Context: an optimization exercise on an open-source flow, tuned for small area. The choices shown serve that exercise and are no tape-out recipe.
Only simulation tests tie the RTL to the original design; equivalence was not proved.
Not every run is shown, and edits may drop behaviour that the tests do not exercise.
The clock cells of runs 6 to 8 come from the design's own scripts or RTL, not from TritonCTS.
The clock port is modelled as an ideal driver, which makes a skipped or thinned clock tree look cheaper than it is; a real chip needs a root buffer or a tree.
Power and IR drop assume default switching activity.

**Run 1: selected gate families**

Scale: 4 px per um.
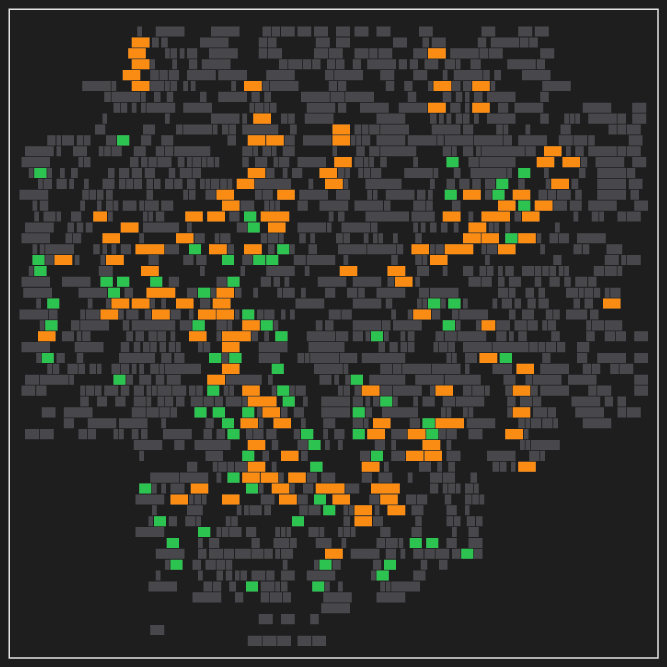
**Run 1: clock network drawn from the DEF**

Scale: 2 px per um.
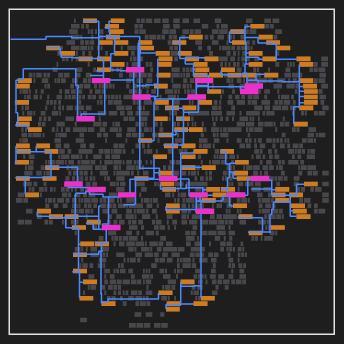
**Run 1: register map, names as in the netlist**

Scale: 3 px per um. Other sequential cells in the stronger gray, the rest of the logic in the fainter gray.
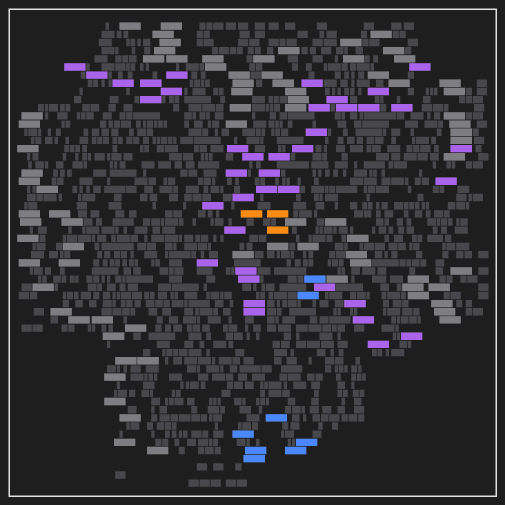
**Run 1: IR drop map**

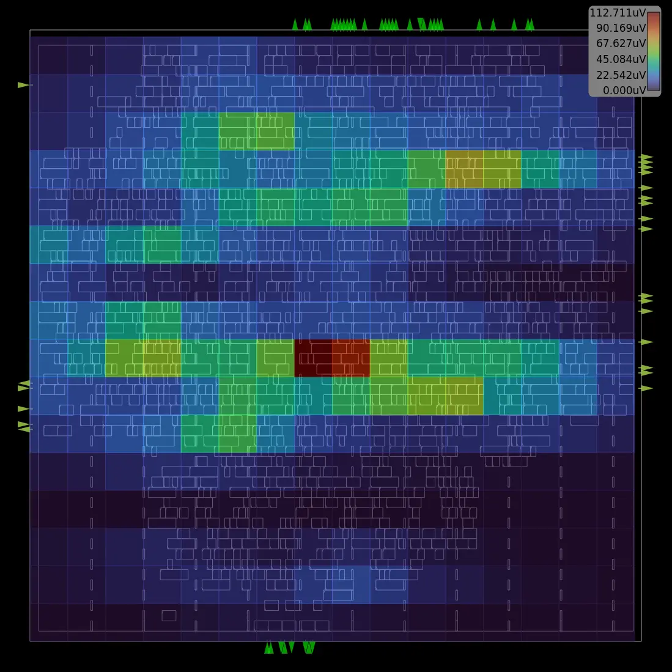
### flow/design.v
module alarm_clock(input clk, tick, reset, time_set, alarm_set, sthrs1min0, run,
	activate_alarm, alarm_reset, output logic [7:0] sec, min, hrs, sec_alarm,
	min_alarm, hrs_alarm, output logic alarm);
logic clk_1Hz, tick_c, tick_a, run_c, run_a, match, match_q;  
fdivby2 #(1) f2(clk, tick, reset, clk_1Hz);
timer clockt(clk, tick_c, reset, run_c, time_set, sthrs1min0, sec, min, hrs);  
timer alarmt(clk, tick_a, reset, run_a, alarm_set, sthrs1min0, sec_alarm, min_alarm, hrs_alarm);  
always_comb begin
	tick_c = tick & ~clk_1Hz;  
	tick_a = 1'b0;
	run_c = run;
	run_a = 1'b0;  
	if(alarm_set == 1'b1) begin  
		tick_a = tick;
		tick_c = 1'b0;
		run_c = 1'b0;
	end
	else if(time_set == 1'b1)begin  
		tick_a = 1'b0;
		tick_c = tick;
		run_c = 1'b0;
	end
end
assign match = (min==min_alarm)&&(hrs==hrs_alarm);
always_ff @(posedge clk)  
	if(reset)
		match_q <= 1'b1;  
	else
		match_q <= match;
D_ff D1(clk, match & ~match_q, reset|alarm_reset, activate_alarm, 1'b1, alarm);  
endmodule
module timer(input clk, tick, reset, run, set, hrs1_min0, output [7:0] Seconds, Minutes, Hours);
logic enable_Sec, enable_Min, enable_Hrs, Min_in, Hr_in, Days_in;  
logic [7:0] fiftynine, twentythree;
assign fiftynine = 8'd59;
assign twentythree = 8'd23;
clocktime secclock(clk, enable_Sec, reset, fiftynine, Seconds, Min_in); 
clocktime minclock(clk, enable_Min, reset, fiftynine, Minutes, Hr_in); 
clocktime hrclock(clk, enable_Hrs, reset, twentythree, Hours, Days_in);
always_comb begin
	enable_Sec = 1'b0; enable_Min=1'b0; enable_Hrs=1'b0;
	if(run) begin  
		enable_Sec = tick; enable_Min = Min_in; enable_Hrs = Hr_in; 
	end
	else if(set) begin  
		if(hrs1_min0)
			enable_Hrs = tick;  
		else
			enable_Min = tick;  
		end
	end
endmodule
module clocktime(input clk, enable, reset, input [7:0] Maxval, output logic [7:0] Count, output logic clkout);  
localparam Zero = 8'd0, One = 8'd1;  
assign clkout = enable && !(Count<Maxval);  
always_ff @ (posedge clk) begin
	if(reset)
		Count <= Zero;
	else if(enable)
		if(Count<Maxval)
			Count <= Count + One;
		else
			Count <= Zero;
	end
endmodule
module D_ff (input clk, Trig, Reset, Enable, D, output reg Q);  
always_ff@ (posedge clk)
	if(Reset)
		Q <= 1'b0;
	else if(Enable && Trig)
		Q <= D;
endmodule
module fdivby2 #(parameter size = 7) (input clk, enable, reset, output logic clkout);  
always_ff @ (posedge clk)
	if(reset)
		clkout <= 1'b0;
	else if(enable)
		clkout <= ~clkout;
endmodule
module pmcntr #(parameter size = 5) (input clk, reset, input [size-1:0] count_max,  
	output logic [size-1:0] count, output logic clkout, output logic rise);
assign rise = !(count < count_max) && !clkout;  
always_ff @ (posedge clk) begin
	if(reset) begin
		count <= {size{1'b0}};
		clkout <= 1'b0;
	end
	else if (count < count_max) begin
		count <= count + {{(size-1){1'b0}}, 1'b1};
	end
	else begin
		count <= {size{1'b0}};
		clkout <= ~clkout;
	end
end
endmodule
module find_msb_lsb(input [7:0] T, output [7:0] msb, lsb);  
assign msb = T/8'd10;
assign lsb = T - msb*8'd10;
endmodule
module alarm_clock_pv(input clk, SW5, SW4,SW3,SW2,SW1,SW0, KEY1,KEY0,
	output logic [6:0] SEC_LSD, SEC_MSD, MIN_LSD,
	MIN_MSD, HR_LSD, HR_MSD,
	output logic LED7, LED5, LED4,LED3,LED2,LED1,LED0);
logic s0, s1, s2, s3,s4, s5, clk_2Hz, tick;  
logic [7:0] sec, min, hrs,sec_alarm, min_alarm, hrs_alarm;  
logic [7:0] sec_c, min_c, hrs_c, sec_a, min_a, hrs_a;   
logic [7:0] sec_c_msb, sec_c_lsb, min_c_msb, min_c_lsb, hrs_c_msb, hrs_c_lsb;   
logic [7:0] sec_a_msb, sec_a_lsb, min_a_msb, min_a_lsb, hrs_a_msb, hrs_a_lsb;  
logic alarm, button0;  
logic [2:0] count;  
logic [7:0] display [5:0];  
find_msb_lsb sec_cl(sec_c, sec_c_msb, sec_c_lsb);  
find_msb_lsb min_cl(min_c, min_c_msb, min_c_lsb);  
find_msb_lsb hrs_cl(hrs_c, hrs_c_msb, hrs_c_lsb);  
find_msb_lsb sec_al(sec_a, sec_a_msb, sec_a_lsb);  
find_msb_lsb min_al(min_a, min_a_msb, min_a_lsb);  
find_msb_lsb hrs_al(hrs_a, hrs_a_msb, hrs_a_lsb);  
pmcntr #(3) p1 (clk, s0, 3'd4, count, clk_2Hz, tick);
alarm_clock a1(clk, tick, s0, s2, s1, s3, s5, s4, button0, sec, min, hrs,sec_alarm, min_alarm, hrs_alarm, alarm);  
ASCII_D d5(display[5], HR_MSD);
ASCII_D d4(display[4], HR_LSD);
ASCII_D d3(display[3], MIN_MSD);
ASCII_D d2(display[2], MIN_LSD);
ASCII_D d1(display[1], SEC_MSD);
ASCII_D d0(display[0], SEC_LSD);
always_ff @(posedge clk) begin
	if(s0) begin
		display[5] <= 8'b0;
		display[4] <= 8'b0;
		display[3] <= 8'b0;
		display[2] <= 8'b0;
		display[1] <= 8'b0;
		display[0] <= 8'b0;
		LED7 <= 1'b0;
	end
	else if(tick) begin
		if(SW1) begin
			display[5] <= hrs_a_msb;  
			display[4] <= hrs_a_lsb;
			display[3] <= min_a_msb;
			display[2] <= min_a_lsb;
			display[1] <= 8'b0;
			display[0] <= 8'b0;
		end
		else begin
			display[5] <= hrs_c_msb;  
			display[4] <= hrs_c_lsb;
			display[3] <= min_c_msb;
			display[2] <= min_c_lsb;
			display[1] <= sec_c_msb;
			display[0] <= sec_c_lsb;
		end
		LED7 <= alarm;
	end
end
always_comb begin
	s0 = SW0;  
	s1 = 1'b0;
	s2 = 1'b0;
	button0 = 1'b0;
	s3 = SW3;
	s4 = SW4;
	s5 = SW5;
	sec_c = sec;
	min_c = min;
	hrs_c = hrs;
	sec_a = sec_alarm;
	min_a = min_alarm;
	hrs_a = hrs_alarm;
	if (KEY0 == 1'b0) begin
		button0 = 1'b1;
	end
	if((KEY1==1'b0) & (SW1 == 1'b1)) begin  
		s1 = 1'b1;
	end
	if((KEY1==1'b0) & (SW2 == 1'b1)) begin   
		s2 = 1'b1;
	end
	if((SW1 == 1'b1) | (SW2 == 1'b1)) begin  
		s5 = 1'b0;
	end
end
always_comb begin
	LED0 = 1'b0;  
	LED1 = 1'b0;
	LED2 = 1'b0;
	LED3 = 1'b0;
	LED4 = 1'b0;
	LED5 = 1'b0;
	if(SW0)
		LED0 = 1'b1;
	else
		LED0 = 1'b0;
	if(SW1)
		LED1 = 1'b1;
	else
		LED1 = 1'b0;
	if(SW2)
		LED2 = 1'b1;
	else
		LED2 = 1'b0;
	if(SW3)
		LED3 = 1'b1;
	else
		LED3 = 1'b0;
	if(SW4)
		LED4 = 1'b1;
	else
		LED4 = 1'b0;
	if(SW5)
		LED5 = 1'b1;
	else
		LED5 = 1'b0;
end
endmodule
module ASCII_D(input [7:0] Decimal, output reg [6:0] HexSeg);
	always @ (*) begin
		HexSeg = 7'd0;
		case(Decimal)
			8'h0 : HexSeg = 7'b1000000;
			8'h1 : HexSeg = 7'b1111001;
			8'h2 : HexSeg = 7'b0100100;  
			8'h3 : HexSeg = 7'b0110000;  
			8'h4 : HexSeg = 7'b0011001;  
			8'h5 : HexSeg = 7'b0010010;  
			8'h6 : HexSeg = 7'b0000010;  
			8'h7 : HexSeg = 7'b1111000;  
			8'h8 : HexSeg = 7'b0000000;  
			8'h9 : HexSeg = 7'b0010000;  
		endcase
	end
endmodule
### flow/run.sh
#!/bin/bash
# synth_recipe.tcl (not shown) runs the flow's synth.tcl, then flattens the netlist and writes it again
# the make line also repeats each setting of config.mk as NAME=value (left out here)
make -C /OpenROAD-flow-scripts/flow DESIGN_CONFIG=/design/flow/config.mk WORK_HOME=/design/flow/orfs CLKGATE_MAP_FILE= SYNTH_SCRIPT=/design/flow/synth_recipe.tcl finish
### flow/config.mk
export PLATFORM = sky130hd
export DESIGN_NAME = alarm_clock_pv
export DESIGN_NICKNAME = alarm_clock_pv
export VERILOG_FILES = /design/flow/design.v
export SDC_FILE = /design/flow/constraint.sdc
export NUM_CORES = 4
export LEC_CHECK = 0
export CAP_MARGIN = 20
export CORE_MARGIN = 2
export CORE_UTILIZATION = 40
export SLEW_MARGIN = 20
### flow/constraint.sdc
create_clock -name core_clock -period 10.0 [get_ports {clk}]
set_input_delay 2.0000 -clock core_clock [delete_from_list [all_inputs] [get_ports {clk}]]
set_output_delay 2.0000 -clock core_clock [all_outputs]
set_load 0.01 [all_outputs]
==> impl_metrics.toml, run 1 <==
[status]
outcome = "timing/DRC/antenna clean"

[sta]
hold_slack_ns = 0.431
setup_viol_count_final = 0
finalCritPeriodShare = 0.550
tightest_slew_ns = 0.843
rsz0062_at_grt = "false"
fin_crit_ns = 5.50
slew-limit-headroom = 0.438
hold_violations = 0
fmax_mhz = 182
finalSetupTns_ns = 0
drv_slew = 0
setup_ws_ns = 4.50

[die]
rows = 57
tapCellCount = 324
start_util = 0.408
die_area_um2 = 26200
io_pins = 58
die-height_um = 162
die_w_um = 162
core_um2 = 24400

[critical_path]
critPathBufInv = 2
crit_top_cell = "ha_1"
slowest_stage = "dfxtp_1"
path_depth = 19
endpoint_kind = "flop"
critPathLaunchType = "flop"
crit_start = "a1.alarmt.minclock.Count[5]$_SDFFE_PP0P_"
critPathMaxFanout = 12
critPathTopFamily = "compound AO/OA/AOI/OAI gates"
rrSetupSlack_ns = 4.50
worstSetupPathType = "reg2reg"
path_cells = "nand2b_1, nor2_1, a22oi_1, o21ai_0, a211o_1, inv_1, ha_1, or3b_2, a2111oi_0, o22ai_1, o2111a_1, ha_1, mux2i_1, nand2_1, a21oi_1, inv_1, ha_1, or3_1, a21oi_1"
arrival_ns = 5.84
worstRegToRegCells = 19
required_ns = 10.35
r2r-start = "a1.alarmt.minclock.Count[5]$_SDFFE_PP0P_"
cpPeakStageDelay_ns = 0.58

[run]
maxCapViolations = 0

[layout]
clockNetworkAreaShare = 0.0568
nNonClkBuffers = 62
multi_input_area_um2 = 6760
area_delta_synth_final_pct = 13.4
seq_cells = 129
diodes = 0
drive_gt1_frac = 0.0483
inv_count = 81
nMultiInputCombCells = 959
nets = 1377
nFillCells = 2428
clkbuf_count = 18
final-nonclk-buf-share = 0.0534
postLayoutCellArea_um2 = 11300
final_cell_mix = "dfxtp_1, nor2_1, ha_1, a21oi_1, nand2_1"
top_area_cell_class = "multi-input gates"
multi_input_area_share = 0.598

[synth]
synth_simple_gate_area_frac = 0.220
ys.flop_type = "dfxtp_1"
yosysSeqAreaShare = 0.259
synth.cell_area_um2 = 9960
yosysTopAreaCell = "dfxtp_1"
synth_top_cells_by_count = "dfxtp_1, nor2_1, ha_1"
async_flop_share = 0
synth_top_family_by_area = "simple AND/OR/NAND/NOR gates"
synth_area_leaders = "dfxtp_1, ha_1, xnor2_1"
synth_top_area_frac = 0.259
synth-seq-cells = 129
synth_compound_area_frac = 0.205
synthMuxAreaShare = 0.0275
synth-adder-area-share = 0.158
yosysUniqueCellTypes = 82
ys_warn_count = 10
synth-edff-count = 0
syn_inst = 1241
synth_xor_area_frac = 0.0677
synth_most_common_cell = "dfxtp_1"
syn_avg_cell_area_um2 = 8.03
syn_nets = 1368

[clocking]
path_clk_slew_ns = 0.07
cts.sinks = 129
cts_tree = "built"
cts_root_buffer = "clkbuf_16"
cts-buffers-inserted = 17
ctsResizeCount = 0
htreeDepth = 4
hold_buffers = 0
postCtsSetupBuffers = 0
clock_path_buffers = 2

[min_path]
hp-start = "p1.count[0]$_SDFF_PP0_"
holdPathEnd = "p1.count[0]$_SDFF_PP0_"
min_delay_path_depth = 1
hp-class = "reg2reg"

[drt]
drt-met1-wl_mm = 11.7
wire_per_inst_um = 15.2
met2_length_mm = 11.4
ant_nets = 0
vias_per_cell = 5.32
vias = 8441
first_iter_violations = 476
dr_wl_met3_um = 605
dr.pass1.iters = 5
wirelength_mm = 24.2
top_layer_used = "met4"
drc = 0

[global_route]
groute.layer.met2.usage = 0.321
antenna_found_initial = 0
grt_pass1_wl_mm = 40.4
use_met3 = 0.0304
grt_usage = 0.190
grt_remaining_overflow = 0
grtUsageMet1 = 0.249
grt_max_degree = 69
grt_pass1_vias = 8077
top_usage_layer = "met2"

[power_and_ir_drop]
top_power_group = "the clock network"
combinationalPower_mw = 0.0421
peakVddDrop_mv = 0.117
power.leakage_nw = 4.62
pwr-share-comb = 0.034
power_frac_seq = 0.419
p_sw_frac = 0.226

[placed_design]
dpl.hpwl_mm = 17.5
dpl-instance-area_um2 = 10700
dp_cells = 1555
gp_congestion = 0.894
pre_cts_ws_ns = 4.51
place.port_buffers = 57
Back to the opening pictures, 'selected gate families':
[green] XOR/XNOR gates | cells: 77
[orange] adder and majority cells | cells: 120
Finished Layout Cells: 1587
commonest non-fill, non-tap cell in the layout: dfxtp_1

Back to the opening pictures, 'clock network drawn from the DEF':
[magenta] cells driving clock nets | count: 17
[blue] clock wires | length: 1900 um
[orange] flip-flops | count: 129
routed clock nets: 18
Power Clock: 0.679 mW
clk latency of the worst-skew pair: 0.43 ns
clock power share: 0.547
Fin Clk Skew: 0.0145 ns

Back to the opening pictures, 'register map, names as in the netlist':
[orange] p1.count | flops: 3
[blue] a1.clockt.minclock.Count | flops: 8 | where: bottom middle
[purple] display | flops: 39
FF+latch area: 2580 um^2
seq pwr: 0.520 mW
final core utilization: 0.463
sequential cell area share: 0.229

Back to the opening pictures, 'IR drop map':
Net Sw Power: 0.280 mW
Power Total: 1.24 mW
cell area power density: 110 nW/um^2
Int Power: 0.961 mW

**Run 1: local utilization**

Scale: 2 px per um. 16 x 16 tiles, from dark purple (low) to yellow (high), 0 to 100% covered.
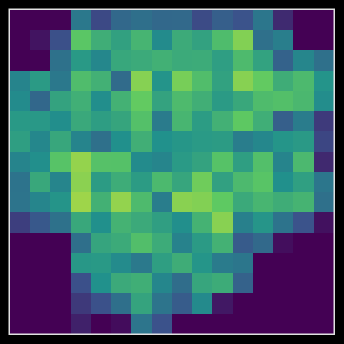

--- run 2 (changed files replaced; the others as in run 1) ---
==> flow/design.v <==
module alarm_clock_pv(input clk, SW5, SW4, SW3, SW2, SW1, SW0, KEY1, KEY0,
	output logic [6:0] SEC_LSD, SEC_MSD, MIN_LSD,
	MIN_MSD, HR_LSD, HR_MSD,
	output logic LED7, LED5, LED4, LED3, LED2, LED1, LED0);
localparam [1:0] OP_NONE = 2'd0, OP_MIN = 2'd1, OP_HRS = 2'd2, OP_RUN = 2'd3;
logic [4:0] pc;
logic tick, tick_run;
assign tick = (pc == 5'd4) | (pc == 5'd14);
assign tick_run = (pc == 5'd4);
logic [3:0] s0, m0, h0, am0, ah0;
logic [2:0] s1, m1, am1;
logic [1:0] h1, ah1;
logic sel;
logic [1:0] op;
logic [3:0] s0n, m0n, h0n, am0n, ah0n;
logic [2:0] s1n, m1n, am1n;
logic [1:0] h1n, ah1n;
logic inc_s, c_s0, c_s1, inc_m, c_m0, c_m1, inc_h, inc_am, inc_ah;
logic s0_9, s1_5, m0_9, m1_5, am0_9, am1_5;
assign s0_9 = (s0 == 4'd9);
assign s1_5 = (s1 == 3'd5);
assign m0_9 = (m0 == 4'd9);
assign m1_5 = (m1 == 3'd5);
assign am0_9 = (am0 == 4'd9);
assign am1_5 = (am1 == 3'd5);
assign inc_s = (op == OP_RUN);
assign c_s0 = inc_s & s0_9;
assign c_s1 = c_s0 & s1_5;
assign inc_m = (~sel & (op == OP_MIN)) | c_s1;
assign c_m0 = inc_m & m0_9;
assign c_m1 = c_s1 & m0_9 & m1_5;
assign inc_h = (~sel & (op == OP_HRS)) | c_m1;
assign inc_am = sel & (op == OP_MIN);
assign inc_ah = sel & (op == OP_HRS);
always_comb begin
	s0n = inc_s ? (s0_9 ? 4'd0 : s0 + 4'd1) : s0;
	s1n = c_s0 ? (s1_5 ? 3'd0 : s1 + 3'd1) : s1;
	m0n = inc_m ? (m0_9 ? 4'd0 : m0 + 4'd1) : m0;
	m1n = c_m0 ? (m1_5 ? 3'd0 : m1 + 3'd1) : m1;
	h0n = h0; h1n = h1;
	if (inc_h) begin
		if (h1 == 2'd2 && h0 == 4'd3) begin h0n = 4'd0; h1n = 2'd0; end
		else if (h0 == 4'd9) begin h0n = 4'd0; h1n = h1 + 2'd1; end
		else h0n = h0 + 4'd1;
	end
	am0n = inc_am ? (am0_9 ? 4'd0 : am0 + 4'd1) : am0;
	am1n = (inc_am & am0_9) ? (am1_5 ? 3'd0 : am1 + 3'd1) : am1;
	ah0n = ah0; ah1n = ah1;
	if (inc_ah) begin
		if (ah1 == 2'd2 && ah0 == 4'd3) begin ah0n = 4'd0; ah1n = 2'd0; end
		else if (ah0 == 4'd9) begin ah0n = 4'd0; ah1n = ah1 + 2'd1; end
		else ah0n = ah0 + 4'd1;
	end
end
logic alarm_set, time_set, run;
logic [1:0] op_new;
assign alarm_set = SW1 & ~KEY1;
assign time_set = SW2 & ~KEY1 & ~SW1;
assign run = SW5 & ~SW1 & ~SW2;
assign op_new = (alarm_set | time_set) ? (SW3 ? OP_HRS : OP_MIN) :
	((run & tick_run) ? OP_RUN : OP_NONE);
always_ff @(posedge clk) begin
	if (SW0) begin
		pc <= 5'd0;
		s0 <= 4'd0; s1 <= 3'd0; m0 <= 4'd0; m1 <= 3'd0; h0 <= 4'd0; h1 <= 2'd0;
		am0 <= 4'd0; am1 <= 3'd0; ah0 <= 4'd0; ah1 <= 2'd0;
		sel <= 1'b0; op <= OP_NONE;
	end
	else begin
		pc <= (pc == 5'd19) ? 5'd0 : pc + 5'd1;
		if (tick) begin
			s0 <= s0n; s1 <= s1n; m0 <= m0n; m1 <= m1n; h0 <= h0n; h1 <= h1n;
			am0 <= am0n; am1 <= am1n; ah0 <= ah0n; ah1 <= ah1n;
			sel <= SW1; op <= op_new;
		end
	end
end
logic match, match_q, alarm;
assign match = (m0n == am0n) && (m1n == am1n) && (h0n == ah0n) && (h1n == ah1n);
always_ff @(posedge clk) begin
	if (SW0) match_q <= 1'b1;
	else match_q <= match;
	if (SW0 | ~KEY0) alarm <= 1'b0;
	else if (SW4 & match & ~match_q) alarm <= 1'b1;
	if (SW0) LED7 <= 1'b0;
	else if (tick) LED7 <= alarm;
end
logic [3:0] d_hl, d_ml, d_sl;
logic [2:0] d_mm, d_sm;
logic [1:0] d_hm;
assign d_hm = sel ? ah1 : h1;
assign d_hl = sel ? ah0 : h0;
assign d_mm = sel ? am1 : m1;
assign d_ml = sel ? am0 : m0;
assign d_sm = sel ? 3'd0 : s1;
assign d_sl = sel ? 4'd0 : s0;
seg7 g5({2'b00, d_hm}, HR_MSD);
seg7 g4(d_hl, HR_LSD);
seg7 g3({1'b0, d_mm}, MIN_MSD);
seg7 g2(d_ml, MIN_LSD);
seg7 g1({1'b0, d_sm}, SEC_MSD);
seg7 g0(d_sl, SEC_LSD);
assign {LED5, LED4, LED3, LED2, LED1, LED0} = {SW5, SW4, SW3, SW2, SW1, SW0};
endmodule
module seg7(input [3:0] d, output logic [6:0] seg);
always_comb
	case (d)
		4'd0: seg = 7'b1000000;
		4'd1: seg = 7'b1111001;
		4'd2: seg = 7'b0100100;
		4'd3: seg = 7'b0110000;
		4'd4: seg = 7'b0011001;
		4'd5: seg = 7'b0010010;
		4'd6: seg = 7'b0000010;
		4'd7: seg = 7'b1111000;
		4'd8: seg = 7'b0000000;
		4'd9: seg = 7'b0010000;
		default: seg = 7'bxxxxxxx;
	endcase
endmodule
**Run 2: local utilization**

Scale: 4 px per um. 10 x 10 tiles, from dark purple (low) to yellow (high), 0 to 100% covered.
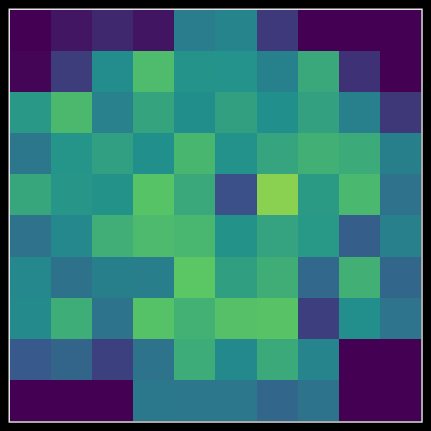
tiles over 75% full: 1.0%
mean over tiles: 42%
fullest tile: 82%
nearly empty tiles: 13%
Initial Util: 0.405
final core utilization: 0.472
Core Region: 9640 um^2

**Run 2: clock network drawn from the DEF**

Scale: 4 px per um.
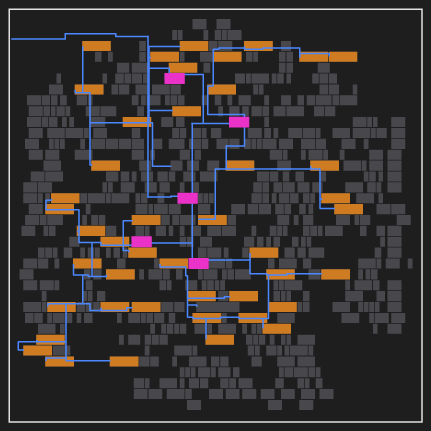
[magenta] cells driving clock nets | count: 5
[orange] flip-flops | count: 44
[blue] clock wires | length: 672 um
flops lie: all over the die
clock power share: 0.403
clk latency of the worst-skew pair: 0.31 ns
Fin Clk Skew: 0.00947 ns

==> run 2 against run 1 <==
Combinational power down 19%. Power down 71%. Design area down 60%.
==> impl_metrics.toml, run 2 <==
[status]
outcome = "timing/DRC/antenna clean"

[layout]
top_area_cell_class = "multi-input gates"
final-nonclk-buf-share = 0.128
multi_input_area_um2 = 2700
seq_area_um2 = 881
clkbuf_count = 5
nNonClkBuffers = 59
diodes = 0
drive_gt1_frac = 0.0468
multi_input_area_share = 0.592
nFillCells = 1011
final_common_cell = "nand2_1"
final_cell_mix = "nand2_1, clkdlybuf4s50_1, nor2_1, dfxtp_1, a21oi_1"
seq_share = 0.193
nMultiInputCombCells = 415
postLayoutCellArea_um2 = 4550
area_delta_synth_final_pct = 16.6
fin_cells = 689
seq_cells = 44

[placed_design]
dpl.hpwl_mm = 6.90
dp_cells = 681
pre_cts_ws_ns = 4.96
gp_congestion = 0.901

[synth]
synth_area_leaders = "dfxtp_1, ha_1, nand2_1"
synthMuxAreaShare = 0.0682
syn_nets = 575
syn_inst = 529
synth.cell_area_um2 = 3910
ys.flop_type = "dfxtp_1"
yosysUniqueCellTypes = 64
syn_avg_cell_area_um2 = 7.38
yosysTopAreaCell = "dfxtp_1"
synth_top_cells_by_count = "nand2_1, nor2_1, dfxtp_1"
synth_compound_area_frac = 0.201
synth-adder-area-share = 0.119
synth-seq-cells = 44
synth_top_family_by_area = "simple AND/OR/NAND/NOR gates"
yosysSeqAreaShare = 0.225
synth_top_area_frac = 0.225
synth_xor_area_frac = 0.0336
ys_warn_count = 2
synth_simple_gate_area_frac = 0.268
async_flop_share = 0
synth-edff-count = 0

[sta]
tightest_slew_ns = 0.752
rsz0062_at_grt = "false"
setup_viol_count_final = 0
hold_slack_ns = 0.454
hold_violations = 0
drv_slew = 0
finalCritPeriodShare = 0.505
slew-limit-headroom = 0.498
fmax_mhz = 198

[drt]
met2_length_mm = 4.38
top_layer_used = "met4"
wire_per_inst_um = 13.7
wirelength_mm = 9.43
drt-met1-wl_mm = 4.54
first_iter_violations = 202
dr.pass1.iters = 4
drc = 0
vias_per_cell = 5.37
vias = 3697
ant_nets = 0
dr_wl_met3_um = 367

[die]
tapCellCount = 133
io_pins = 58
die_area_um2 = 10600
die_w_um = 103
rows = 36

[global_route]
use_met3 = 0.0237
grt_remaining_overflow = 0
grtUsageMet1 = 0.252
groute.layer.met2.usage = 0.313
grt_max_degree = 42
grt_pass1_wl_mm = 16.0
top_usage_layer = "met2"

[critical_path]
crit_top_cell = "clkdlybuf4s50_1"
rrSetupSlack_ns = 6.99
path_depth = 2
critPathTopFamily = "buffers and inverters"
worstSetupPathType = "in2out"
slowest_stage = "clkdlybuf4s50_1"
arrival_ns = 3.05
r2r-start = "sel$_SDFFE_PP0N_"
critPathMaxFanout = 3
critPathBufInv = 2
required_ns = 8.00
path_cells = "clkdlybuf4s50_1, clkdlybuf4s50_1"
cpPeakStageDelay_ns = 0.55
critPathLaunchType = "primary input"
endpoint_kind = "output port"

[min_path]
hp-start = "alarm$_SDFFE_PP0P_"
holdPathEnd = "LED7$_SDFFE_PP0N_"
hp-class = "reg2reg"
min_delay_path_depth = 2

[clocking]
cts.sinks = 44
clock_path_buffers = 2
postCtsSetupBuffers = 0
path_clk_slew_ns = 0.10
hold_buffers = 0
htreeDepth = 2

[power_and_ir_drop]
intPower_mw = 0.269
combinationalPower_mw = 0.0340
top_power_group = "registers"
p_per_area_nw_per_um2 = 79.7
power.leakage_nw = 1.77
finalPower_mw = 0.363
clk-power_mw = 0.146
peakVddDrop_mv = 0.0497
p_sw_frac = 0.260
pwr-share-comb = 0.094
pg_seq_mw = 0.183
power.switching_mw = 0.0944
power_frac_seq = 0.503
**Run 2: worst path highlighted**

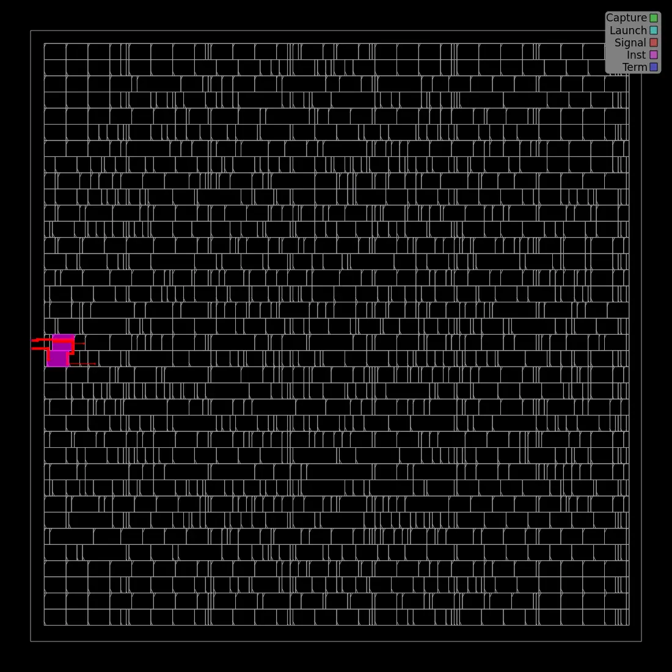
setup_tns: 0 ns
Final min period: 5.05 ns

**Run 2: IR drop map**

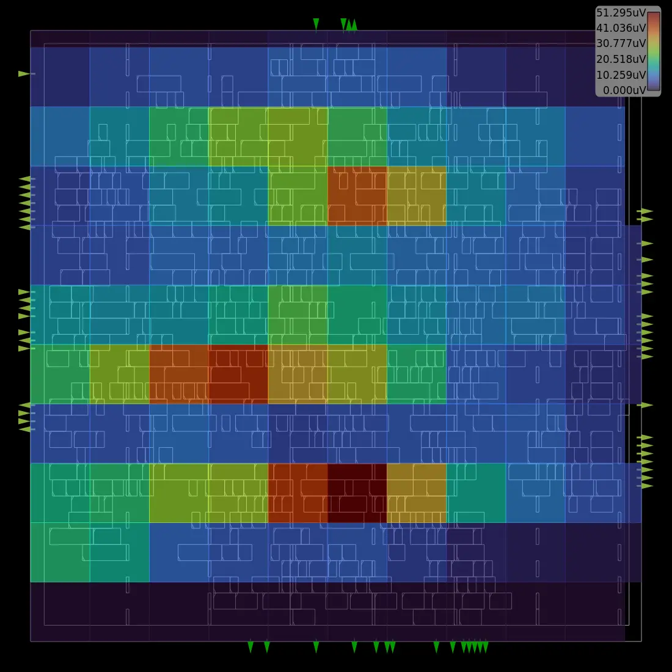

==> run 3: changes to the inputs <==
==> flow/flow/run.sh (new file) <==
#!/bin/bash
# Layout flow: the standard synthesis, then the combinational logic between
# the (unchanged) registers is re-mapped with ABC for area, then the standard
# ORFS layout from floorplan to finish, with port buffers of the smallest size.
set -euo pipefail
W=$(pwd)
R=$W/orfs/results/$FLOW_PLATFORM/alarm_clock_pv/base
LIB=$FLOW_HOME/platforms/$FLOW_PLATFORM/lib/sky130_fd_sc_hd__tt_025C_1v80.lib
YOSYS=$FLOW_HOME/../tools/install/yosys/bin/yosys
[[ -x $YOSYS ]] || YOSYS=$(command -v yosys)

bash standard.sh synth > $W/log_1_standard_synth.txt 2>&1
cp $R/1_2_yosys.v $W/synth_standard.v

sed -e "s#@LIB@#$LIB#g" -e "s#@IN@#$W/synth_standard.v#g" -e "s#@OUT@#$W/synth_remap.v#g" \
    -e "s#@TOP@#$FLOW_TOP#g" -e "s#@FLOW@#$W/flow#g" $W/flow/remap.ys.in > $W/remap.ys
$YOSYS -s $W/remap.ys > $W/log_2_remap.txt 2>&1

cp $W/synth_remap.v $R/1_2_yosys.v
rm -f $R/1_synth.odb $R/1_synth.sdc
bash standard.sh "BUFFER_PORTS_ARGS=-buffer_cell sky130_fd_sc_hd__buf_1" finish > $W/log_3_layout.txt 2>&1
==> flow/flow/remap.abc (new file) <==
strash
dc2
dc2
&get -n
&dch -f
&nf
&put
strash
dch -f
amap
==> flow/flow/remap.ys.in (new file) <==
read_liberty -ignore_miss_func @LIB@
delete sky130_fd_sc_hd__dfxtp_1
read_verilog @FLOW@/stub.v
read_verilog @IN@
hierarchy -top @TOP@
flatten
opt -purge
abc -script @FLOW@/remap.abc -liberty @LIB@ -dont_use *lpflow* -dont_use *probe*
opt_clean -purge
hilomap -singleton -hicell sky130_fd_sc_hd__conb_1 HI -locell sky130_fd_sc_hd__conb_1 LO
insbuf -buf sky130_fd_sc_hd__buf_1 A X
splitnets
opt_clean -purge
stat -liberty @LIB@
select @TOP@
write_verilog -noattr -nohex -nodec -selected @OUT@
==> flow/flow/stub.v (new file) <==
(* blackbox *)
module sky130_fd_sc_hd__dfxtp_1(input CLK, input D, output Q);
endmodule
==> flow/standard.sh (new file) <==
#!/bin/bash
# synth_recipe.tcl (not shown) runs the flow's synth.tcl, then flattens the netlist and writes it again
# the make line also repeats each setting of config.mk as NAME=value (left out here)
make -C /OpenROAD-flow-scripts/flow DESIGN_CONFIG=/design/flow/config.mk WORK_HOME=/design/flow/orfs CLKGATE_MAP_FILE= SYNTH_SCRIPT=/design/flow/synth_recipe.tcl "${@:-finish}"
removed: flow/run.sh
**Run 3: IR drop map**

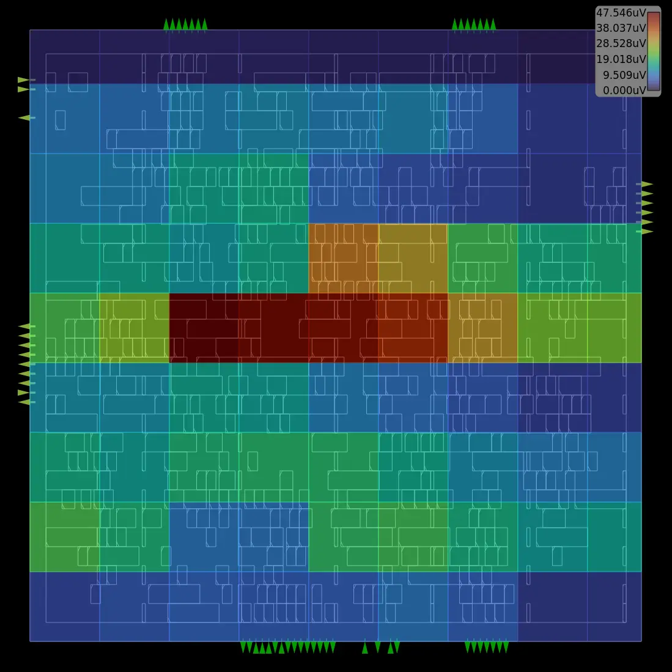
Net Sw Power: 0.0860 mW
cell area power density: 104 nW/um^2
Int Power: 0.251 mW
Power Total: 0.337 mW

**Run 3: local utilization**

Scale: 4 px per um. 9 x 9 tiles, from dark purple (low) to yellow (high), 0 to 100% covered.
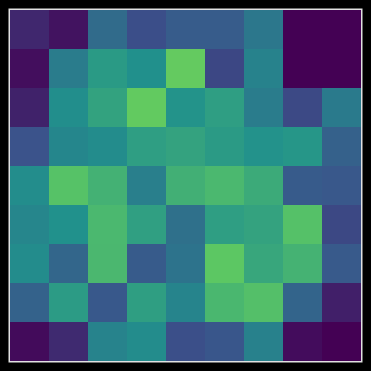
nearly empty tiles: 6.2%
tiles over 75% full: 2.5%
mean over tiles: 40%
emptiest ninth of the die: top right
fullest tile: 76%
Initial Util: 0.413
final core utilization: 0.475
Core Region: 6790 um^2

**Run 3: clock network drawn from the DEF**

Scale: 4 px per um.
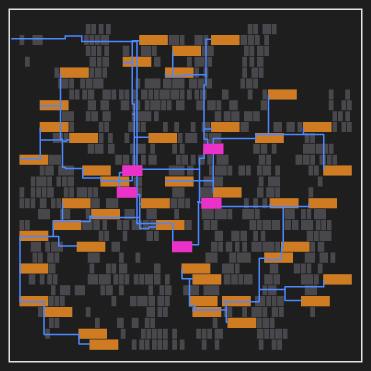
[blue] clock wires | length: 618 um
[magenta] cells driving clock nets | count: 5
[orange] flip-flops | count: 44
routed clock nets: 6
clk latency of the worst-skew pair: 0.29 ns
Fin Clk Skew: 0.00579 ns

==> run 3 against run 2 <==
Combinational power down 4%. Sequential power barely moved. Via count is 15% lower. Sequential share of layout area up 8.0 points. Die area shrank 27%. Wire length fell by 21%. Area after synthesis down 28%. Fmax down 5.6%. Clock power decreased by 16%. Still clean. Sequential cell count stayed put. Critical path type is now reg2out.
==> impl_metrics.toml, run 3 <==
[status]
outcome = "timing/DRC/antenna clean"

[global_route]
grt_usage = 0.203
grt_pass1_wl_mm = 12.6
grt_max_degree = 36
grt_remaining_overflow = 0

[critical_path]
cpPeakStageDelay_ns = 0.83
critPathLaunchType = "flop"
worstSetupPathType = "reg2out"
worstRegToRegCells = 12
crit_start = "sel$_SDFFE_PP0N_"
slowest_stage = "dfxtp_1"
required_ns = 8.00
rrSetupSlack_ns = 5.31
critPathBufInv = 4
crit_top_cell = "clkinv_1"
critPathTopFamily = "buffers and inverters"

[clocking]
ctsResizeCount = 0
cts_root_buffer = "clkbuf_8"
postCtsSetupBuffers = 0
cts_tree = "built"
clock_path_buffers = 2
cts-buffers-inserted = 5
hold_buffers = 0

[drt]
wirelength_mm = 7.50
vias_per_cell = 5.42
top_layer_used = "met4"
wire_per_inst_um = 12.9
dr.pass1.iters = 4
met2_length_mm = 3.66

[synth]
syn_avg_cell_area_um2 = 6.58
synth.cell_area_um2 = 2810
syn_nets = 435

[die]
die_w_um = 87.7
tapCellCount = 96
die_area_um2 = 7700
rows = 30
io_pins = 58

[layout]
area_delta_synth_final_pct = 14.9
fin_cells = 580
multi_input_area_share = 0.507
postLayoutCellArea_um2 = 3220
seq_area_um2 = 881
nFillCells = 716
clkbuf_count = 7

[sta]
slew-limit-headroom = 0.440
finalCritPeriodShare = 0.535
finalSetupTns_ns = 0
setup_viol_count_final = 0
hold_slack_ns = 0.469
drv_slew = 0

[min_path]
holdPathEnd = "pc[0]$_SDFF_PP0_"
hp-class = "reg2reg"
hp-start = "pc[0]$_SDFF_PP0_"

[placed_design]
gp_congestion = 0.905
pre_cts_ws_ns = 4.95
dpl-instance-area_um2 = 3130

[power_and_ir_drop]
clkPwrFrac = 0.363
combinationalPower_mw = 0.0325
pwr-share-comb = 0.096
power.leakage_nw = 1.00
p_sw_frac = 0.255
top_power_group = "registers"
**Run 3: selected gate families**

Scale: 6 px per um.
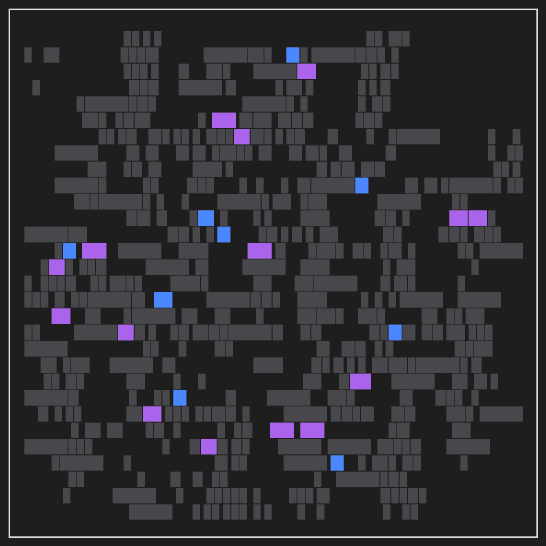

==> run 4: changes to the inputs <==
--- a/flow/design.v
+++ b/flow/design.v
@@ -5,6 +5,9 @@
 localparam [1:0] OP_NONE = 2'd0, OP_MIN = 2'd1, OP_HRS = 2'd2, OP_RUN = 2'd3;
-logic [4:0] pc;
-logic tick, tick_run;
+localparam [2:0] T5 = 3'b010;  
+logic [4:0] pc, pc_n;
+logic tick, tick_run, post_tick;
 assign tick = (pc == 5'd4) | (pc == 5'd14);
 assign tick_run = (pc == 5'd4);
+assign post_tick = (pc == 5'd5) | (pc == 5'd15);
+assign pc_n = (pc == 5'd19) ? 5'd0 : pc + 5'd1;
 logic [3:0] s0, m0, h0, am0, ah0;
@@ -17,2 +20,8 @@
 logic [1:0] h1n, ah1n;
+function automatic [3:0] inc10(input [3:0] d);
+	inc10 = (d == 4'd9) ? 4'd0 : d + 4'd1;
+endfunction
+function automatic [2:0] inc6(input [2:0] t);
+	inc6 = {~t[1] | (t[2] & t[0]), ~t[1] | (t[0] ^ t[2]), ~t[0] & ~(t[2] ^ t[1])};
+endfunction
 logic inc_s, c_s0, c_s1, inc_m, c_m0, c_m1, inc_h, inc_am, inc_ah;
@@ -20,7 +29,7 @@
 assign s0_9 = (s0 == 4'd9);
-assign s1_5 = (s1 == 3'd5);
+assign s1_5 = (s1 == T5);
 assign m0_9 = (m0 == 4'd9);
-assign m1_5 = (m1 == 3'd5);
+assign m1_5 = (m1 == T5);
 assign am0_9 = (am0 == 4'd9);
-assign am1_5 = (am1 == 3'd5);
+assign am1_5 = (am1 == T5);
 assign inc_s = (op == OP_RUN);
@@ -34,7 +43,17 @@
 assign inc_ah = sel & (op == OP_HRS);
+logic [3:0] s0_i, m0_i, h0_i, am0_i, ah0_i;
+logic [2:0] s1_i, m1_i, am1_i;
+assign s0_i = inc10(s0);
+assign m0_i = inc10(m0);
+assign h0_i = inc10(h0);
+assign am0_i = inc10(am0);
+assign ah0_i = inc10(ah0);
+assign s1_i = inc6(s1);
+assign m1_i = inc6(m1);
+assign am1_i = inc6(am1);
 always_comb begin
-	s0n = inc_s ? (s0_9 ? 4'd0 : s0 + 4'd1) : s0;
-	s1n = c_s0 ? (s1_5 ? 3'd0 : s1 + 3'd1) : s1;
-	m0n = inc_m ? (m0_9 ? 4'd0 : m0 + 4'd1) : m0;
-	m1n = c_m0 ? (m1_5 ? 3'd0 : m1 + 3'd1) : m1;
+	s0n = inc_s ? s0_i : s0;
+	s1n = c_s0 ? s1_i : s1;
+	m0n = inc_m ? m0_i : m0;
+	m1n = c_m0 ? m1_i : m1;
 	h0n = h0; h1n = h1;
@@ -42,7 +61,6 @@
 		if (h1 == 2'd2 && h0 == 4'd3) begin h0n = 4'd0; h1n = 2'd0; end
-		else if (h0 == 4'd9) begin h0n = 4'd0; h1n = h1 + 2'd1; end
-		else h0n = h0 + 4'd1;
+		else begin h0n = h0_i; if (h0 == 4'd9) h1n = {h1[0], ~h1[0]}; end
 	end
-	am0n = inc_am ? (am0_9 ? 4'd0 : am0 + 4'd1) : am0;
-	am1n = (inc_am & am0_9) ? (am1_5 ? 3'd0 : am1 + 3'd1) : am1;
+	am0n = inc_am ? am0_i : am0;
+	am1n = (inc_am & am0_9) ? am1_i : am1;
 	ah0n = ah0; ah1n = ah1;
@@ -50,4 +68,3 @@
 		if (ah1 == 2'd2 && ah0 == 4'd3) begin ah0n = 4'd0; ah1n = 2'd0; end
-		else if (ah0 == 4'd9) begin ah0n = 4'd0; ah1n = ah1 + 2'd1; end
-		else ah0n = ah0 + 4'd1;
+		else begin ah0n = ah0_i; if (ah0 == 4'd9) ah1n = {ah1[0], ~ah1[0]}; end
 	end
@@ -69,3 +86,3 @@
 	else begin
-		pc <= (pc == 5'd19) ? 5'd0 : pc + 5'd1;
+		pc <= pc_n;
 		if (tick) begin
@@ -77,9 +94,8 @@
 end
-logic match, match_q, alarm;
+logic match, rise, alarm;
 assign match = (m0n == am0n) && (m1n == am1n) && (h0n == ah0n) && (h1n == ah1n);
+assign rise = post_tick & match & (op[1] ^ op[0] | c_s1);
 always_ff @(posedge clk) begin
-	if (SW0) match_q <= 1'b1;
-	else match_q <= match;
 	if (SW0 | ~KEY0) alarm <= 1'b0;
-	else if (SW4 & match & ~match_q) alarm <= 1'b1;
+	else if (SW4 & rise) alarm <= 1'b1;
 	if (SW0) LED7 <= 1'b0;
@@ -96,11 +112,11 @@
 assign d_sl = sel ? 4'd0 : s0;
-seg7 g5({2'b00, d_hm}, HR_MSD);
-seg7 g4(d_hl, HR_LSD);
-seg7 g3({1'b0, d_mm}, MIN_MSD);
-seg7 g2(d_ml, MIN_LSD);
-seg7 g1({1'b0, d_sm}, SEC_MSD);
-seg7 g0(d_sl, SEC_LSD);
+seg_h g5(d_hm, HR_MSD);
+seg_d g4(d_hl, HR_LSD);
+seg_t g3(d_mm, MIN_MSD);
+seg_d g2(d_ml, MIN_LSD);
+seg_t g1(d_sm, SEC_MSD);
+seg_d g0(d_sl, SEC_LSD);
 assign {LED5, LED4, LED3, LED2, LED1, LED0} = {SW5, SW4, SW3, SW2, SW1, SW0};
 endmodule
-module seg7(input [3:0] d, output logic [6:0] seg);
+module seg_d(input [3:0] d, output logic [6:0] seg);
 always_comb
@@ -117,4 +133,12 @@
 		4'd9: seg = 7'b0010000;
-		default: seg = 7'bxxxxxxx;
+		default: seg = 7'b1111111;
 	endcase
 endmodule
+module seg_t(input [2:0] t, output logic [6:0] seg);
+logic f, e, d;
+assign {f, e, d} = t;
+assign seg = {~(f ^ e) & ~(e ^ d), f, e, d, f & ~e, ~f & e & ~d, d};
+endmodule
+module seg_h(input [1:0] h, output logic [6:0] seg);
+assign seg = {~h[1], h[1] | h[0], h[0], h[0], h[1], 1'b0, h[0]};
+endmodule
**Run 4: selected gate families**

Scale: 6 px per um.
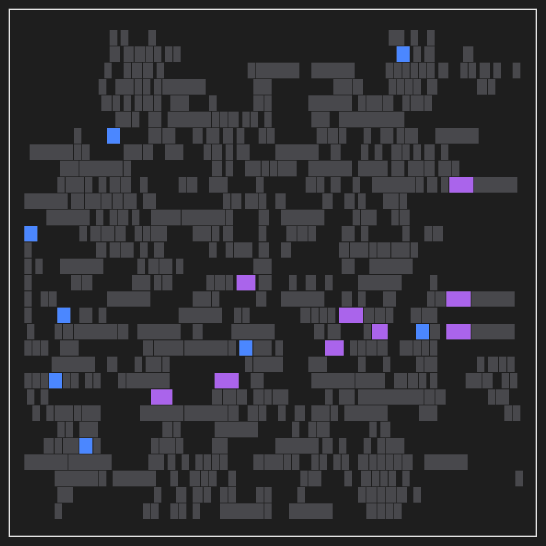
[purple] AND-OR and OR-AND gates | cells: 9
[blue] AND and OR gates | cells: 8
commonest non-fill, non-tap cell in the layout: nor2_1
multi-input logic portion of the cell area: 0.508
Finished Layout Cells: 582

**Run 4: IR drop map**

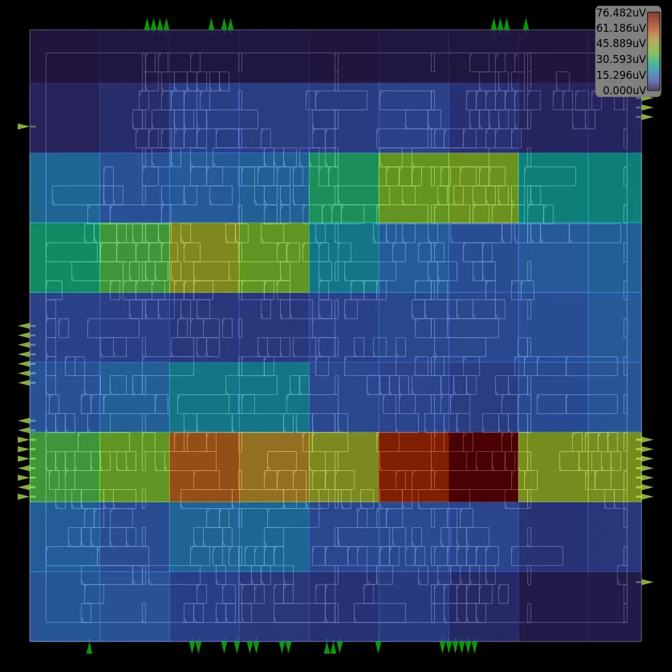
Int Power: 0.286 mW
cell area power density: 118 nW/um^2
Net Sw Power: 0.0972 mW
Power Total: 0.383 mW

==> run 4 against run 3 <==
Still clean. Wire length up 1.2%. Fmax down 6.0%. Area after synthesis down 0.31%. Sequential power about the same. Global-route usage up 0.35 points. Utilization up 0.29 points. Non-clock buffer count unchanged.
==> impl_metrics.toml, run 4 <==
[status]
outcome = "timing/DRC/antenna clean"

[placed_design]
dp_cells = 574
gp_congestion = 0.824
place.port_buffers = 56
pre_cts_ws_ns = 4.70
dpl.hpwl_mm = 5.57
dpl-instance-area_um2 = 3110

[sta]
fin_crit_ns = 5.69
fmax_mhz = 176
setup_viol_count_final = 0
clock-skew-final_ns = 0.0111
hold_violations = 0
slew-limit-headroom = 0.352
finalSetupTns_ns = 0
drv_slew = 0
rsz0062_at_grt = "false"
tightest_slew_ns = 0.971
setup_ws_ns = 4.31
finalCritPeriodShare = 0.569
hold_slack_ns = 0.492

[critical_path]
crit_start = "sel$_SDFFE_PP0N_"
slowest_stage = "dfxtp_1"
path_cells = "clkinv_1, o22ai_1, clkinv_1, o21ai_0, or2_0, nor2_1, nor3_1, buf_1"
rrSetupSlack_ns = 6.04
worstRegToRegCells = 9
path_depth = 8
critPathTopFamily = "buffers and inverters"
critPathLaunchType = "flop"
crit_top_cell = "clkinv_1"
endpoint_kind = "output port"
arrival_ns = 3.69
worstSetupPathType = "reg2out"
endpoint = "HR_LSD[3]"
cpPeakStageDelay_ns = 0.97
required_ns = 8.00
r2r-end = "alarm$_SDFFE_PP0P_"
r2r-start = "sel$_SDFFE_PP0N_"
critPathBufInv = 3
critPathMaxFanout = 26

[synth]
syn_avg_cell_area_um2 = 6.50
synth.cell_area_um2 = 2800
syn_inst = 430
ys_warn_count = 2
syn_nets = 439

[power_and_ir_drop]
clkPwrFrac = 0.435
power_frac_seq = 0.467
top_power_group = "registers"
p_sw_frac = 0.254
power.leakage_nw = 1.01
clk-power_mw = 0.167
peakVddDrop_mv = 0.0686
combinationalPower_mw = 0.0376
pwr-share-comb = 0.098

[drt]
vias = 3139
dr_wl_met3_um = 259
wire_per_inst_um = 13.0
met2_length_mm = 3.43
top_layer_used = "met4"
drc = 0
vias_per_cell = 5.39
first_iter_violations = 136
wirelength_mm = 7.59
dr.pass1.iters = 4
drt-met1-wl_mm = 3.80
ant_nets = 0

[layout]
top_area_cell_class = "multi-input gates"
final-nonclk-buf-share = 0.0717
multi_input_area_um2 = 1650
area_delta_synth_final_pct = 16.0
final_cell_mix = "nor2_1, clkinv_1, buf_1, o21ai_0, dfxtp_1"
nNonClkBuffers = 59
diodes = 0
clkbuf_count = 5
nFillCells = 703
clockNetworkAreaShare = 0.0420
seq_cells = 43
largest_reg_flops = 5
nets = 494
drive_gt1_frac = 0.0226
nMultiInputCombCells = 310
largest_register = "pc"
inv_count = 66
postLayoutCellArea_um2 = 3240

[global_route]
grt_remaining_overflow = 0
groute.layer.met2.usage = 0.345
grt_pass1_wl_mm = 12.7
grt_pass1_vias = 2865
grtUsageMet1 = 0.270
grt_usage = 0.206
grt_max_degree = 35
top_usage_layer = "met2"
use_met3 = 0.0311
antenna_found_initial = 0

[clocking]
htreeDepth = 2
ctsResizeCount = 0
postCtsSetupBuffers = 0
cts_tree = "built"
hold_buffers = 0
clock_path_buffers = 2
clk_latency_ns = 0.31
cts.sinks = 43
cts-buffers-inserted = 5
path_clk_slew_ns = 0.09
cts_root_buffer = "clkbuf_8"

[die]
core_um2 = 6790
tapCellCount = 96
io_pins = 58
rows = 30
start_util = 0.412
die-height_um = 87.6
die_w_um = 87.6
die_area_um2 = 7680

[min_path]
hp-start = "pc[0]$_SDFF_PP0_"
holdPathEnd = "pc[0]$_SDFF_PP0_"
min_delay_path_depth = 1
hp-class = "reg2reg"

[run]
maxCapViolations = 0
**Run 4: register map, names as in the netlist**

Scale: 6 px per um. Other sequential cells in the stronger gray, the rest of the logic in the fainter gray.
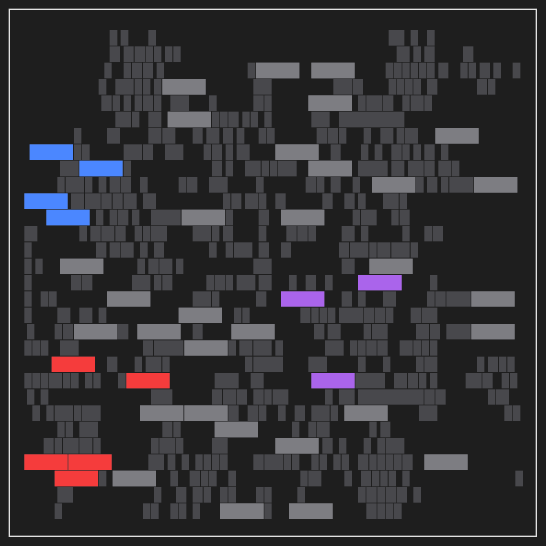
[purple] am1 | flops: 3
[blue] h0 | flops: 4
[red] pc | flops: 5 | where: bottom left
not colored: 31
FF+latch area: 861 um^2
seq pwr: 0.179 mW
sequential cell area share: 0.265
final core utilization: 0.478

**Run 4: clock network drawn from the DEF**

Scale: 4 px per um.
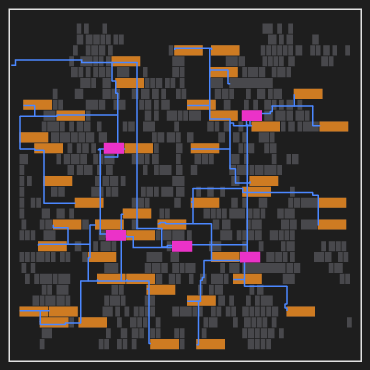

--- run 5 (changed files replaced; the others as in run 4) ---
==> flow/design.v <==
module alarm_clock_pv(input clk, SW5, SW4, SW3, SW2, SW1, SW0, KEY1, KEY0,
	output logic [6:0] SEC_LSD, SEC_MSD, MIN_LSD,
	MIN_MSD, HR_LSD, HR_MSD,
	output logic LED7, LED5, LED4, LED3, LED2, LED1, LED0);
localparam [1:0] OP_NONE = 2'd0, OP_MIN = 2'd1, OP_HRS = 2'd2, OP_RUN = 2'd3;
localparam [2:0] T5 = 3'b010;  
localparam [3:0] U0 = 4'd4, U3 = 4'd14;  
localparam [111:0] SEGT = 112'b0010000011000000100100000010010010001001000100100010010000110011111000000000010000001111001111100111110011111001;
localparam [63:0] INCT = 64'b0100011111000110111011101110111011010101111100111001100110011001;
localparam [15:0] LASTT = 16'b1000000000000000;
logic [4:0] pc, pc_n;
logic tick, tick_run, post_tick;
assign tick = (pc == 5'd4) | (pc == 5'd14);
assign tick_run = (pc == 5'd4);
assign post_tick = (pc == 5'd5) | (pc == 5'd15);
assign pc_n = (pc == 5'd19) ? 5'd0 : pc + 5'd1;
logic [3:0] s0, m0, h0, am0, ah0;
logic [2:0] s1, m1, am1;
logic [1:0] h1, ah1;
logic sel;
logic [1:0] op;
logic [3:0] s0n;
logic [2:0] s1n;
function automatic [2:0] inc6(input [2:0] t);
	inc6 = {~t[1] | (t[2] & t[0]), ~t[1] | (t[0] ^ t[2]), ~t[0] & ~(t[2] ^ t[1])};
endfunction
logic [3:0] x_m0, x_h0, xn_m0, xn_h0;
logic [2:0] x_m1, xn_m1;
logic [1:0] x_h1, xn_h1;
assign x_h1 = sel ? ah1 : h1;
assign x_h0 = sel ? ah0 : h0;
assign x_m1 = sel ? am1 : m1;
assign x_m0 = sel ? am0 : m0;
logic inc_s, c_s0, c_s1, inc_m, c_m0, c_m1, inc_h;
logic s0_9, s1_5, m0_9, m1_5;
assign s0_9 = LASTT[s0];
assign s1_5 = (s1 == T5);
assign m0_9 = LASTT[x_m0];
assign m1_5 = (x_m1 == T5);
assign inc_s = (op == OP_RUN);
assign c_s0 = inc_s & s0_9;
assign c_s1 = c_s0 & s1_5;
assign inc_m = (op == OP_MIN) | c_s1;
assign c_m0 = inc_m & m0_9;
assign c_m1 = c_s1 & m0_9 & m1_5;
assign inc_h = (op == OP_HRS) | c_m1;
logic [3:0] s0_i, m0_i, h0_i;
logic [2:0] s1_i, m1_i;
assign s0_i = INCT[s0*4 +: 4];
assign m0_i = INCT[x_m0*4 +: 4];
assign h0_i = INCT[x_h0*4 +: 4];
assign s1_i = inc6(s1);
assign m1_i = inc6(x_m1);
always_comb begin
	s0n = inc_s ? s0_i : s0;
	s1n = c_s0 ? s1_i : s1;
	xn_m0 = inc_m ? m0_i : x_m0;
	xn_m1 = c_m0 ? m1_i : x_m1;
	xn_h0 = x_h0; xn_h1 = x_h1;
	if (inc_h) begin
		if (x_h1 == 2'd2 && x_h0 == U3) begin xn_h0 = U0; xn_h1 = 2'd0; end
		else begin xn_h0 = h0_i; if (LASTT[x_h0]) xn_h1 = {x_h1[0], ~x_h1[0]}; end
	end
end
logic alarm_set, time_set, run;
logic [1:0] op_new;
assign alarm_set = SW1 & ~KEY1;
assign time_set = SW2 & ~KEY1 & ~SW1;
assign run = SW5 & ~SW1 & ~SW2;
assign op_new = (alarm_set | time_set) ? (SW3 ? OP_HRS : OP_MIN) :
	((run & tick_run) ? OP_RUN : OP_NONE);
always_ff @(posedge clk) begin
	if (SW0) begin
		pc <= 5'd0;
		s0 <= U0; s1 <= 3'd0; m0 <= U0; m1 <= 3'd0; h0 <= U0; h1 <= 2'd0;
		am0 <= U0; am1 <= 3'd0; ah0 <= U0; ah1 <= 2'd0;
		sel <= 1'b0; op <= OP_NONE;
	end
	else begin
		pc <= pc_n;
		if (tick) begin
			s0 <= s0n; s1 <= s1n;
			if (sel) begin am0 <= xn_m0; am1 <= xn_m1; ah0 <= xn_h0; ah1 <= xn_h1; end
			else begin m0 <= xn_m0; m1 <= xn_m1; h0 <= xn_h0; h1 <= xn_h1; end
			sel <= SW1; op <= op_new;
		end
	end
end
logic match, changed, pend, pend_l, alarm, led_q;
assign match = (m0 == am0) && (m1 == am1) && (h0 == ah0) && (h1 == ah1);
assign changed = op[1] ^ op[0] | c_s1;
always_ff @(posedge clk) begin
	if (SW0 | ~KEY0) alarm <= 1'b0;
	else if (post_tick & pend & match) alarm <= 1'b1;
	if (SW0) pend <= 1'b0;
	else if (post_tick) pend <= KEY0 & SW4 & changed;
	else if (~KEY0) pend <= 1'b0;
	if (SW0) begin led_q <= 1'b0; pend_l <= 1'b0; end
	else if (tick) begin led_q <= alarm; pend_l <= pend; end
end
assign LED7 = led_q | (pend_l & match);
logic [3:0] d_hl, d_ml, d_sl;
logic [2:0] d_mm, d_sm;
logic [1:0] d_hm;
assign d_hm = x_h1;
assign d_hl = x_h0;
assign d_mm = x_m1;
assign d_ml = x_m0;
assign d_sm = sel ? 3'd0 : s1;
assign d_sl = sel ? U0 : s0;
seg_h g5(d_hm, HR_MSD);
assign HR_LSD = SEGT[d_hl*7 +: 7];
seg_t g3(d_mm, MIN_MSD);
assign MIN_LSD = SEGT[d_ml*7 +: 7];
seg_t g1(d_sm, SEC_MSD);
assign SEC_LSD = SEGT[d_sl*7 +: 7];
assign {LED5, LED4, LED3, LED2, LED1, LED0} = {SW5, SW4, SW3, SW2, SW1, SW0};
endmodule
module seg_t(input [2:0] t, output logic [6:0] seg);
logic f, e, d;
assign {f, e, d} = t;
assign seg = {~(f ^ e) & ~(e ^ d), f, e, d, f & ~e, ~f & e & ~d, d};
endmodule
module seg_h(input [1:0] h, output logic [6:0] seg);
assign seg = {~h[1], h[1] | h[0], h[0], h[0], h[1], 1'b0, h[0]};
endmodule
==> flow/flow/run.sh <==
#!/bin/bash
# Layout flow: the standard synthesis, then the combinational logic between
# the (unchanged) registers is re-mapped with ABC for area, then the standard
# ORFS layout from floorplan to finish, with port buffers of the smallest size.
set -euo pipefail
W=$(pwd)
R=$W/orfs/results/$FLOW_PLATFORM/alarm_clock_pv/base
LIB=$FLOW_HOME/platforms/$FLOW_PLATFORM/lib/sky130_fd_sc_hd__tt_025C_1v80.lib
YOSYS=$FLOW_HOME/../tools/install/yosys/bin/yosys
[[ -x $YOSYS ]] || YOSYS=$(command -v yosys)

bash standard.sh synth > $W/log_1_standard_synth.txt 2>&1
cp $R/1_2_yosys.v $W/synth_standard.v

sed -e "s#@LIB@#$LIB#g" -e "s#@IN@#$W/synth_standard.v#g" -e "s#@OUT@#$W/synth_remap.v#g" \
    -e "s#@TOP@#$FLOW_TOP#g" -e "s#@FLOW@#$W/flow#g" $W/flow/remap.ys.in > $W/remap.ys
$YOSYS -s $W/remap.ys > $W/log_2_remap.txt 2>&1

cp $W/synth_remap.v $R/1_2_yosys.v
rm -f $R/1_synth.odb $R/1_synth.sdc
CTS="${CTS_ARGS_OVERRIDE:--sink_clustering_enable -repair_clock_nets -dont_use_dummy_load -buf_list sky130_fd_sc_hd__clkbuf_8}"
bash standard.sh "BUFFER_PORTS_ARGS=-buffer_cell sky130_fd_sc_hd__buf_1" "CTS_ARGS=$CTS" finish > $W/log_3_layout.txt 2>&1
==> flow/flow/remap.abc <==
strash
&get -n
&deepsyn -J 100 -T 120
&put
dc2
&get -n
&dch -f
&nf
&put
mfs2
strash
dch -f
amap
==> flow/config.mk <==
export PLATFORM = sky130hd
export DESIGN_NAME = alarm_clock_pv
export DESIGN_NICKNAME = alarm_clock_pv
export VERILOG_FILES = /design/flow/design.v
export SDC_FILE = /design/flow/constraint.sdc
export NUM_CORES = 4
export LEC_CHECK = 0
export CAP_MARGIN = 20
export CORE_MARGIN = 2
export CORE_UTILIZATION = 30
export SLEW_MARGIN = 20
**Run 5: clock network drawn from the DEF**

Scale: 4 px per um.
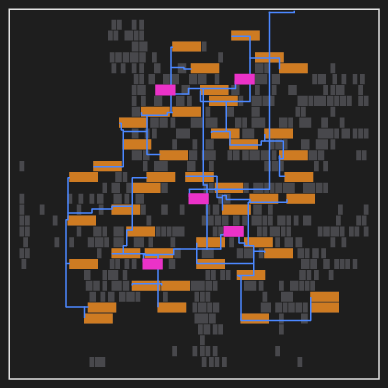
[blue] clock wires | length: 572 um
[magenta] cells driving clock nets | count: 5
[orange] flip-flops | count: 45
routed clock nets: 6
clock power share: 0.333
Power Clock: 0.102 mW
clk latency of the worst-skew pair: 0.30 ns
Fin Clk Skew: 0.0218 ns

**Run 5: worst path highlighted**

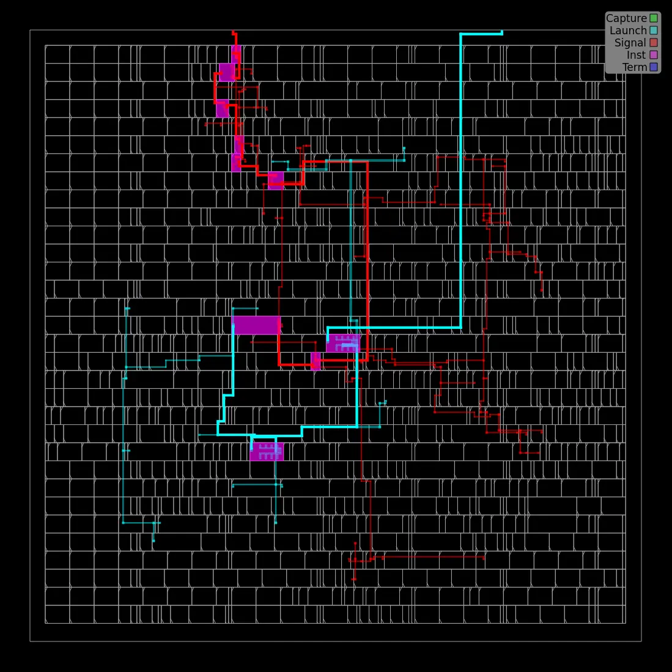
Finished Layout Cells: 485
final core utilization: 0.355

**Run 5: local utilization**

Scale: 4 px per um. 9 x 9 tiles, from dark purple (low) to yellow (high), 0 to 100% covered.
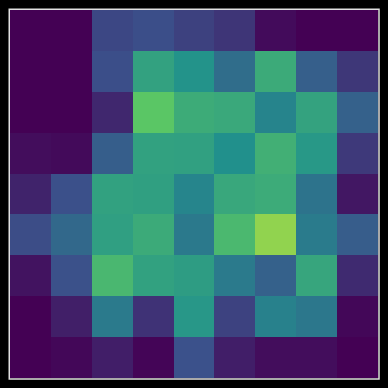
emptiest ninth of the die: top left
mean over tiles: 30%
nearly empty tiles: 17%
densest ninth of the die: middle
fullest tile: 83%
tiles over 75% full: 1.2%
Core Region: 7610 um^2
Initial Util: 0.306

==> run 5 against run 4 <==
Count of clock-buffer cells in the layout unchanged. Worst hold slack got worse by 0.037 ns. Sequential power is essentially flat. Sequential share of layout area rose by 6.8 points. Clock power down 39%. Die area rose by 10%. Still clean. Wire length fell by 14%. Sequential cell count rose by 2.
==> impl_metrics.toml, run 5 <==
[layout]
multi_input_area_share = 0.435
largest_register = "pc"
seq_area_um2 = 901
clockNetworkAreaShare = 0.0255
nNonClkBuffers = 57
seq_cells = 45
nMultiInputCombCells = 220
drive_gt1_frac = 0.0157
inv_count = 56
area_delta_synth_final_pct = 16.0
nets = 394
top_area_cell_class = "multi-input gates"
final_cell_mix = "nor2_1, clkinv_1, buf_1, dfxtp_1, o22ai_1"
clkbuf_count = 5
final-nonclk-buf-share = 0.0806

[min_path]
holdPathEnd = "pc[0]$_SDFF_PP0_"
hp-start = "pc[0]$_SDFF_PP0_"
hp-class = "reg2reg"

[sta]
setup_ws_ns = 4.60
finalSetupTns_ns = 0
fmax_mhz = 185
hold_violations = 0
finalCritPeriodShare = 0.540
rsz0062_at_grt = "false"
hold_slack_ns = 0.455
drv_slew = 0
tightest_slew_ns = 1.03
setup_viol_count_final = 0

[power_and_ir_drop]
peakVddDrop_mv = 0.0388
power.leakage_nw = 0.868
combinationalPower_mw = 0.0212
p_per_area_nw_per_um2 = 113
pwr-share-comb = 0.069
pg_seq_mw = 0.182
p_sw_frac = 0.242

[critical_path]
worstSetupPathType = "reg2out"
r2r-start = "sel$_SDFFE_PP0N_"
critPathTopFamily = "flip-flops"
rrSetupSlack_ns = 5.45
r2r-end = "h0[3]$_SDFFE_PP0P_"
arrival_ns = 3.40
endpoint = "MIN_LSD[4]"
slowest_stage = "dfxtp_1"
critPathBufInv = 2
critPathMaxFanout = 28
crit_start = "sel$_SDFFE_PP0N_"
endpoint_kind = "output port"

[drt]
wire_per_inst_um = 13.4
ant_nets = 0
met2_length_mm = 2.84
drc = 0
first_iter_violations = 185
top_layer_used = "met4"
dr.pass1.iters = 5

[placed_design]
dp_cells = 480
place.port_buffers = 56
pre_cts_ws_ns = 5.00
dpl-instance-area_um2 = 2630
dpl.hpwl_mm = 4.93

[die]
die_w_um = 92.1
die-height_um = 92.1
rows = 32
io_pins = 58
tapCellCount = 102

[status]
outcome = "timing/DRC/antenna clean"

[clocking]
postCtsSetupBuffers = 0
clock_path_buffers = 2
cts_root_buffer = "clkbuf_8"
cts.sinks = 45
cts_tree = "built"
path_clk_slew_ns = 0.08

[synth]
ys_warn_count = 1
syn_nets = 341
syn_inst = 332

[global_route]
grt_pass1_vias = 2220
antenna_found_initial = 0
grt_max_degree = 29
grt_pass1_wl_mm = 10.7
groute.layer.met2.usage = 0.245
grt_remaining_overflow = 0

[run]
maxCapViolations = 0
**Run 5: IR drop map**

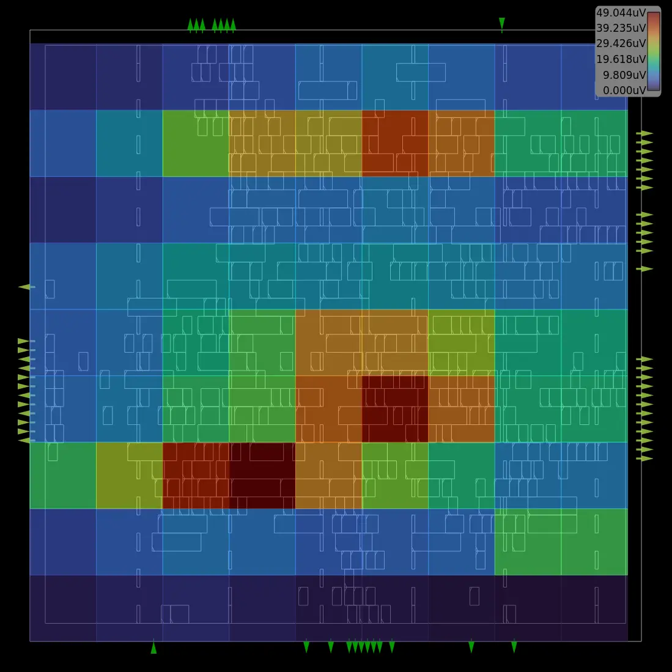

==> run 6: changes to the inputs <==
--- a/flow/design.v
+++ b/flow/design.v
@@ -4,3 +4,3 @@
 	output logic LED7, LED5, LED4, LED3, LED2, LED1, LED0);
-localparam [1:0] OP_NONE = 2'd0, OP_MIN = 2'd1, OP_HRS = 2'd2, OP_RUN = 2'd3;
+localparam [1:0] OP_NONE = 2'd0, OP_MIN = 2'd2, OP_HRS = 2'd3, OP_RUN = 2'd1;
 localparam [2:0] T5 = 3'b010;  
@@ -90,3 +90,3 @@
 assign match = (m0 == am0) && (m1 == am1) && (h0 == ah0) && (h1 == ah1);
-assign changed = op[1] ^ op[0] | c_s1;
+assign changed = (op == OP_MIN) | (op == OP_HRS) | c_s1;
 always_ff @(posedge clk) begin
==> flow/flow/run.sh (replaced) <==
#!/bin/bash
# Layout flow: the standard synthesis; the combinational logic between the
# (unchanged) registers re-mapped with ABC for area; the standard ORFS
# floorplan and placement with port buffers of the smallest size; a one-level
# clock tree of a few buffers (mycts.tcl) in place of ORFS's CTS; then the
# standard ORFS routing and finish. Each tool's output goes to a log_* file.
set -euo pipefail
W=$(pwd)
R=$W/orfs/results/$FLOW_PLATFORM/alarm_clock_pv/base
PLAT=$FLOW_HOME/platforms/$FLOW_PLATFORM
LIB=$PLAT/lib/sky130_fd_sc_hd__tt_025C_1v80.lib
YOSYS=$FLOW_HOME/../tools/install/yosys/bin/yosys
[[ -x $YOSYS ]] || YOSYS=$(command -v yosys)
PORTBUF="BUFFER_PORTS_ARGS=-buffer_cell sky130_fd_sc_hd__buf_1"

bash standard.sh synth > $W/log_1_standard_synth.txt 2>&1
cp $R/1_2_yosys.v $W/synth_standard.v

sed -e "s#@LIB@#$LIB#g" -e "s#@IN@#$W/synth_standard.v#g" -e "s#@OUT@#$W/synth_remap.v#g" \
    -e "s#@TOP@#$FLOW_TOP#g" -e "s#@FLOW@#$W/flow#g" $W/flow/remap.ys.in > $W/remap.ys
$YOSYS -s $W/remap.ys > $W/log_2_remap.txt 2>&1
cp $W/synth_remap.v $R/1_2_yosys.v
rm -f $R/1_synth.odb $R/1_synth.sdc

bash standard.sh "$PORTBUF" place > $W/log_3_place.txt 2>&1

RESULTS_DIR=$R LIB_FILES=$LIB PLATFORM_DIR=$PLAT \
MY_CTS_BUF=${MY_CTS_BUF:-sky130_fd_sc_hd__clkbuf_4} MY_CTS_GROUPS=${MY_CTS_GROUPS:-4} \
  openroad -no_init -exit $W/flow/mycts.tcl > $W/log_4_cts.txt 2>&1

bash standard.sh "$PORTBUF" finish > $W/log_5_route_finish.txt 2>&1
==> flow/flow/mycts.tcl (new file) <==
# Clock tree: the flip-flops are split into CTS_GROUPS groups by position
# (halving by x, then by y) and each group gets one clock buffer at its
# centre, driven straight from the clock port; every buffer sees the same
# kind of load, so the tree is balanced. Then legalise, as the flow's CTS does.
set R $::env(RESULTS_DIR)
read_db $R/3_place.odb
foreach lib $::env(LIB_FILES) { read_liberty $lib }
read_sdc $R/3_place.sdc
source $::env(PLATFORM_DIR)/setRC.tcl

set block [ord::get_db_block]
set db [ord::get_db]
set bufm [$db findMaster $::env(MY_CTS_BUF)]
set ngroups $::env(MY_CTS_GROUPS)
set clknet [$block findNet clk]

set sinks {}
foreach it [$clknet getITerms] {
  set inst [$it getInst]
  if {[[$inst getMaster] isSequential]} {
    set bb [$inst getBBox]
    lappend sinks [list $it [expr {([$bb xMin] + [$bb xMax]) / 2}] [expr {([$bb yMin] + [$bb yMax]) / 2}]]
  }
}
puts "clock sinks: [llength $sinks]"

proc split_groups {items n axis} {
  if {$n <= 1 || [llength $items] <= 1} { return [list $items] }
  set idx [expr {$axis == 0 ? 1 : 2}]
  set sorted [lsort -integer -index $idx $items]
  set n1 [expr {$n / 2}]
  set k [expr {int(round([llength $sorted] * double($n1) / $n))}]
  set a [lrange $sorted 0 [expr {$k - 1}]]
  set b [lrange $sorted $k end]
  return [concat [split_groups $a $n1 [expr {1 - $axis}]] [split_groups $b [expr {$n - $n1}] [expr {1 - $axis}]]]
}

set g 0
foreach grp [split_groups $sinks $ngroups 0] {
  set sx 0; set sy 0
  foreach s $grp { incr sx [lindex $s 1]; incr sy [lindex $s 2] }
  set cx [expr {$sx / [llength $grp]}]
  set cy [expr {$sy / [llength $grp]}]
  set inst [odb::dbInst_create $block $bufm "clkbuf_leaf_$g"]
  set net [odb::dbNet_create $block "clknet_leaf_$g"]
  $net setSigType CLOCK
  [$inst findITerm A] connect $clknet
  [$inst findITerm X] connect $net
  foreach s $grp {
    set it [lindex $s 0]
    $it disconnect
    $it connect $net
  }
  $inst setLocation $cx $cy
  $inst setPlacementStatus PLACED
  puts "group $g: [llength $grp] sinks, buffer at $cx $cy"
  incr g
}

set_placement_padding -global -left 0 -right 0
detailed_placement
check_placement -verbose
set_propagated_clock [all_clocks]
estimate_parasitics -placement
report_worst_slack -max
report_worst_slack -min
write_db $R/4_1_cts.odb
unset_propagated_clock [all_clocks]
write_sdc $R/4_cts.sdc
**Run 6: IR drop map**

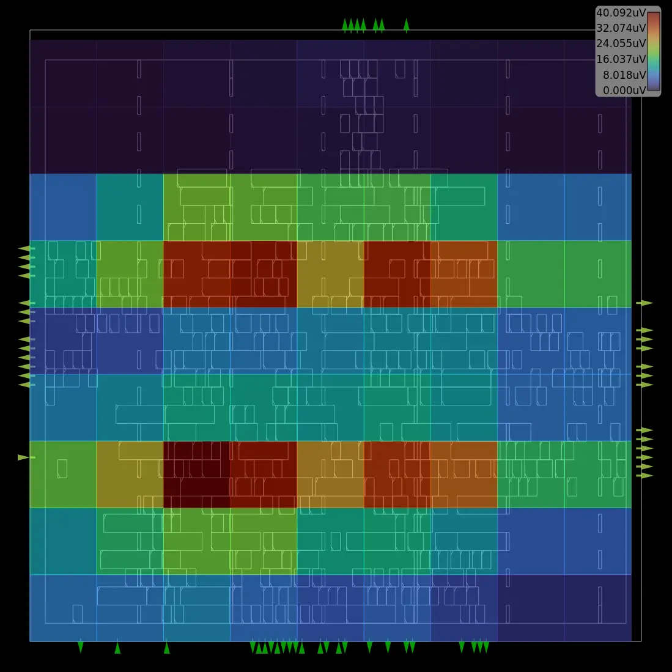
Int Power: 0.205 mW
Power Total: 0.266 mW
Net Sw Power: 0.0612 mW

**Run 6: selected gate families**

Scale: 6 px per um.
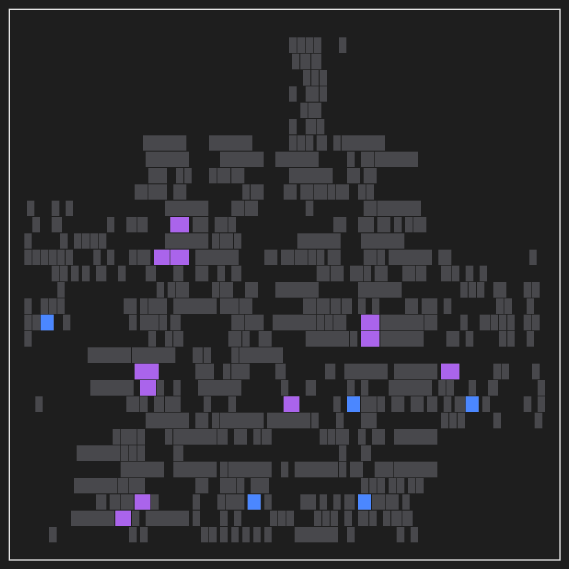
[purple] AND-OR and OR-AND gates | cells: 11
[blue] AND and OR gates | cells: 5
commonest non-fill, non-tap cell in the layout: clkinv_1
multi-input logic portion of the cell area: 0.420
Finished Layout Cells: 476

**Run 6: register map, names as in the netlist**

Scale: 4 px per um. Other sequential cells in the stronger gray, the rest of the logic in the fainter gray.
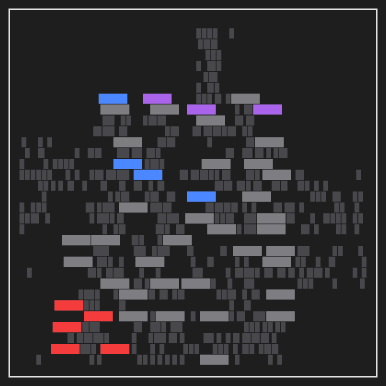
[red] pc | flops: 5 | where: bottom left
[blue] h0 | flops: 4
[purple] am1 | flops: 3
not colored: 33
sequential cell area share: 0.343
seq pwr: 0.181 mW
FF+latch area: 901 um^2
final core utilization: 0.359

==> run 6 against run 5 <==
Setup slack gained 0.76 ns. Synthesized cell count down 1.5%. Sequential power is essentially flat. Die area is 1.2% lower. Power is 13% lower. Via count down 2.6%.
==> impl_metrics.toml, run 6 <==
[min_path]
min_delay_path_depth = 1
holdPathEnd = "pc[0]$_SDFF_PP0_"
hp-class = "reg2reg"
hp-start = "pc[0]$_SDFF_PP0_"

[layout]
largest_register = "pc"
diodes = 0
postLayoutCellArea_um2 = 2630
inv_count = 67
nMultiInputCombCells = 204
area_delta_synth_final_pct = 14.4
largest_reg_flops = 5
multi_input_area_um2 = 1100
final_cell_mix = "clkinv_1, nor2_1, buf_1, o22ai_1, dfxtp_1"
nets = 388
nFillCells = 808

[die]
die_area_um2 = 8380
core_um2 = 7330
start_util = 0.314
rows = 31
io_pins = 58

[critical_path]
r2r-end = "ah1[1]$_SDFFE_PP0P_"
rrSetupSlack_ns = 5.80
required_ns = 8.00
critPathTopFamily = "buffers and inverters"
critPathBufInv = 2
endpoint_kind = "output port"
critPathMaxFanout = 12
path_depth = 2
crit_top_cell = "buf_1"

[sta]
rsz0062_at_grt = "false"
tightest_slew_ns = 0.662
fmax_mhz = 216
clock-skew-final_ns = 0.00405
drv_slew = 0
slew-limit-headroom = 0.554
finalCritPeriodShare = 0.464
finalSetupTns_ns = 0
hold_slack_ns = 0.453

[synth]
syn_nets = 336
ys_warn_count = 1
synth.cell_area_um2 = 2300
syn_avg_cell_area_um2 = 7.03

[global_route]
grt_usage = 0.142
use_met3 = 0.0108
antenna_found_initial = 0
top_usage_layer = "met2"
groute.layer.met2.usage = 0.233
grtUsageMet1 = 0.208
grt_remaining_overflow = 0
grt_pass1_wl_mm = 10.3
grt_pass1_vias = 2217

[drt]
ant_nets = 0
drt-met1-wl_mm = 3.00
vias = 2435
dr_wl_met3_um = 363
wire_per_inst_um = 12.9
wirelength_mm = 6.16
dr.pass1.iters = 4
drc = 0
vias_per_cell = 5.12

[placed_design]
pre_cts_ws_ns = 5.35
dpl-instance-area_um2 = 2600
dp_cells = 472

[clocking]
path_clk_slew_ns = 0.12
clk_latency_ns = 0.18

[power_and_ir_drop]
peakVddDrop_mv = 0.0375
p_sw_frac = 0.230
top_power_group = "registers"
pwr-share-comb = 0.071
combinationalPower_mw = 0.0189
power_frac_seq = 0.681
power.leakage_nw = 0.844
p_per_area_nw_per_um2 = 101

[status]
outcome = "timing/DRC/antenna clean"

[run]
maxCapViolations = 0
**Run 6: worst path highlighted**

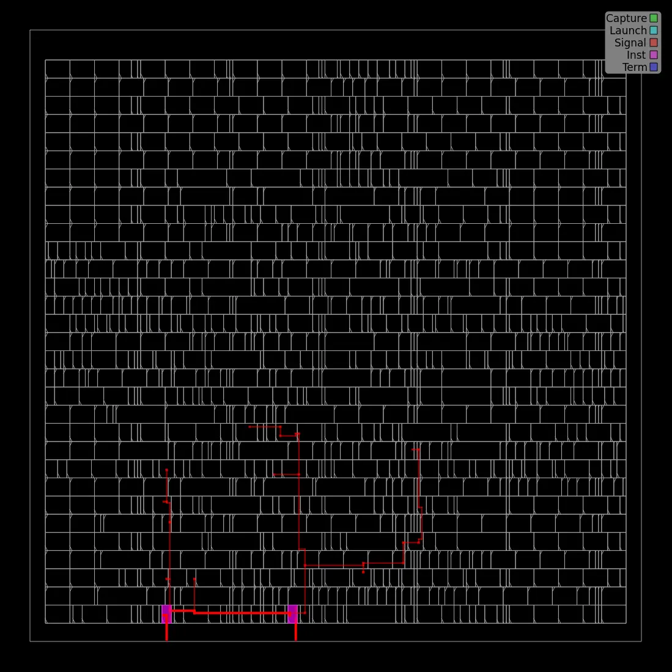

==> run 7: changes to the inputs <==
--- a/flow/design.v
+++ b/flow/design.v
@@ -6,3 +6,3 @@
 localparam [2:0] T5 = 3'b010;  
-localparam [3:0] U0 = 4'd4, U3 = 4'd14;  
+localparam [3:0] U0 = 4'd4;  
 localparam [111:0] SEGT = 112'b0010000011000000100100000010010010001001000100100010010000110011111000000000010000001111001111100111110011111001;
@@ -10,2 +10,11 @@
 localparam [15:0] LASTT = 16'b1000000000000000;
+localparam [3:0] S0C = 4'd4;
+localparam [111:0] SEGS = 112'b0010000011000000100100000010010010001001000100100010010000110011111000000000010000001111001111100111110011111001;
+localparam [63:0] INCS = 64'b0100011111000110111011101110111011010101111100111001100110011001;
+localparam [15:0] LASTS = 16'b1000000000000000;
+localparam [3:0] H20 = 4'd8;
+localparam [111:0] HSEGT = 112'b0010000011000000100100000010010010010000000100100100000000110011111000000000010000001111001111100101001000110000;
+localparam [63:0] HINCT = 64'b0100011111000110111000101110001011010101111100111001000100000100;
+localparam [15:0] HLASTT = 16'b1000000000000000;
+localparam [15:0] HTWOT = 16'b0000010100000111;
 logic [4:0] pc, pc_n;
@@ -18,3 +27,3 @@
 logic [2:0] s1, m1, am1;
-logic [1:0] h1, ah1;
+logic h1, ah1;  
 logic sel;
@@ -28,3 +37,3 @@
 logic [2:0] x_m1, xn_m1;
-logic [1:0] x_h1, xn_h1;
+logic x_h1, xn_h1;
 assign x_h1 = sel ? ah1 : h1;
@@ -35,3 +44,3 @@
 logic s0_9, s1_5, m0_9, m1_5;
-assign s0_9 = LASTT[s0];
+assign s0_9 = LASTS[s0];
 assign s1_5 = (s1 == T5);
@@ -46,7 +55,6 @@
 assign inc_h = (op == OP_HRS) | c_m1;
-logic [3:0] s0_i, m0_i, h0_i;
+logic [3:0] s0_i, m0_i;
 logic [2:0] s1_i, m1_i;
-assign s0_i = INCT[s0*4 +: 4];
+assign s0_i = INCS[s0*4 +: 4];
 assign m0_i = INCT[x_m0*4 +: 4];
-assign h0_i = INCT[x_h0*4 +: 4];
 assign s1_i = inc6(s1);
@@ -60,4 +68,4 @@
 	if (inc_h) begin
-		if (x_h1 == 2'd2 && x_h0 == U3) begin xn_h0 = U0; xn_h1 = 2'd0; end
-		else begin xn_h0 = h0_i; if (LASTT[x_h0]) xn_h1 = {x_h1[0], ~x_h1[0]}; end
+		xn_h0 = (HLASTT[x_h0] & x_h1) ? H20 : HINCT[x_h0*4 +: 4];
+		xn_h1 = x_h1 ^ HLASTT[x_h0];
 	end
@@ -74,4 +82,4 @@
 		pc <= 5'd0;
-		s0 <= U0; s1 <= 3'd0; m0 <= U0; m1 <= 3'd0; h0 <= U0; h1 <= 2'd0;
-		am0 <= U0; am1 <= 3'd0; ah0 <= U0; ah1 <= 2'd0;
+		s0 <= S0C; s1 <= 3'd0; m0 <= U0; m1 <= 3'd0; h0 <= U0; h1 <= 1'b0;
+		am0 <= U0; am1 <= 3'd0; ah0 <= U0; ah1 <= 1'b0;
 		sel <= 1'b0; op <= OP_NONE;
@@ -103,4 +111,2 @@
 logic [2:0] d_mm, d_sm;
-logic [1:0] d_hm;
-assign d_hm = x_h1;
 assign d_hl = x_h0;
@@ -109,5 +115,5 @@
 assign d_sm = sel ? 3'd0 : s1;
-assign d_sl = sel ? U0 : s0;
-seg_h g5(d_hm, HR_MSD);
-assign HR_LSD = SEGT[d_hl*7 +: 7];
+assign d_sl = sel ? S0C : s0;
+assign HR_MSD = {~HTWOT[d_hl], HTWOT[d_hl] | x_h1, x_h1, x_h1, HTWOT[d_hl], 1'b0, x_h1};
+assign HR_LSD = HSEGT[d_hl*7 +: 7];
 seg_t g3(d_mm, MIN_MSD);
@@ -115,3 +121,3 @@
 seg_t g1(d_sm, SEC_MSD);
-assign SEC_LSD = SEGT[d_sl*7 +: 7];
+assign SEC_LSD = SEGS[d_sl*7 +: 7];
 assign {LED5, LED4, LED3, LED2, LED1, LED0} = {SW5, SW4, SW3, SW2, SW1, SW0};
@@ -123,4 +129 @@
 endmodule
-module seg_h(input [1:0] h, output logic [6:0] seg);
-assign seg = {~h[1], h[1] | h[0], h[0], h[0], h[1], 1'b0, h[0]};
-endmodule
**Run 7: worst path highlighted**

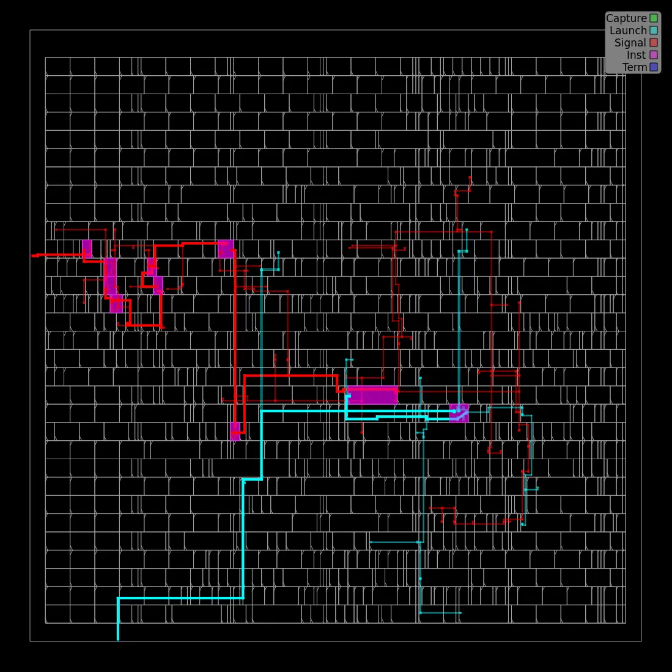
final setup margin: 4.57 ns
Final min period: 5.43 ns
Finished Layout Cells: 480
final core utilization: 0.357

**Run 7: IR drop map**

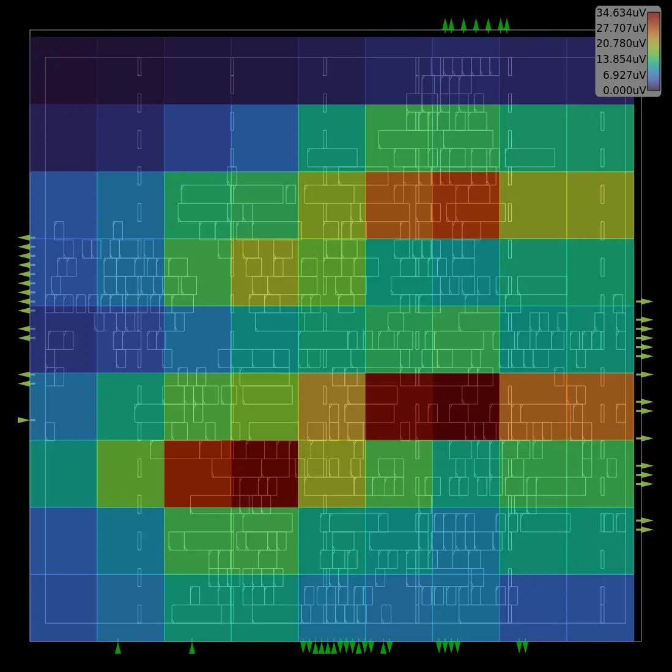
Power Total: 0.256 mW
Int Power: 0.197 mW
cell area power density: 98.6 nW/um^2
Net Sw Power: 0.0594 mW

**Run 7: local utilization**

Scale: 4 px per um. 9 x 9 tiles, from dark purple (low) to yellow (high), 0 to 100% covered.
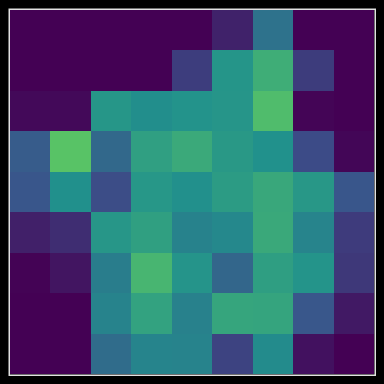
emptiest ninth of the die: top left
densest ninth of the die: middle
mean over tiles: 30%
nearly empty tiles: 26%
Core Region: 7290 um^2
Initial Util: 0.312

==> run 7 against run 6 <==
Highest routed layer unchanged. Still clean on timing, DRC and antenna. Design area shrank 1.1%. Sequential share of layout area shrank 1.2 points. Utilization shrank 0.20 points. Largest power group unchanged.
==> impl_metrics.toml, run 7 <==
[status]
outcome = "timing/DRC/antenna clean"

[sta]
tightest_slew_ns = 0.946
clock-skew-final_ns = 0.0124
rsz0062_at_grt = "false"
hold_violations = 0
drv_slew = 0
fmax_mhz = 184
slew-limit-headroom = 0.368
setup_viol_count_final = 0
finalSetupTns_ns = 0

[global_route]
grt_usage = 0.130
top_usage_layer = "met2"
grtUsageMet1 = 0.184
grt_pass1_wl_mm = 9.42
use_met3 = 0.0124
groute.layer.met2.usage = 0.212
grt_max_degree = 22
antenna_found_initial = 0
grt_pass1_vias = 2155
grt_remaining_overflow = 0

[drt]
first_iter_violations = 144
met2_length_mm = 2.61
vias = 2416
dr.pass1.iters = 4
ant_nets = 0
wirelength_mm = 5.80
wire_per_inst_um = 12.1
drt-met1-wl_mm = 2.79
drc = 0
vias_per_cell = 5.03
top_layer_used = "met4"
dr_wl_met3_um = 282

[layout]
inv_count = 62
diodes = 0
area_delta_synth_final_pct = 14.2
seq_share = 0.331
final_common_cell = "nor2_1"
nFillCells = 833
largest_reg_flops = 5
nets = 392
postLayoutCellArea_um2 = 2600
largest_register = "pc"
multi_input_area_share = 0.439
seq_area_um2 = 861
drive_gt1_frac = 0.0105
final_cell_mix = "nor2_1, clkinv_1, buf_1, dfxtp_1, o22ai_1"

[die]
die_area_um2 = 8300
die_w_um = 91.1
die-height_um = 91.1
tapCellCount = 99
io_pins = 58
rows = 31

[critical_path]
critPathLaunchType = "flop"
path_cells = "clkinv_1, o22ai_1, clkinv_1, nor2_1, nor3_1, a21oi_1, nor3_1, buf_1"
rrSetupSlack_ns = 5.87
critPathBufInv = 3
critPathTopFamily = "buffers and inverters"
endpoint_kind = "output port"
worstRegToRegCells = 8
critPathMaxFanout = 21
r2r-start = "sel$_SDFFE_PP0N_"
path_depth = 8
required_ns = 8.00
worstSetupPathType = "reg2out"
r2r-end = "h1$_SDFFE_PP0P_"
endpoint = "HR_LSD[2]"

[power_and_ir_drop]
top_power_group = "registers"
peakVddDrop_mv = 0.0340
pwr-share-comb = 0.067
clk-power_mw = 0.0650
pg_seq_mw = 0.174
p_sw_frac = 0.232
power_frac_seq = 0.679

[placed_design]
dpl.hpwl_mm = 4.52
place.port_buffers = 56
gp_congestion = 0.911
dp_cells = 476
pre_cts_ws_ns = 4.80

[run]
maxCapViolations = 0

[synth]
syn_inst = 332
ys_warn_count = 1
syn_avg_cell_area_um2 = 6.86
synth.cell_area_um2 = 2280
syn_nets = 341

[min_path]
hp-class = "reg2reg"
hp-start = "pc[0]$_SDFF_PP0_"
holdPathEnd = "pc[0]$_SDFF_PP0_"
min_delay_path_depth = 1

[clocking]
path_clk_slew_ns = 0.12
clk_latency_ns = 0.18
**Run 7: register map, names as in the netlist**

Scale: 4 px per um. Other sequential cells in the stronger gray, the rest of the logic in the fainter gray.
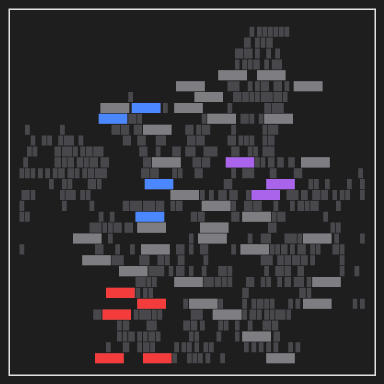

==> run 8: changes to the inputs <==
==> flow/flow/run.sh (replaced) <==
#!/bin/bash
# Layout flow:
#  1. the standard synthesis (standard.sh synth), unchanged;
#  2. the combinational logic between its registers re-mapped with ABC for
#     area, with a few seeds of the same script; each result is proved
#     equivalent to the standard netlist (registers cut into inputs/outputs)
#     and the smallest proven one is kept (the standard netlist if none);
#  3. the standard ORFS floorplan and placement, with port buffers of the
#     smallest size;
#  4. a one-level clock tree of a few buffers (mycts.tcl) in place of ORFS's CTS;
#  5. the standard ORFS routing and finish.
# Each tool's output goes to a log_* file in this folder.
set -euo pipefail
W=$(pwd)
R=$W/orfs/results/$FLOW_PLATFORM/alarm_clock_pv/base
PLAT=$FLOW_HOME/platforms/$FLOW_PLATFORM
LIB=$PLAT/lib/sky130_fd_sc_hd__tt_025C_1v80.lib
YOSYS=$FLOW_HOME/../tools/install/yosys/bin/yosys
[[ -x $YOSYS ]] || YOSYS=$(command -v yosys)
PORTBUF="BUFFER_PORTS_ARGS=-buffer_cell sky130_fd_sc_hd__buf_1"

bash standard.sh synth > $W/log_1_standard_synth.txt 2>&1
cp $R/1_2_yosys.v $W/synth_standard.v
python3 $W/flow/cut.py $W/synth_standard.v $W/cut_standard.v > $W/log_2_cut_standard.txt 2>&1

remap() {  # remap N: script flow/remap_N.abc -> synth_remap_N.v, checked
  local n=$1
  sed -e "s#@LIB@#$LIB#g" -e "s#@IN@#$W/synth_standard.v#g" -e "s#@OUT@#$W/synth_remap_$n.v#g" \
      -e "s#@TOP@#$FLOW_TOP#g" -e "s#@FLOW@#$W/flow#g" -e "s#@SCRIPT@#$W/flow/remap_$n.abc#g" \
      $W/flow/remap.ys.in > $W/remap_$n.ys
  $YOSYS -s $W/remap_$n.ys > $W/log_2_remap_$n.txt 2>&1 || return 0
  python3 $W/flow/cut.py $W/synth_remap_$n.v $W/cut_remap_$n.v >> $W/log_2_remap_$n.txt 2>&1 || return 0
  sed -e "s#@LIB@#$LIB#g" -e "s#@A@#$W/cut_standard.v#g" -e "s#@B@#$W/cut_remap_$n.v#g" \
      -e "s#@TOP@#$FLOW_TOP#g" $W/flow/eq.ys.in > $W/eq_$n.ys
  if $YOSYS -s $W/eq_$n.ys > $W/log_2_equiv_$n.txt 2>&1; then
    grep "Chip area" $W/log_2_remap_$n.txt | tail -1 | awk -v n=$n '{print $NF, n}' >> $W/remap_ok.txt
  fi
}
: > $W/remap_ok.txt
for n in 0 1 2 3; do remap $n & done; wait
for n in 4 5 6 7; do remap $n & done; wait
BEST=$(sort -g $W/remap_ok.txt | head -1 | awk '{print $2}')
if [[ -n "$BEST" ]]; then
  echo "using remap $BEST" > $W/log_2_choice.txt
  cp $W/synth_remap_$BEST.v $W/synth_remap.v
else
  echo "no remap proven; using the standard netlist" > $W/log_2_choice.txt
  cp $W/synth_standard.v $W/synth_remap.v
fi
cat $W/remap_ok.txt >> $W/log_2_choice.txt
cp $W/synth_remap.v $R/1_2_yosys.v
rm -f $R/1_synth.odb $R/1_synth.sdc

bash standard.sh "$PORTBUF" place > $W/log_3_place.txt 2>&1

RESULTS_DIR=$R LIB_FILES=$LIB PLATFORM_DIR=$PLAT \
MY_CTS_BUF=sky130_fd_sc_hd__clkbuf_4 MY_CTS_GROUPS=4 \
MY_CTS_BIGBUF=sky130_fd_sc_hd__clkbuf_8 MY_CTS_SLEW_LIMIT=0.122 \
  openroad -no_init -exit $W/flow/mycts.tcl > $W/log_4_cts.txt 2>&1

bash standard.sh "$PORTBUF" finish > $W/log_5_route_finish.txt 2>&1
==> flow/flow/cut.py (new file) <==
# cut.py in.v out.v : turn each dfxtp flip-flop into a primary input (its Q) and
# a primary output (its D), so two netlists with the same flip-flops can be
# compared as combinational logic
import re, sys
src=open(sys.argv[1]).read()
pat=re.compile(r'\s*sky130_fd_sc_hd__dfxtp_\d+\s+(\S+)\s*\(\s*\.CLK\(([^)]*)\),\s*\.D\(([^)]*)\),\s*\.Q\(([^)]*)\)\s*\);', re.S)
ffs=sorted(pat.findall(src), key=lambda f: f[0])
src=pat.sub('', src)
names=[]; decl=[]; assigns=[]
for i,(n,clk,d,q) in enumerate(ffs):
    decl.append("  input ffq_%d;\n  output ffd_%d;"%(i,i))
    assigns.append("  assign %s = ffq_%d;\n  assign ffd_%d = %s;"%(q.strip(),i,i,d.strip()))
    names.append("ffq_%d, ffd_%d"%(i,i))
m=re.search(r'module\s+(\w+)\s*\(', src)
src=src[:m.end()]+", ".join(names)+", "+src[m.end():]
src=src.replace(");\n", ");\n"+"\n".join(decl)+"\n", 1)
src=src.replace("endmodule", "\n".join(assigns)+"\nendmodule")
open(sys.argv[2],'w').write(src)
print(len(ffs))
==> flow/flow/eq.ys.in (new file) <==
read_liberty -ignore_miss_func @LIB@
read_verilog @A@
rename @TOP@ gold
read_verilog @B@
rename @TOP@ gate
flatten gold gate
miter -equiv -flatten -make_assert gold gate m
hierarchy -top m
sat -verify -prove-asserts m
--- a/flow/flow/mycts.tcl
+++ b/flow/flow/mycts.tcl
@@ -64,2 +64,29 @@
 estimate_parasitics -placement
+
+proc group_slew {g} {
+  set mx 0
+  foreach p [get_pins -of_objects [get_nets clknet_leaf_$g] -filter "direction==input"] {
+    foreach k {slew_max_rise slew_max_fall} { set s [get_property $p $k]; if {$s > $mx} {set mx $s} }
+  }
+  return $mx
+}
+set bigm [$db findMaster $::env(MY_CTS_BIGBUF)]
+set swapped 0
+for {set i 0} {$i < $g} {incr i} {
+  set s [group_slew $i]
+  puts "group $i: estimated clock slew [format %.1f [expr {$s * 1000}]] ps"
+  if {$s > $::env(MY_CTS_SLEW_LIMIT)} {
+    [$block findInst "clkbuf_leaf_$i"] swapMaster $bigm
+    puts "group $i: buffer swapped to $::env(MY_CTS_BIGBUF)"
+    set swapped 1
+  }
+}
+if {$swapped} {
+  detailed_placement
+  check_placement -verbose
+  estimate_parasitics -placement
+  for {set i 0} {$i < $g} {incr i} {
+    puts "group $i: estimated clock slew [format %.1f [expr {[group_slew $i] * 1000}]] ps"
+  }
+}
 report_worst_slack -max
--- a/flow/flow/remap.ys.in
+++ b/flow/flow/remap.ys.in
@@ -7,3 +7,3 @@
 opt -purge
-abc -script @FLOW@/remap.abc -liberty @LIB@ -dont_use *lpflow* -dont_use *probe*
+abc -script @SCRIPT@ -liberty @LIB@ -dont_use *lpflow* -dont_use *probe*
 opt_clean -purge
==> flow/flow/remap_0.abc (new file) <==
strash
&get -n
&deepsyn -J 100 -T 120 -S 0
&put
dc2
&get -n
&dch -f
&nf
&put
mfs2
strash
dch -f
amap
==> flow/flow/remap_1.abc (new file) <==
strash
&get -n
&deepsyn -J 100 -T 120 -S 1
&put
dc2
&get -n
&dch -f
&nf
&put
mfs2
strash
dch -f
amap
==> flow/flow/remap_2.abc (new file) <==
strash
&get -n
&deepsyn -J 100 -T 120 -S 2
&put
dc2
&get -n
&dch -f
&nf
&put
mfs2
strash
dch -f
amap
==> flow/flow/remap_3.abc (new file) <==
strash
&get -n
&deepsyn -J 100 -T 120 -S 3
&put
dc2
&get -n
&dch -f
&nf
&put
mfs2
strash
dch -f
amap
==> flow/flow/remap_4.abc (new file) <==
strash
&get -n
&deepsyn -J 100 -T 120 -S 4
&put
dc2
&get -n
&dch -f
&nf
&put
mfs2
strash
dch -f
amap
==> flow/flow/remap_5.abc (new file) <==
strash
&get -n
&deepsyn -J 100 -T 120 -S 5
&put
dc2
&get -n
&dch -f
&nf
&put
mfs2
strash
dch -f
amap
==> flow/flow/remap_6.abc (new file) <==
strash
&get -n
&deepsyn -J 100 -T 120 -S 6
&put
dc2
&get -n
&dch -f
&nf
&put
mfs2
strash
dch -f
amap
==> flow/flow/remap_7.abc (new file) <==
strash
&get -n
&deepsyn -J 100 -T 120 -S 7
&put
dc2
&get -n
&dch -f
&nf
&put
mfs2
strash
dch -f
amap
removed: flow/flow/remap.abc
**Run 8: register map, names as in the netlist**

Scale: 4 px per um. Other sequential cells in the stronger gray, the rest of the logic in the fainter gray.
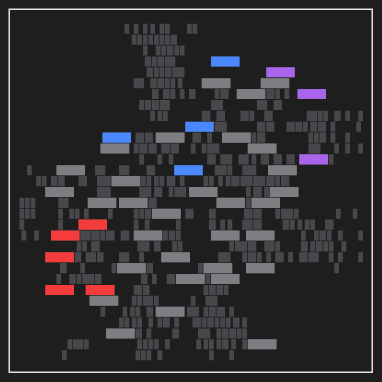
[red] pc | flops: 5
[blue] h0 | flops: 4
[purple] am1 | flops: 3
not colored: 31
sequential cell area share: 0.335
seq pwr: 0.174 mW

**Run 8: IR drop map**

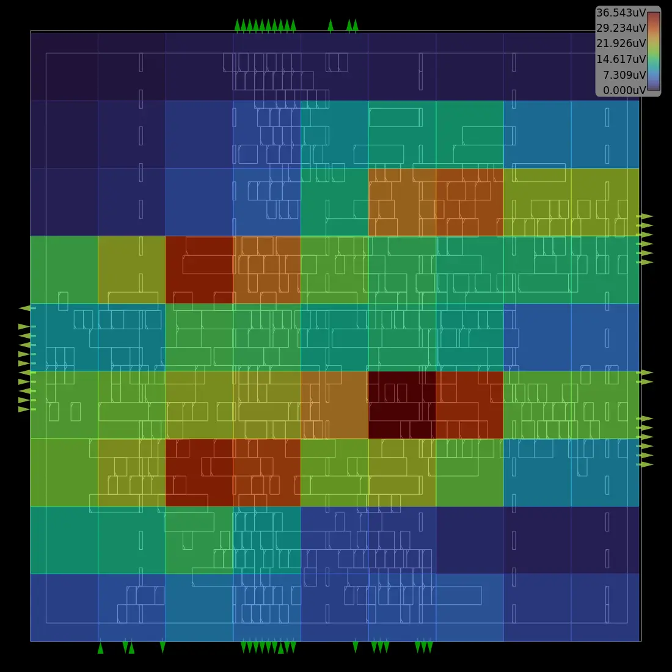
Power Total: 0.255 mW
Int Power: 0.197 mW
Net Sw Power: 0.0586 mW

==> run 8 against run 7 <==
Fmax fell by 4.3%. Setup slack worse by 0.24 ns. Sequential share of layout area is 0.40 points higher. Area after synthesis fell by 1.7%. Clock skew decreased by 0.0063 ns. Design area is 1.2% lower. Critical endpoint is now HR_LSD[4]. Still clean.
==> impl_metrics.toml, run 8 <==
[status]
outcome = "timing/DRC/antenna clean"

[min_path]
hp-class = "reg2reg"
holdPathEnd = "pc[0]$_SDFF_PP0_"
hp-start = "pc[0]$_SDFF_PP0_"
min_delay_path_depth = 1

[drt]
vias_per_cell = 5.10
wirelength_mm = 5.72
top_layer_used = "met4"
first_iter_violations = 137
met2_length_mm = 2.57
vias = 2389
wire_per_inst_um = 12.2
drt-met1-wl_mm = 2.80
dr_wl_met3_um = 272

[layout]
postLayoutCellArea_um2 = 2570
nets = 380
nFillCells = 784
final_common_cell = "buf_1"
final_cell_mix = "buf_1, clkinv_1, nor2_1, dfxtp_1, o22ai_1"
inv_count = 55
area_delta_synth_final_pct = 14.8
drive_gt1_frac = 0.0136
nMultiInputCombCells = 210
fin_cells = 468
top_area_cell_class = "multi-input gates"
seq_area_um2 = 861
diodes = 0
multi_input_area_um2 = 1130
multi_input_area_share = 0.440
largest_register = "pc"

[power_and_ir_drop]
pwr-share-comb = 0.070
clkPwrFrac = 0.249
combinationalPower_mw = 0.0179
power.leakage_nw = 0.860
power_frac_seq = 0.680
top_power_group = "registers"
peakVddDrop_mv = 0.0401
p_sw_frac = 0.229
p_per_area_nw_per_um2 = 99.4

[sta]
clock-skew-final_ns = 0.00611
setup_viol_count_final = 0
hold_slack_ns = 0.455
drv_slew = 0
slew-limit-headroom = 0.453
rsz0062_at_grt = "false"
finalSetupTns_ns = 0
fmax_mhz = 176
finalCritPeriodShare = 0.567

[die]
die_w_um = 90.4
die-height_um = 90.4
die_area_um2 = 8170
tapCellCount = 99
rows = 31
io_pins = 58

[run]
maxCapViolations = 0

[placed_design]
dp_cells = 464
dpl.hpwl_mm = 4.34
gp_congestion = 0.884
place.port_buffers = 56

[critical_path]
r2r-start = "sel$_SDFFE_PP0N_"
worstSetupPathType = "reg2out"
rrSetupSlack_ns = 6.00
critPathMaxFanout = 24
path_depth = 10
path_cells = "clkinv_1, o22ai_1, clkinv_1, nor3_1, a21oi_1, clkinv_1, a21oi_1, nor2_1, nor2_1, buf_1"
r2r-end = "ah1$_SDFFE_PP0P_"
critPathBufInv = 4
critPathTopFamily = "buffers and inverters"
worstRegToRegCells = 9
crit_top_cell = "clkinv_1"
crit_start = "sel$_SDFFE_PP0N_"
cpPeakStageDelay_ns = 0.88
endpoint = "HR_LSD[4]"
slowest_stage = "dfxtp_1"
required_ns = 8.00

[synth]
ys_warn_count = 1
syn_avg_cell_area_um2 = 7.02
syn_nets = 328
syn_inst = 319
synth.cell_area_um2 = 2240

[global_route]
grt_pass1_vias = 2071
grt_max_degree = 25
grt_remaining_overflow = 0
top_usage_layer = "met2"
use_met3 = 0.0100
antenna_found_initial = 0
grt_pass1_wl_mm = 9.43
grtUsageMet1 = 0.186
grt_usage = 0.132

[clocking]
clk_latency_ns = 0.17
**Run 8: local utilization**

Scale: 4 px per um. 9 x 9 tiles, from dark purple (low) to yellow (high), 0 to 100% covered.
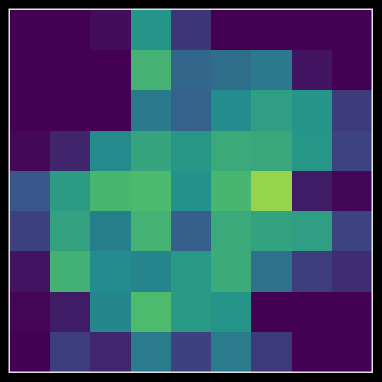
densest ninth of the die: middle
fullest tile: 84%
emptiest ninth of the die: top left
tiles over 75% full: 1.2%
mean over tiles: 30%
nearly empty tiles: 26%
final core utilization: 0.354
Initial Util: 0.309
Core Region: 7250 um^2


==> notes/layouts.md <==
Pictures saved along the way, in no particular order.

Register map, names as in the netlist.
Plate I
Scale: 4 px per um. Other sequential cells in the stronger gray, the rest of the logic in the fainter gray.
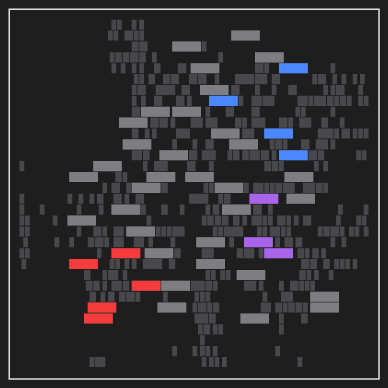
Plate II
Scale: 6 px per um. Other sequential cells in the stronger gray, the rest of the logic in the fainter gray.
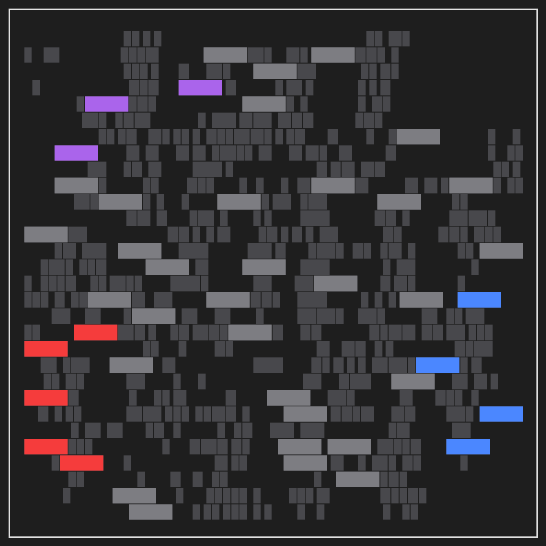
Plate III
Scale: 4 px per um. Other sequential cells in the stronger gray, the rest of the logic in the fainter gray.
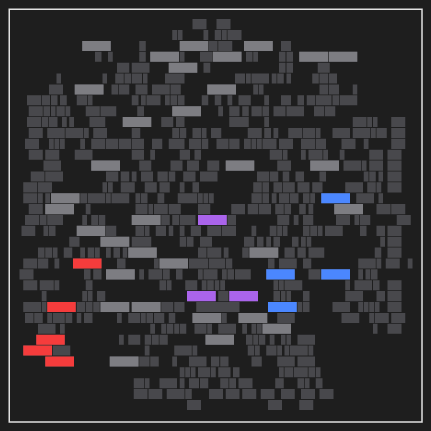
| picture | from |
|---|---|
| Plate II | run 3 |
| Plate I | run 5 |
| Plate III | run 2 |

-- re-timing with driven ports --
How much do the figures lean on ideal ports? The routed layouts below were timed once more, with nothing changed but the port constraints. Step 1 (the two cells are an assumption about what drives the block):
set clk [get_ports {clk}]
set_driving_cell -lib_cell sky130_fd_sc_hd__clkbuf_16 $clk
set_driving_cell -lib_cell sky130_fd_sc_hd__buf_2 [delete_from_list [all_inputs] $clk]
Step 2 also shifts input and output timing later by t, the mid clock arrival at the registers, as if the neighbouring blocks saw the same clock. Slacks: ideal ports / drivers / drivers and shift; pairs: ideal ports / drivers.
run | shift t [ns] | setup WS [ns] | slew at the worst register clock pin (ns) | worst data-port slew with drivers (ns) | pins driven straight from the clock port
run 1 | 0.466 | 4.503 / 4.503 / 4.472 | 0.07 / 0.07 | 0.03 | 1
run 2 | 0.337 | 4.953 / 4.930 / 4.930 | 0.10 / 0.10 | 0.03 | 1
run 3 | 0.321 | 4.653 / 4.619 / 4.940 | 0.09 / 0.09 | 0.03 | 1
run 4 | 0.340 | 4.311 / 4.278 / 4.617 | 0.09 / 0.09 | 0.03 | 1
run 5 | 0.323 | 4.600 / 4.569 / 4.892 | 0.08 / 0.08 | 0.03 | 1
run 6 | 0.223 | 5.364 / 5.342 / 5.342 | 0.12 / 0.12 | 0.03 | 4
run 7 | 0.220 | 4.573 / 4.525 / 4.745 | 0.12 / 0.12 | 0.04 | 4
run 8 | 0.220 | 4.329 / 4.279 / 4.499 | 0.12 / 0.12 | 0.03 | 4
After both steps setup and hold are still met in every run listed. The setup slack of run 1, which loses most, moves by 0.000 ns with the drivers and by -0.031 ns with both steps.
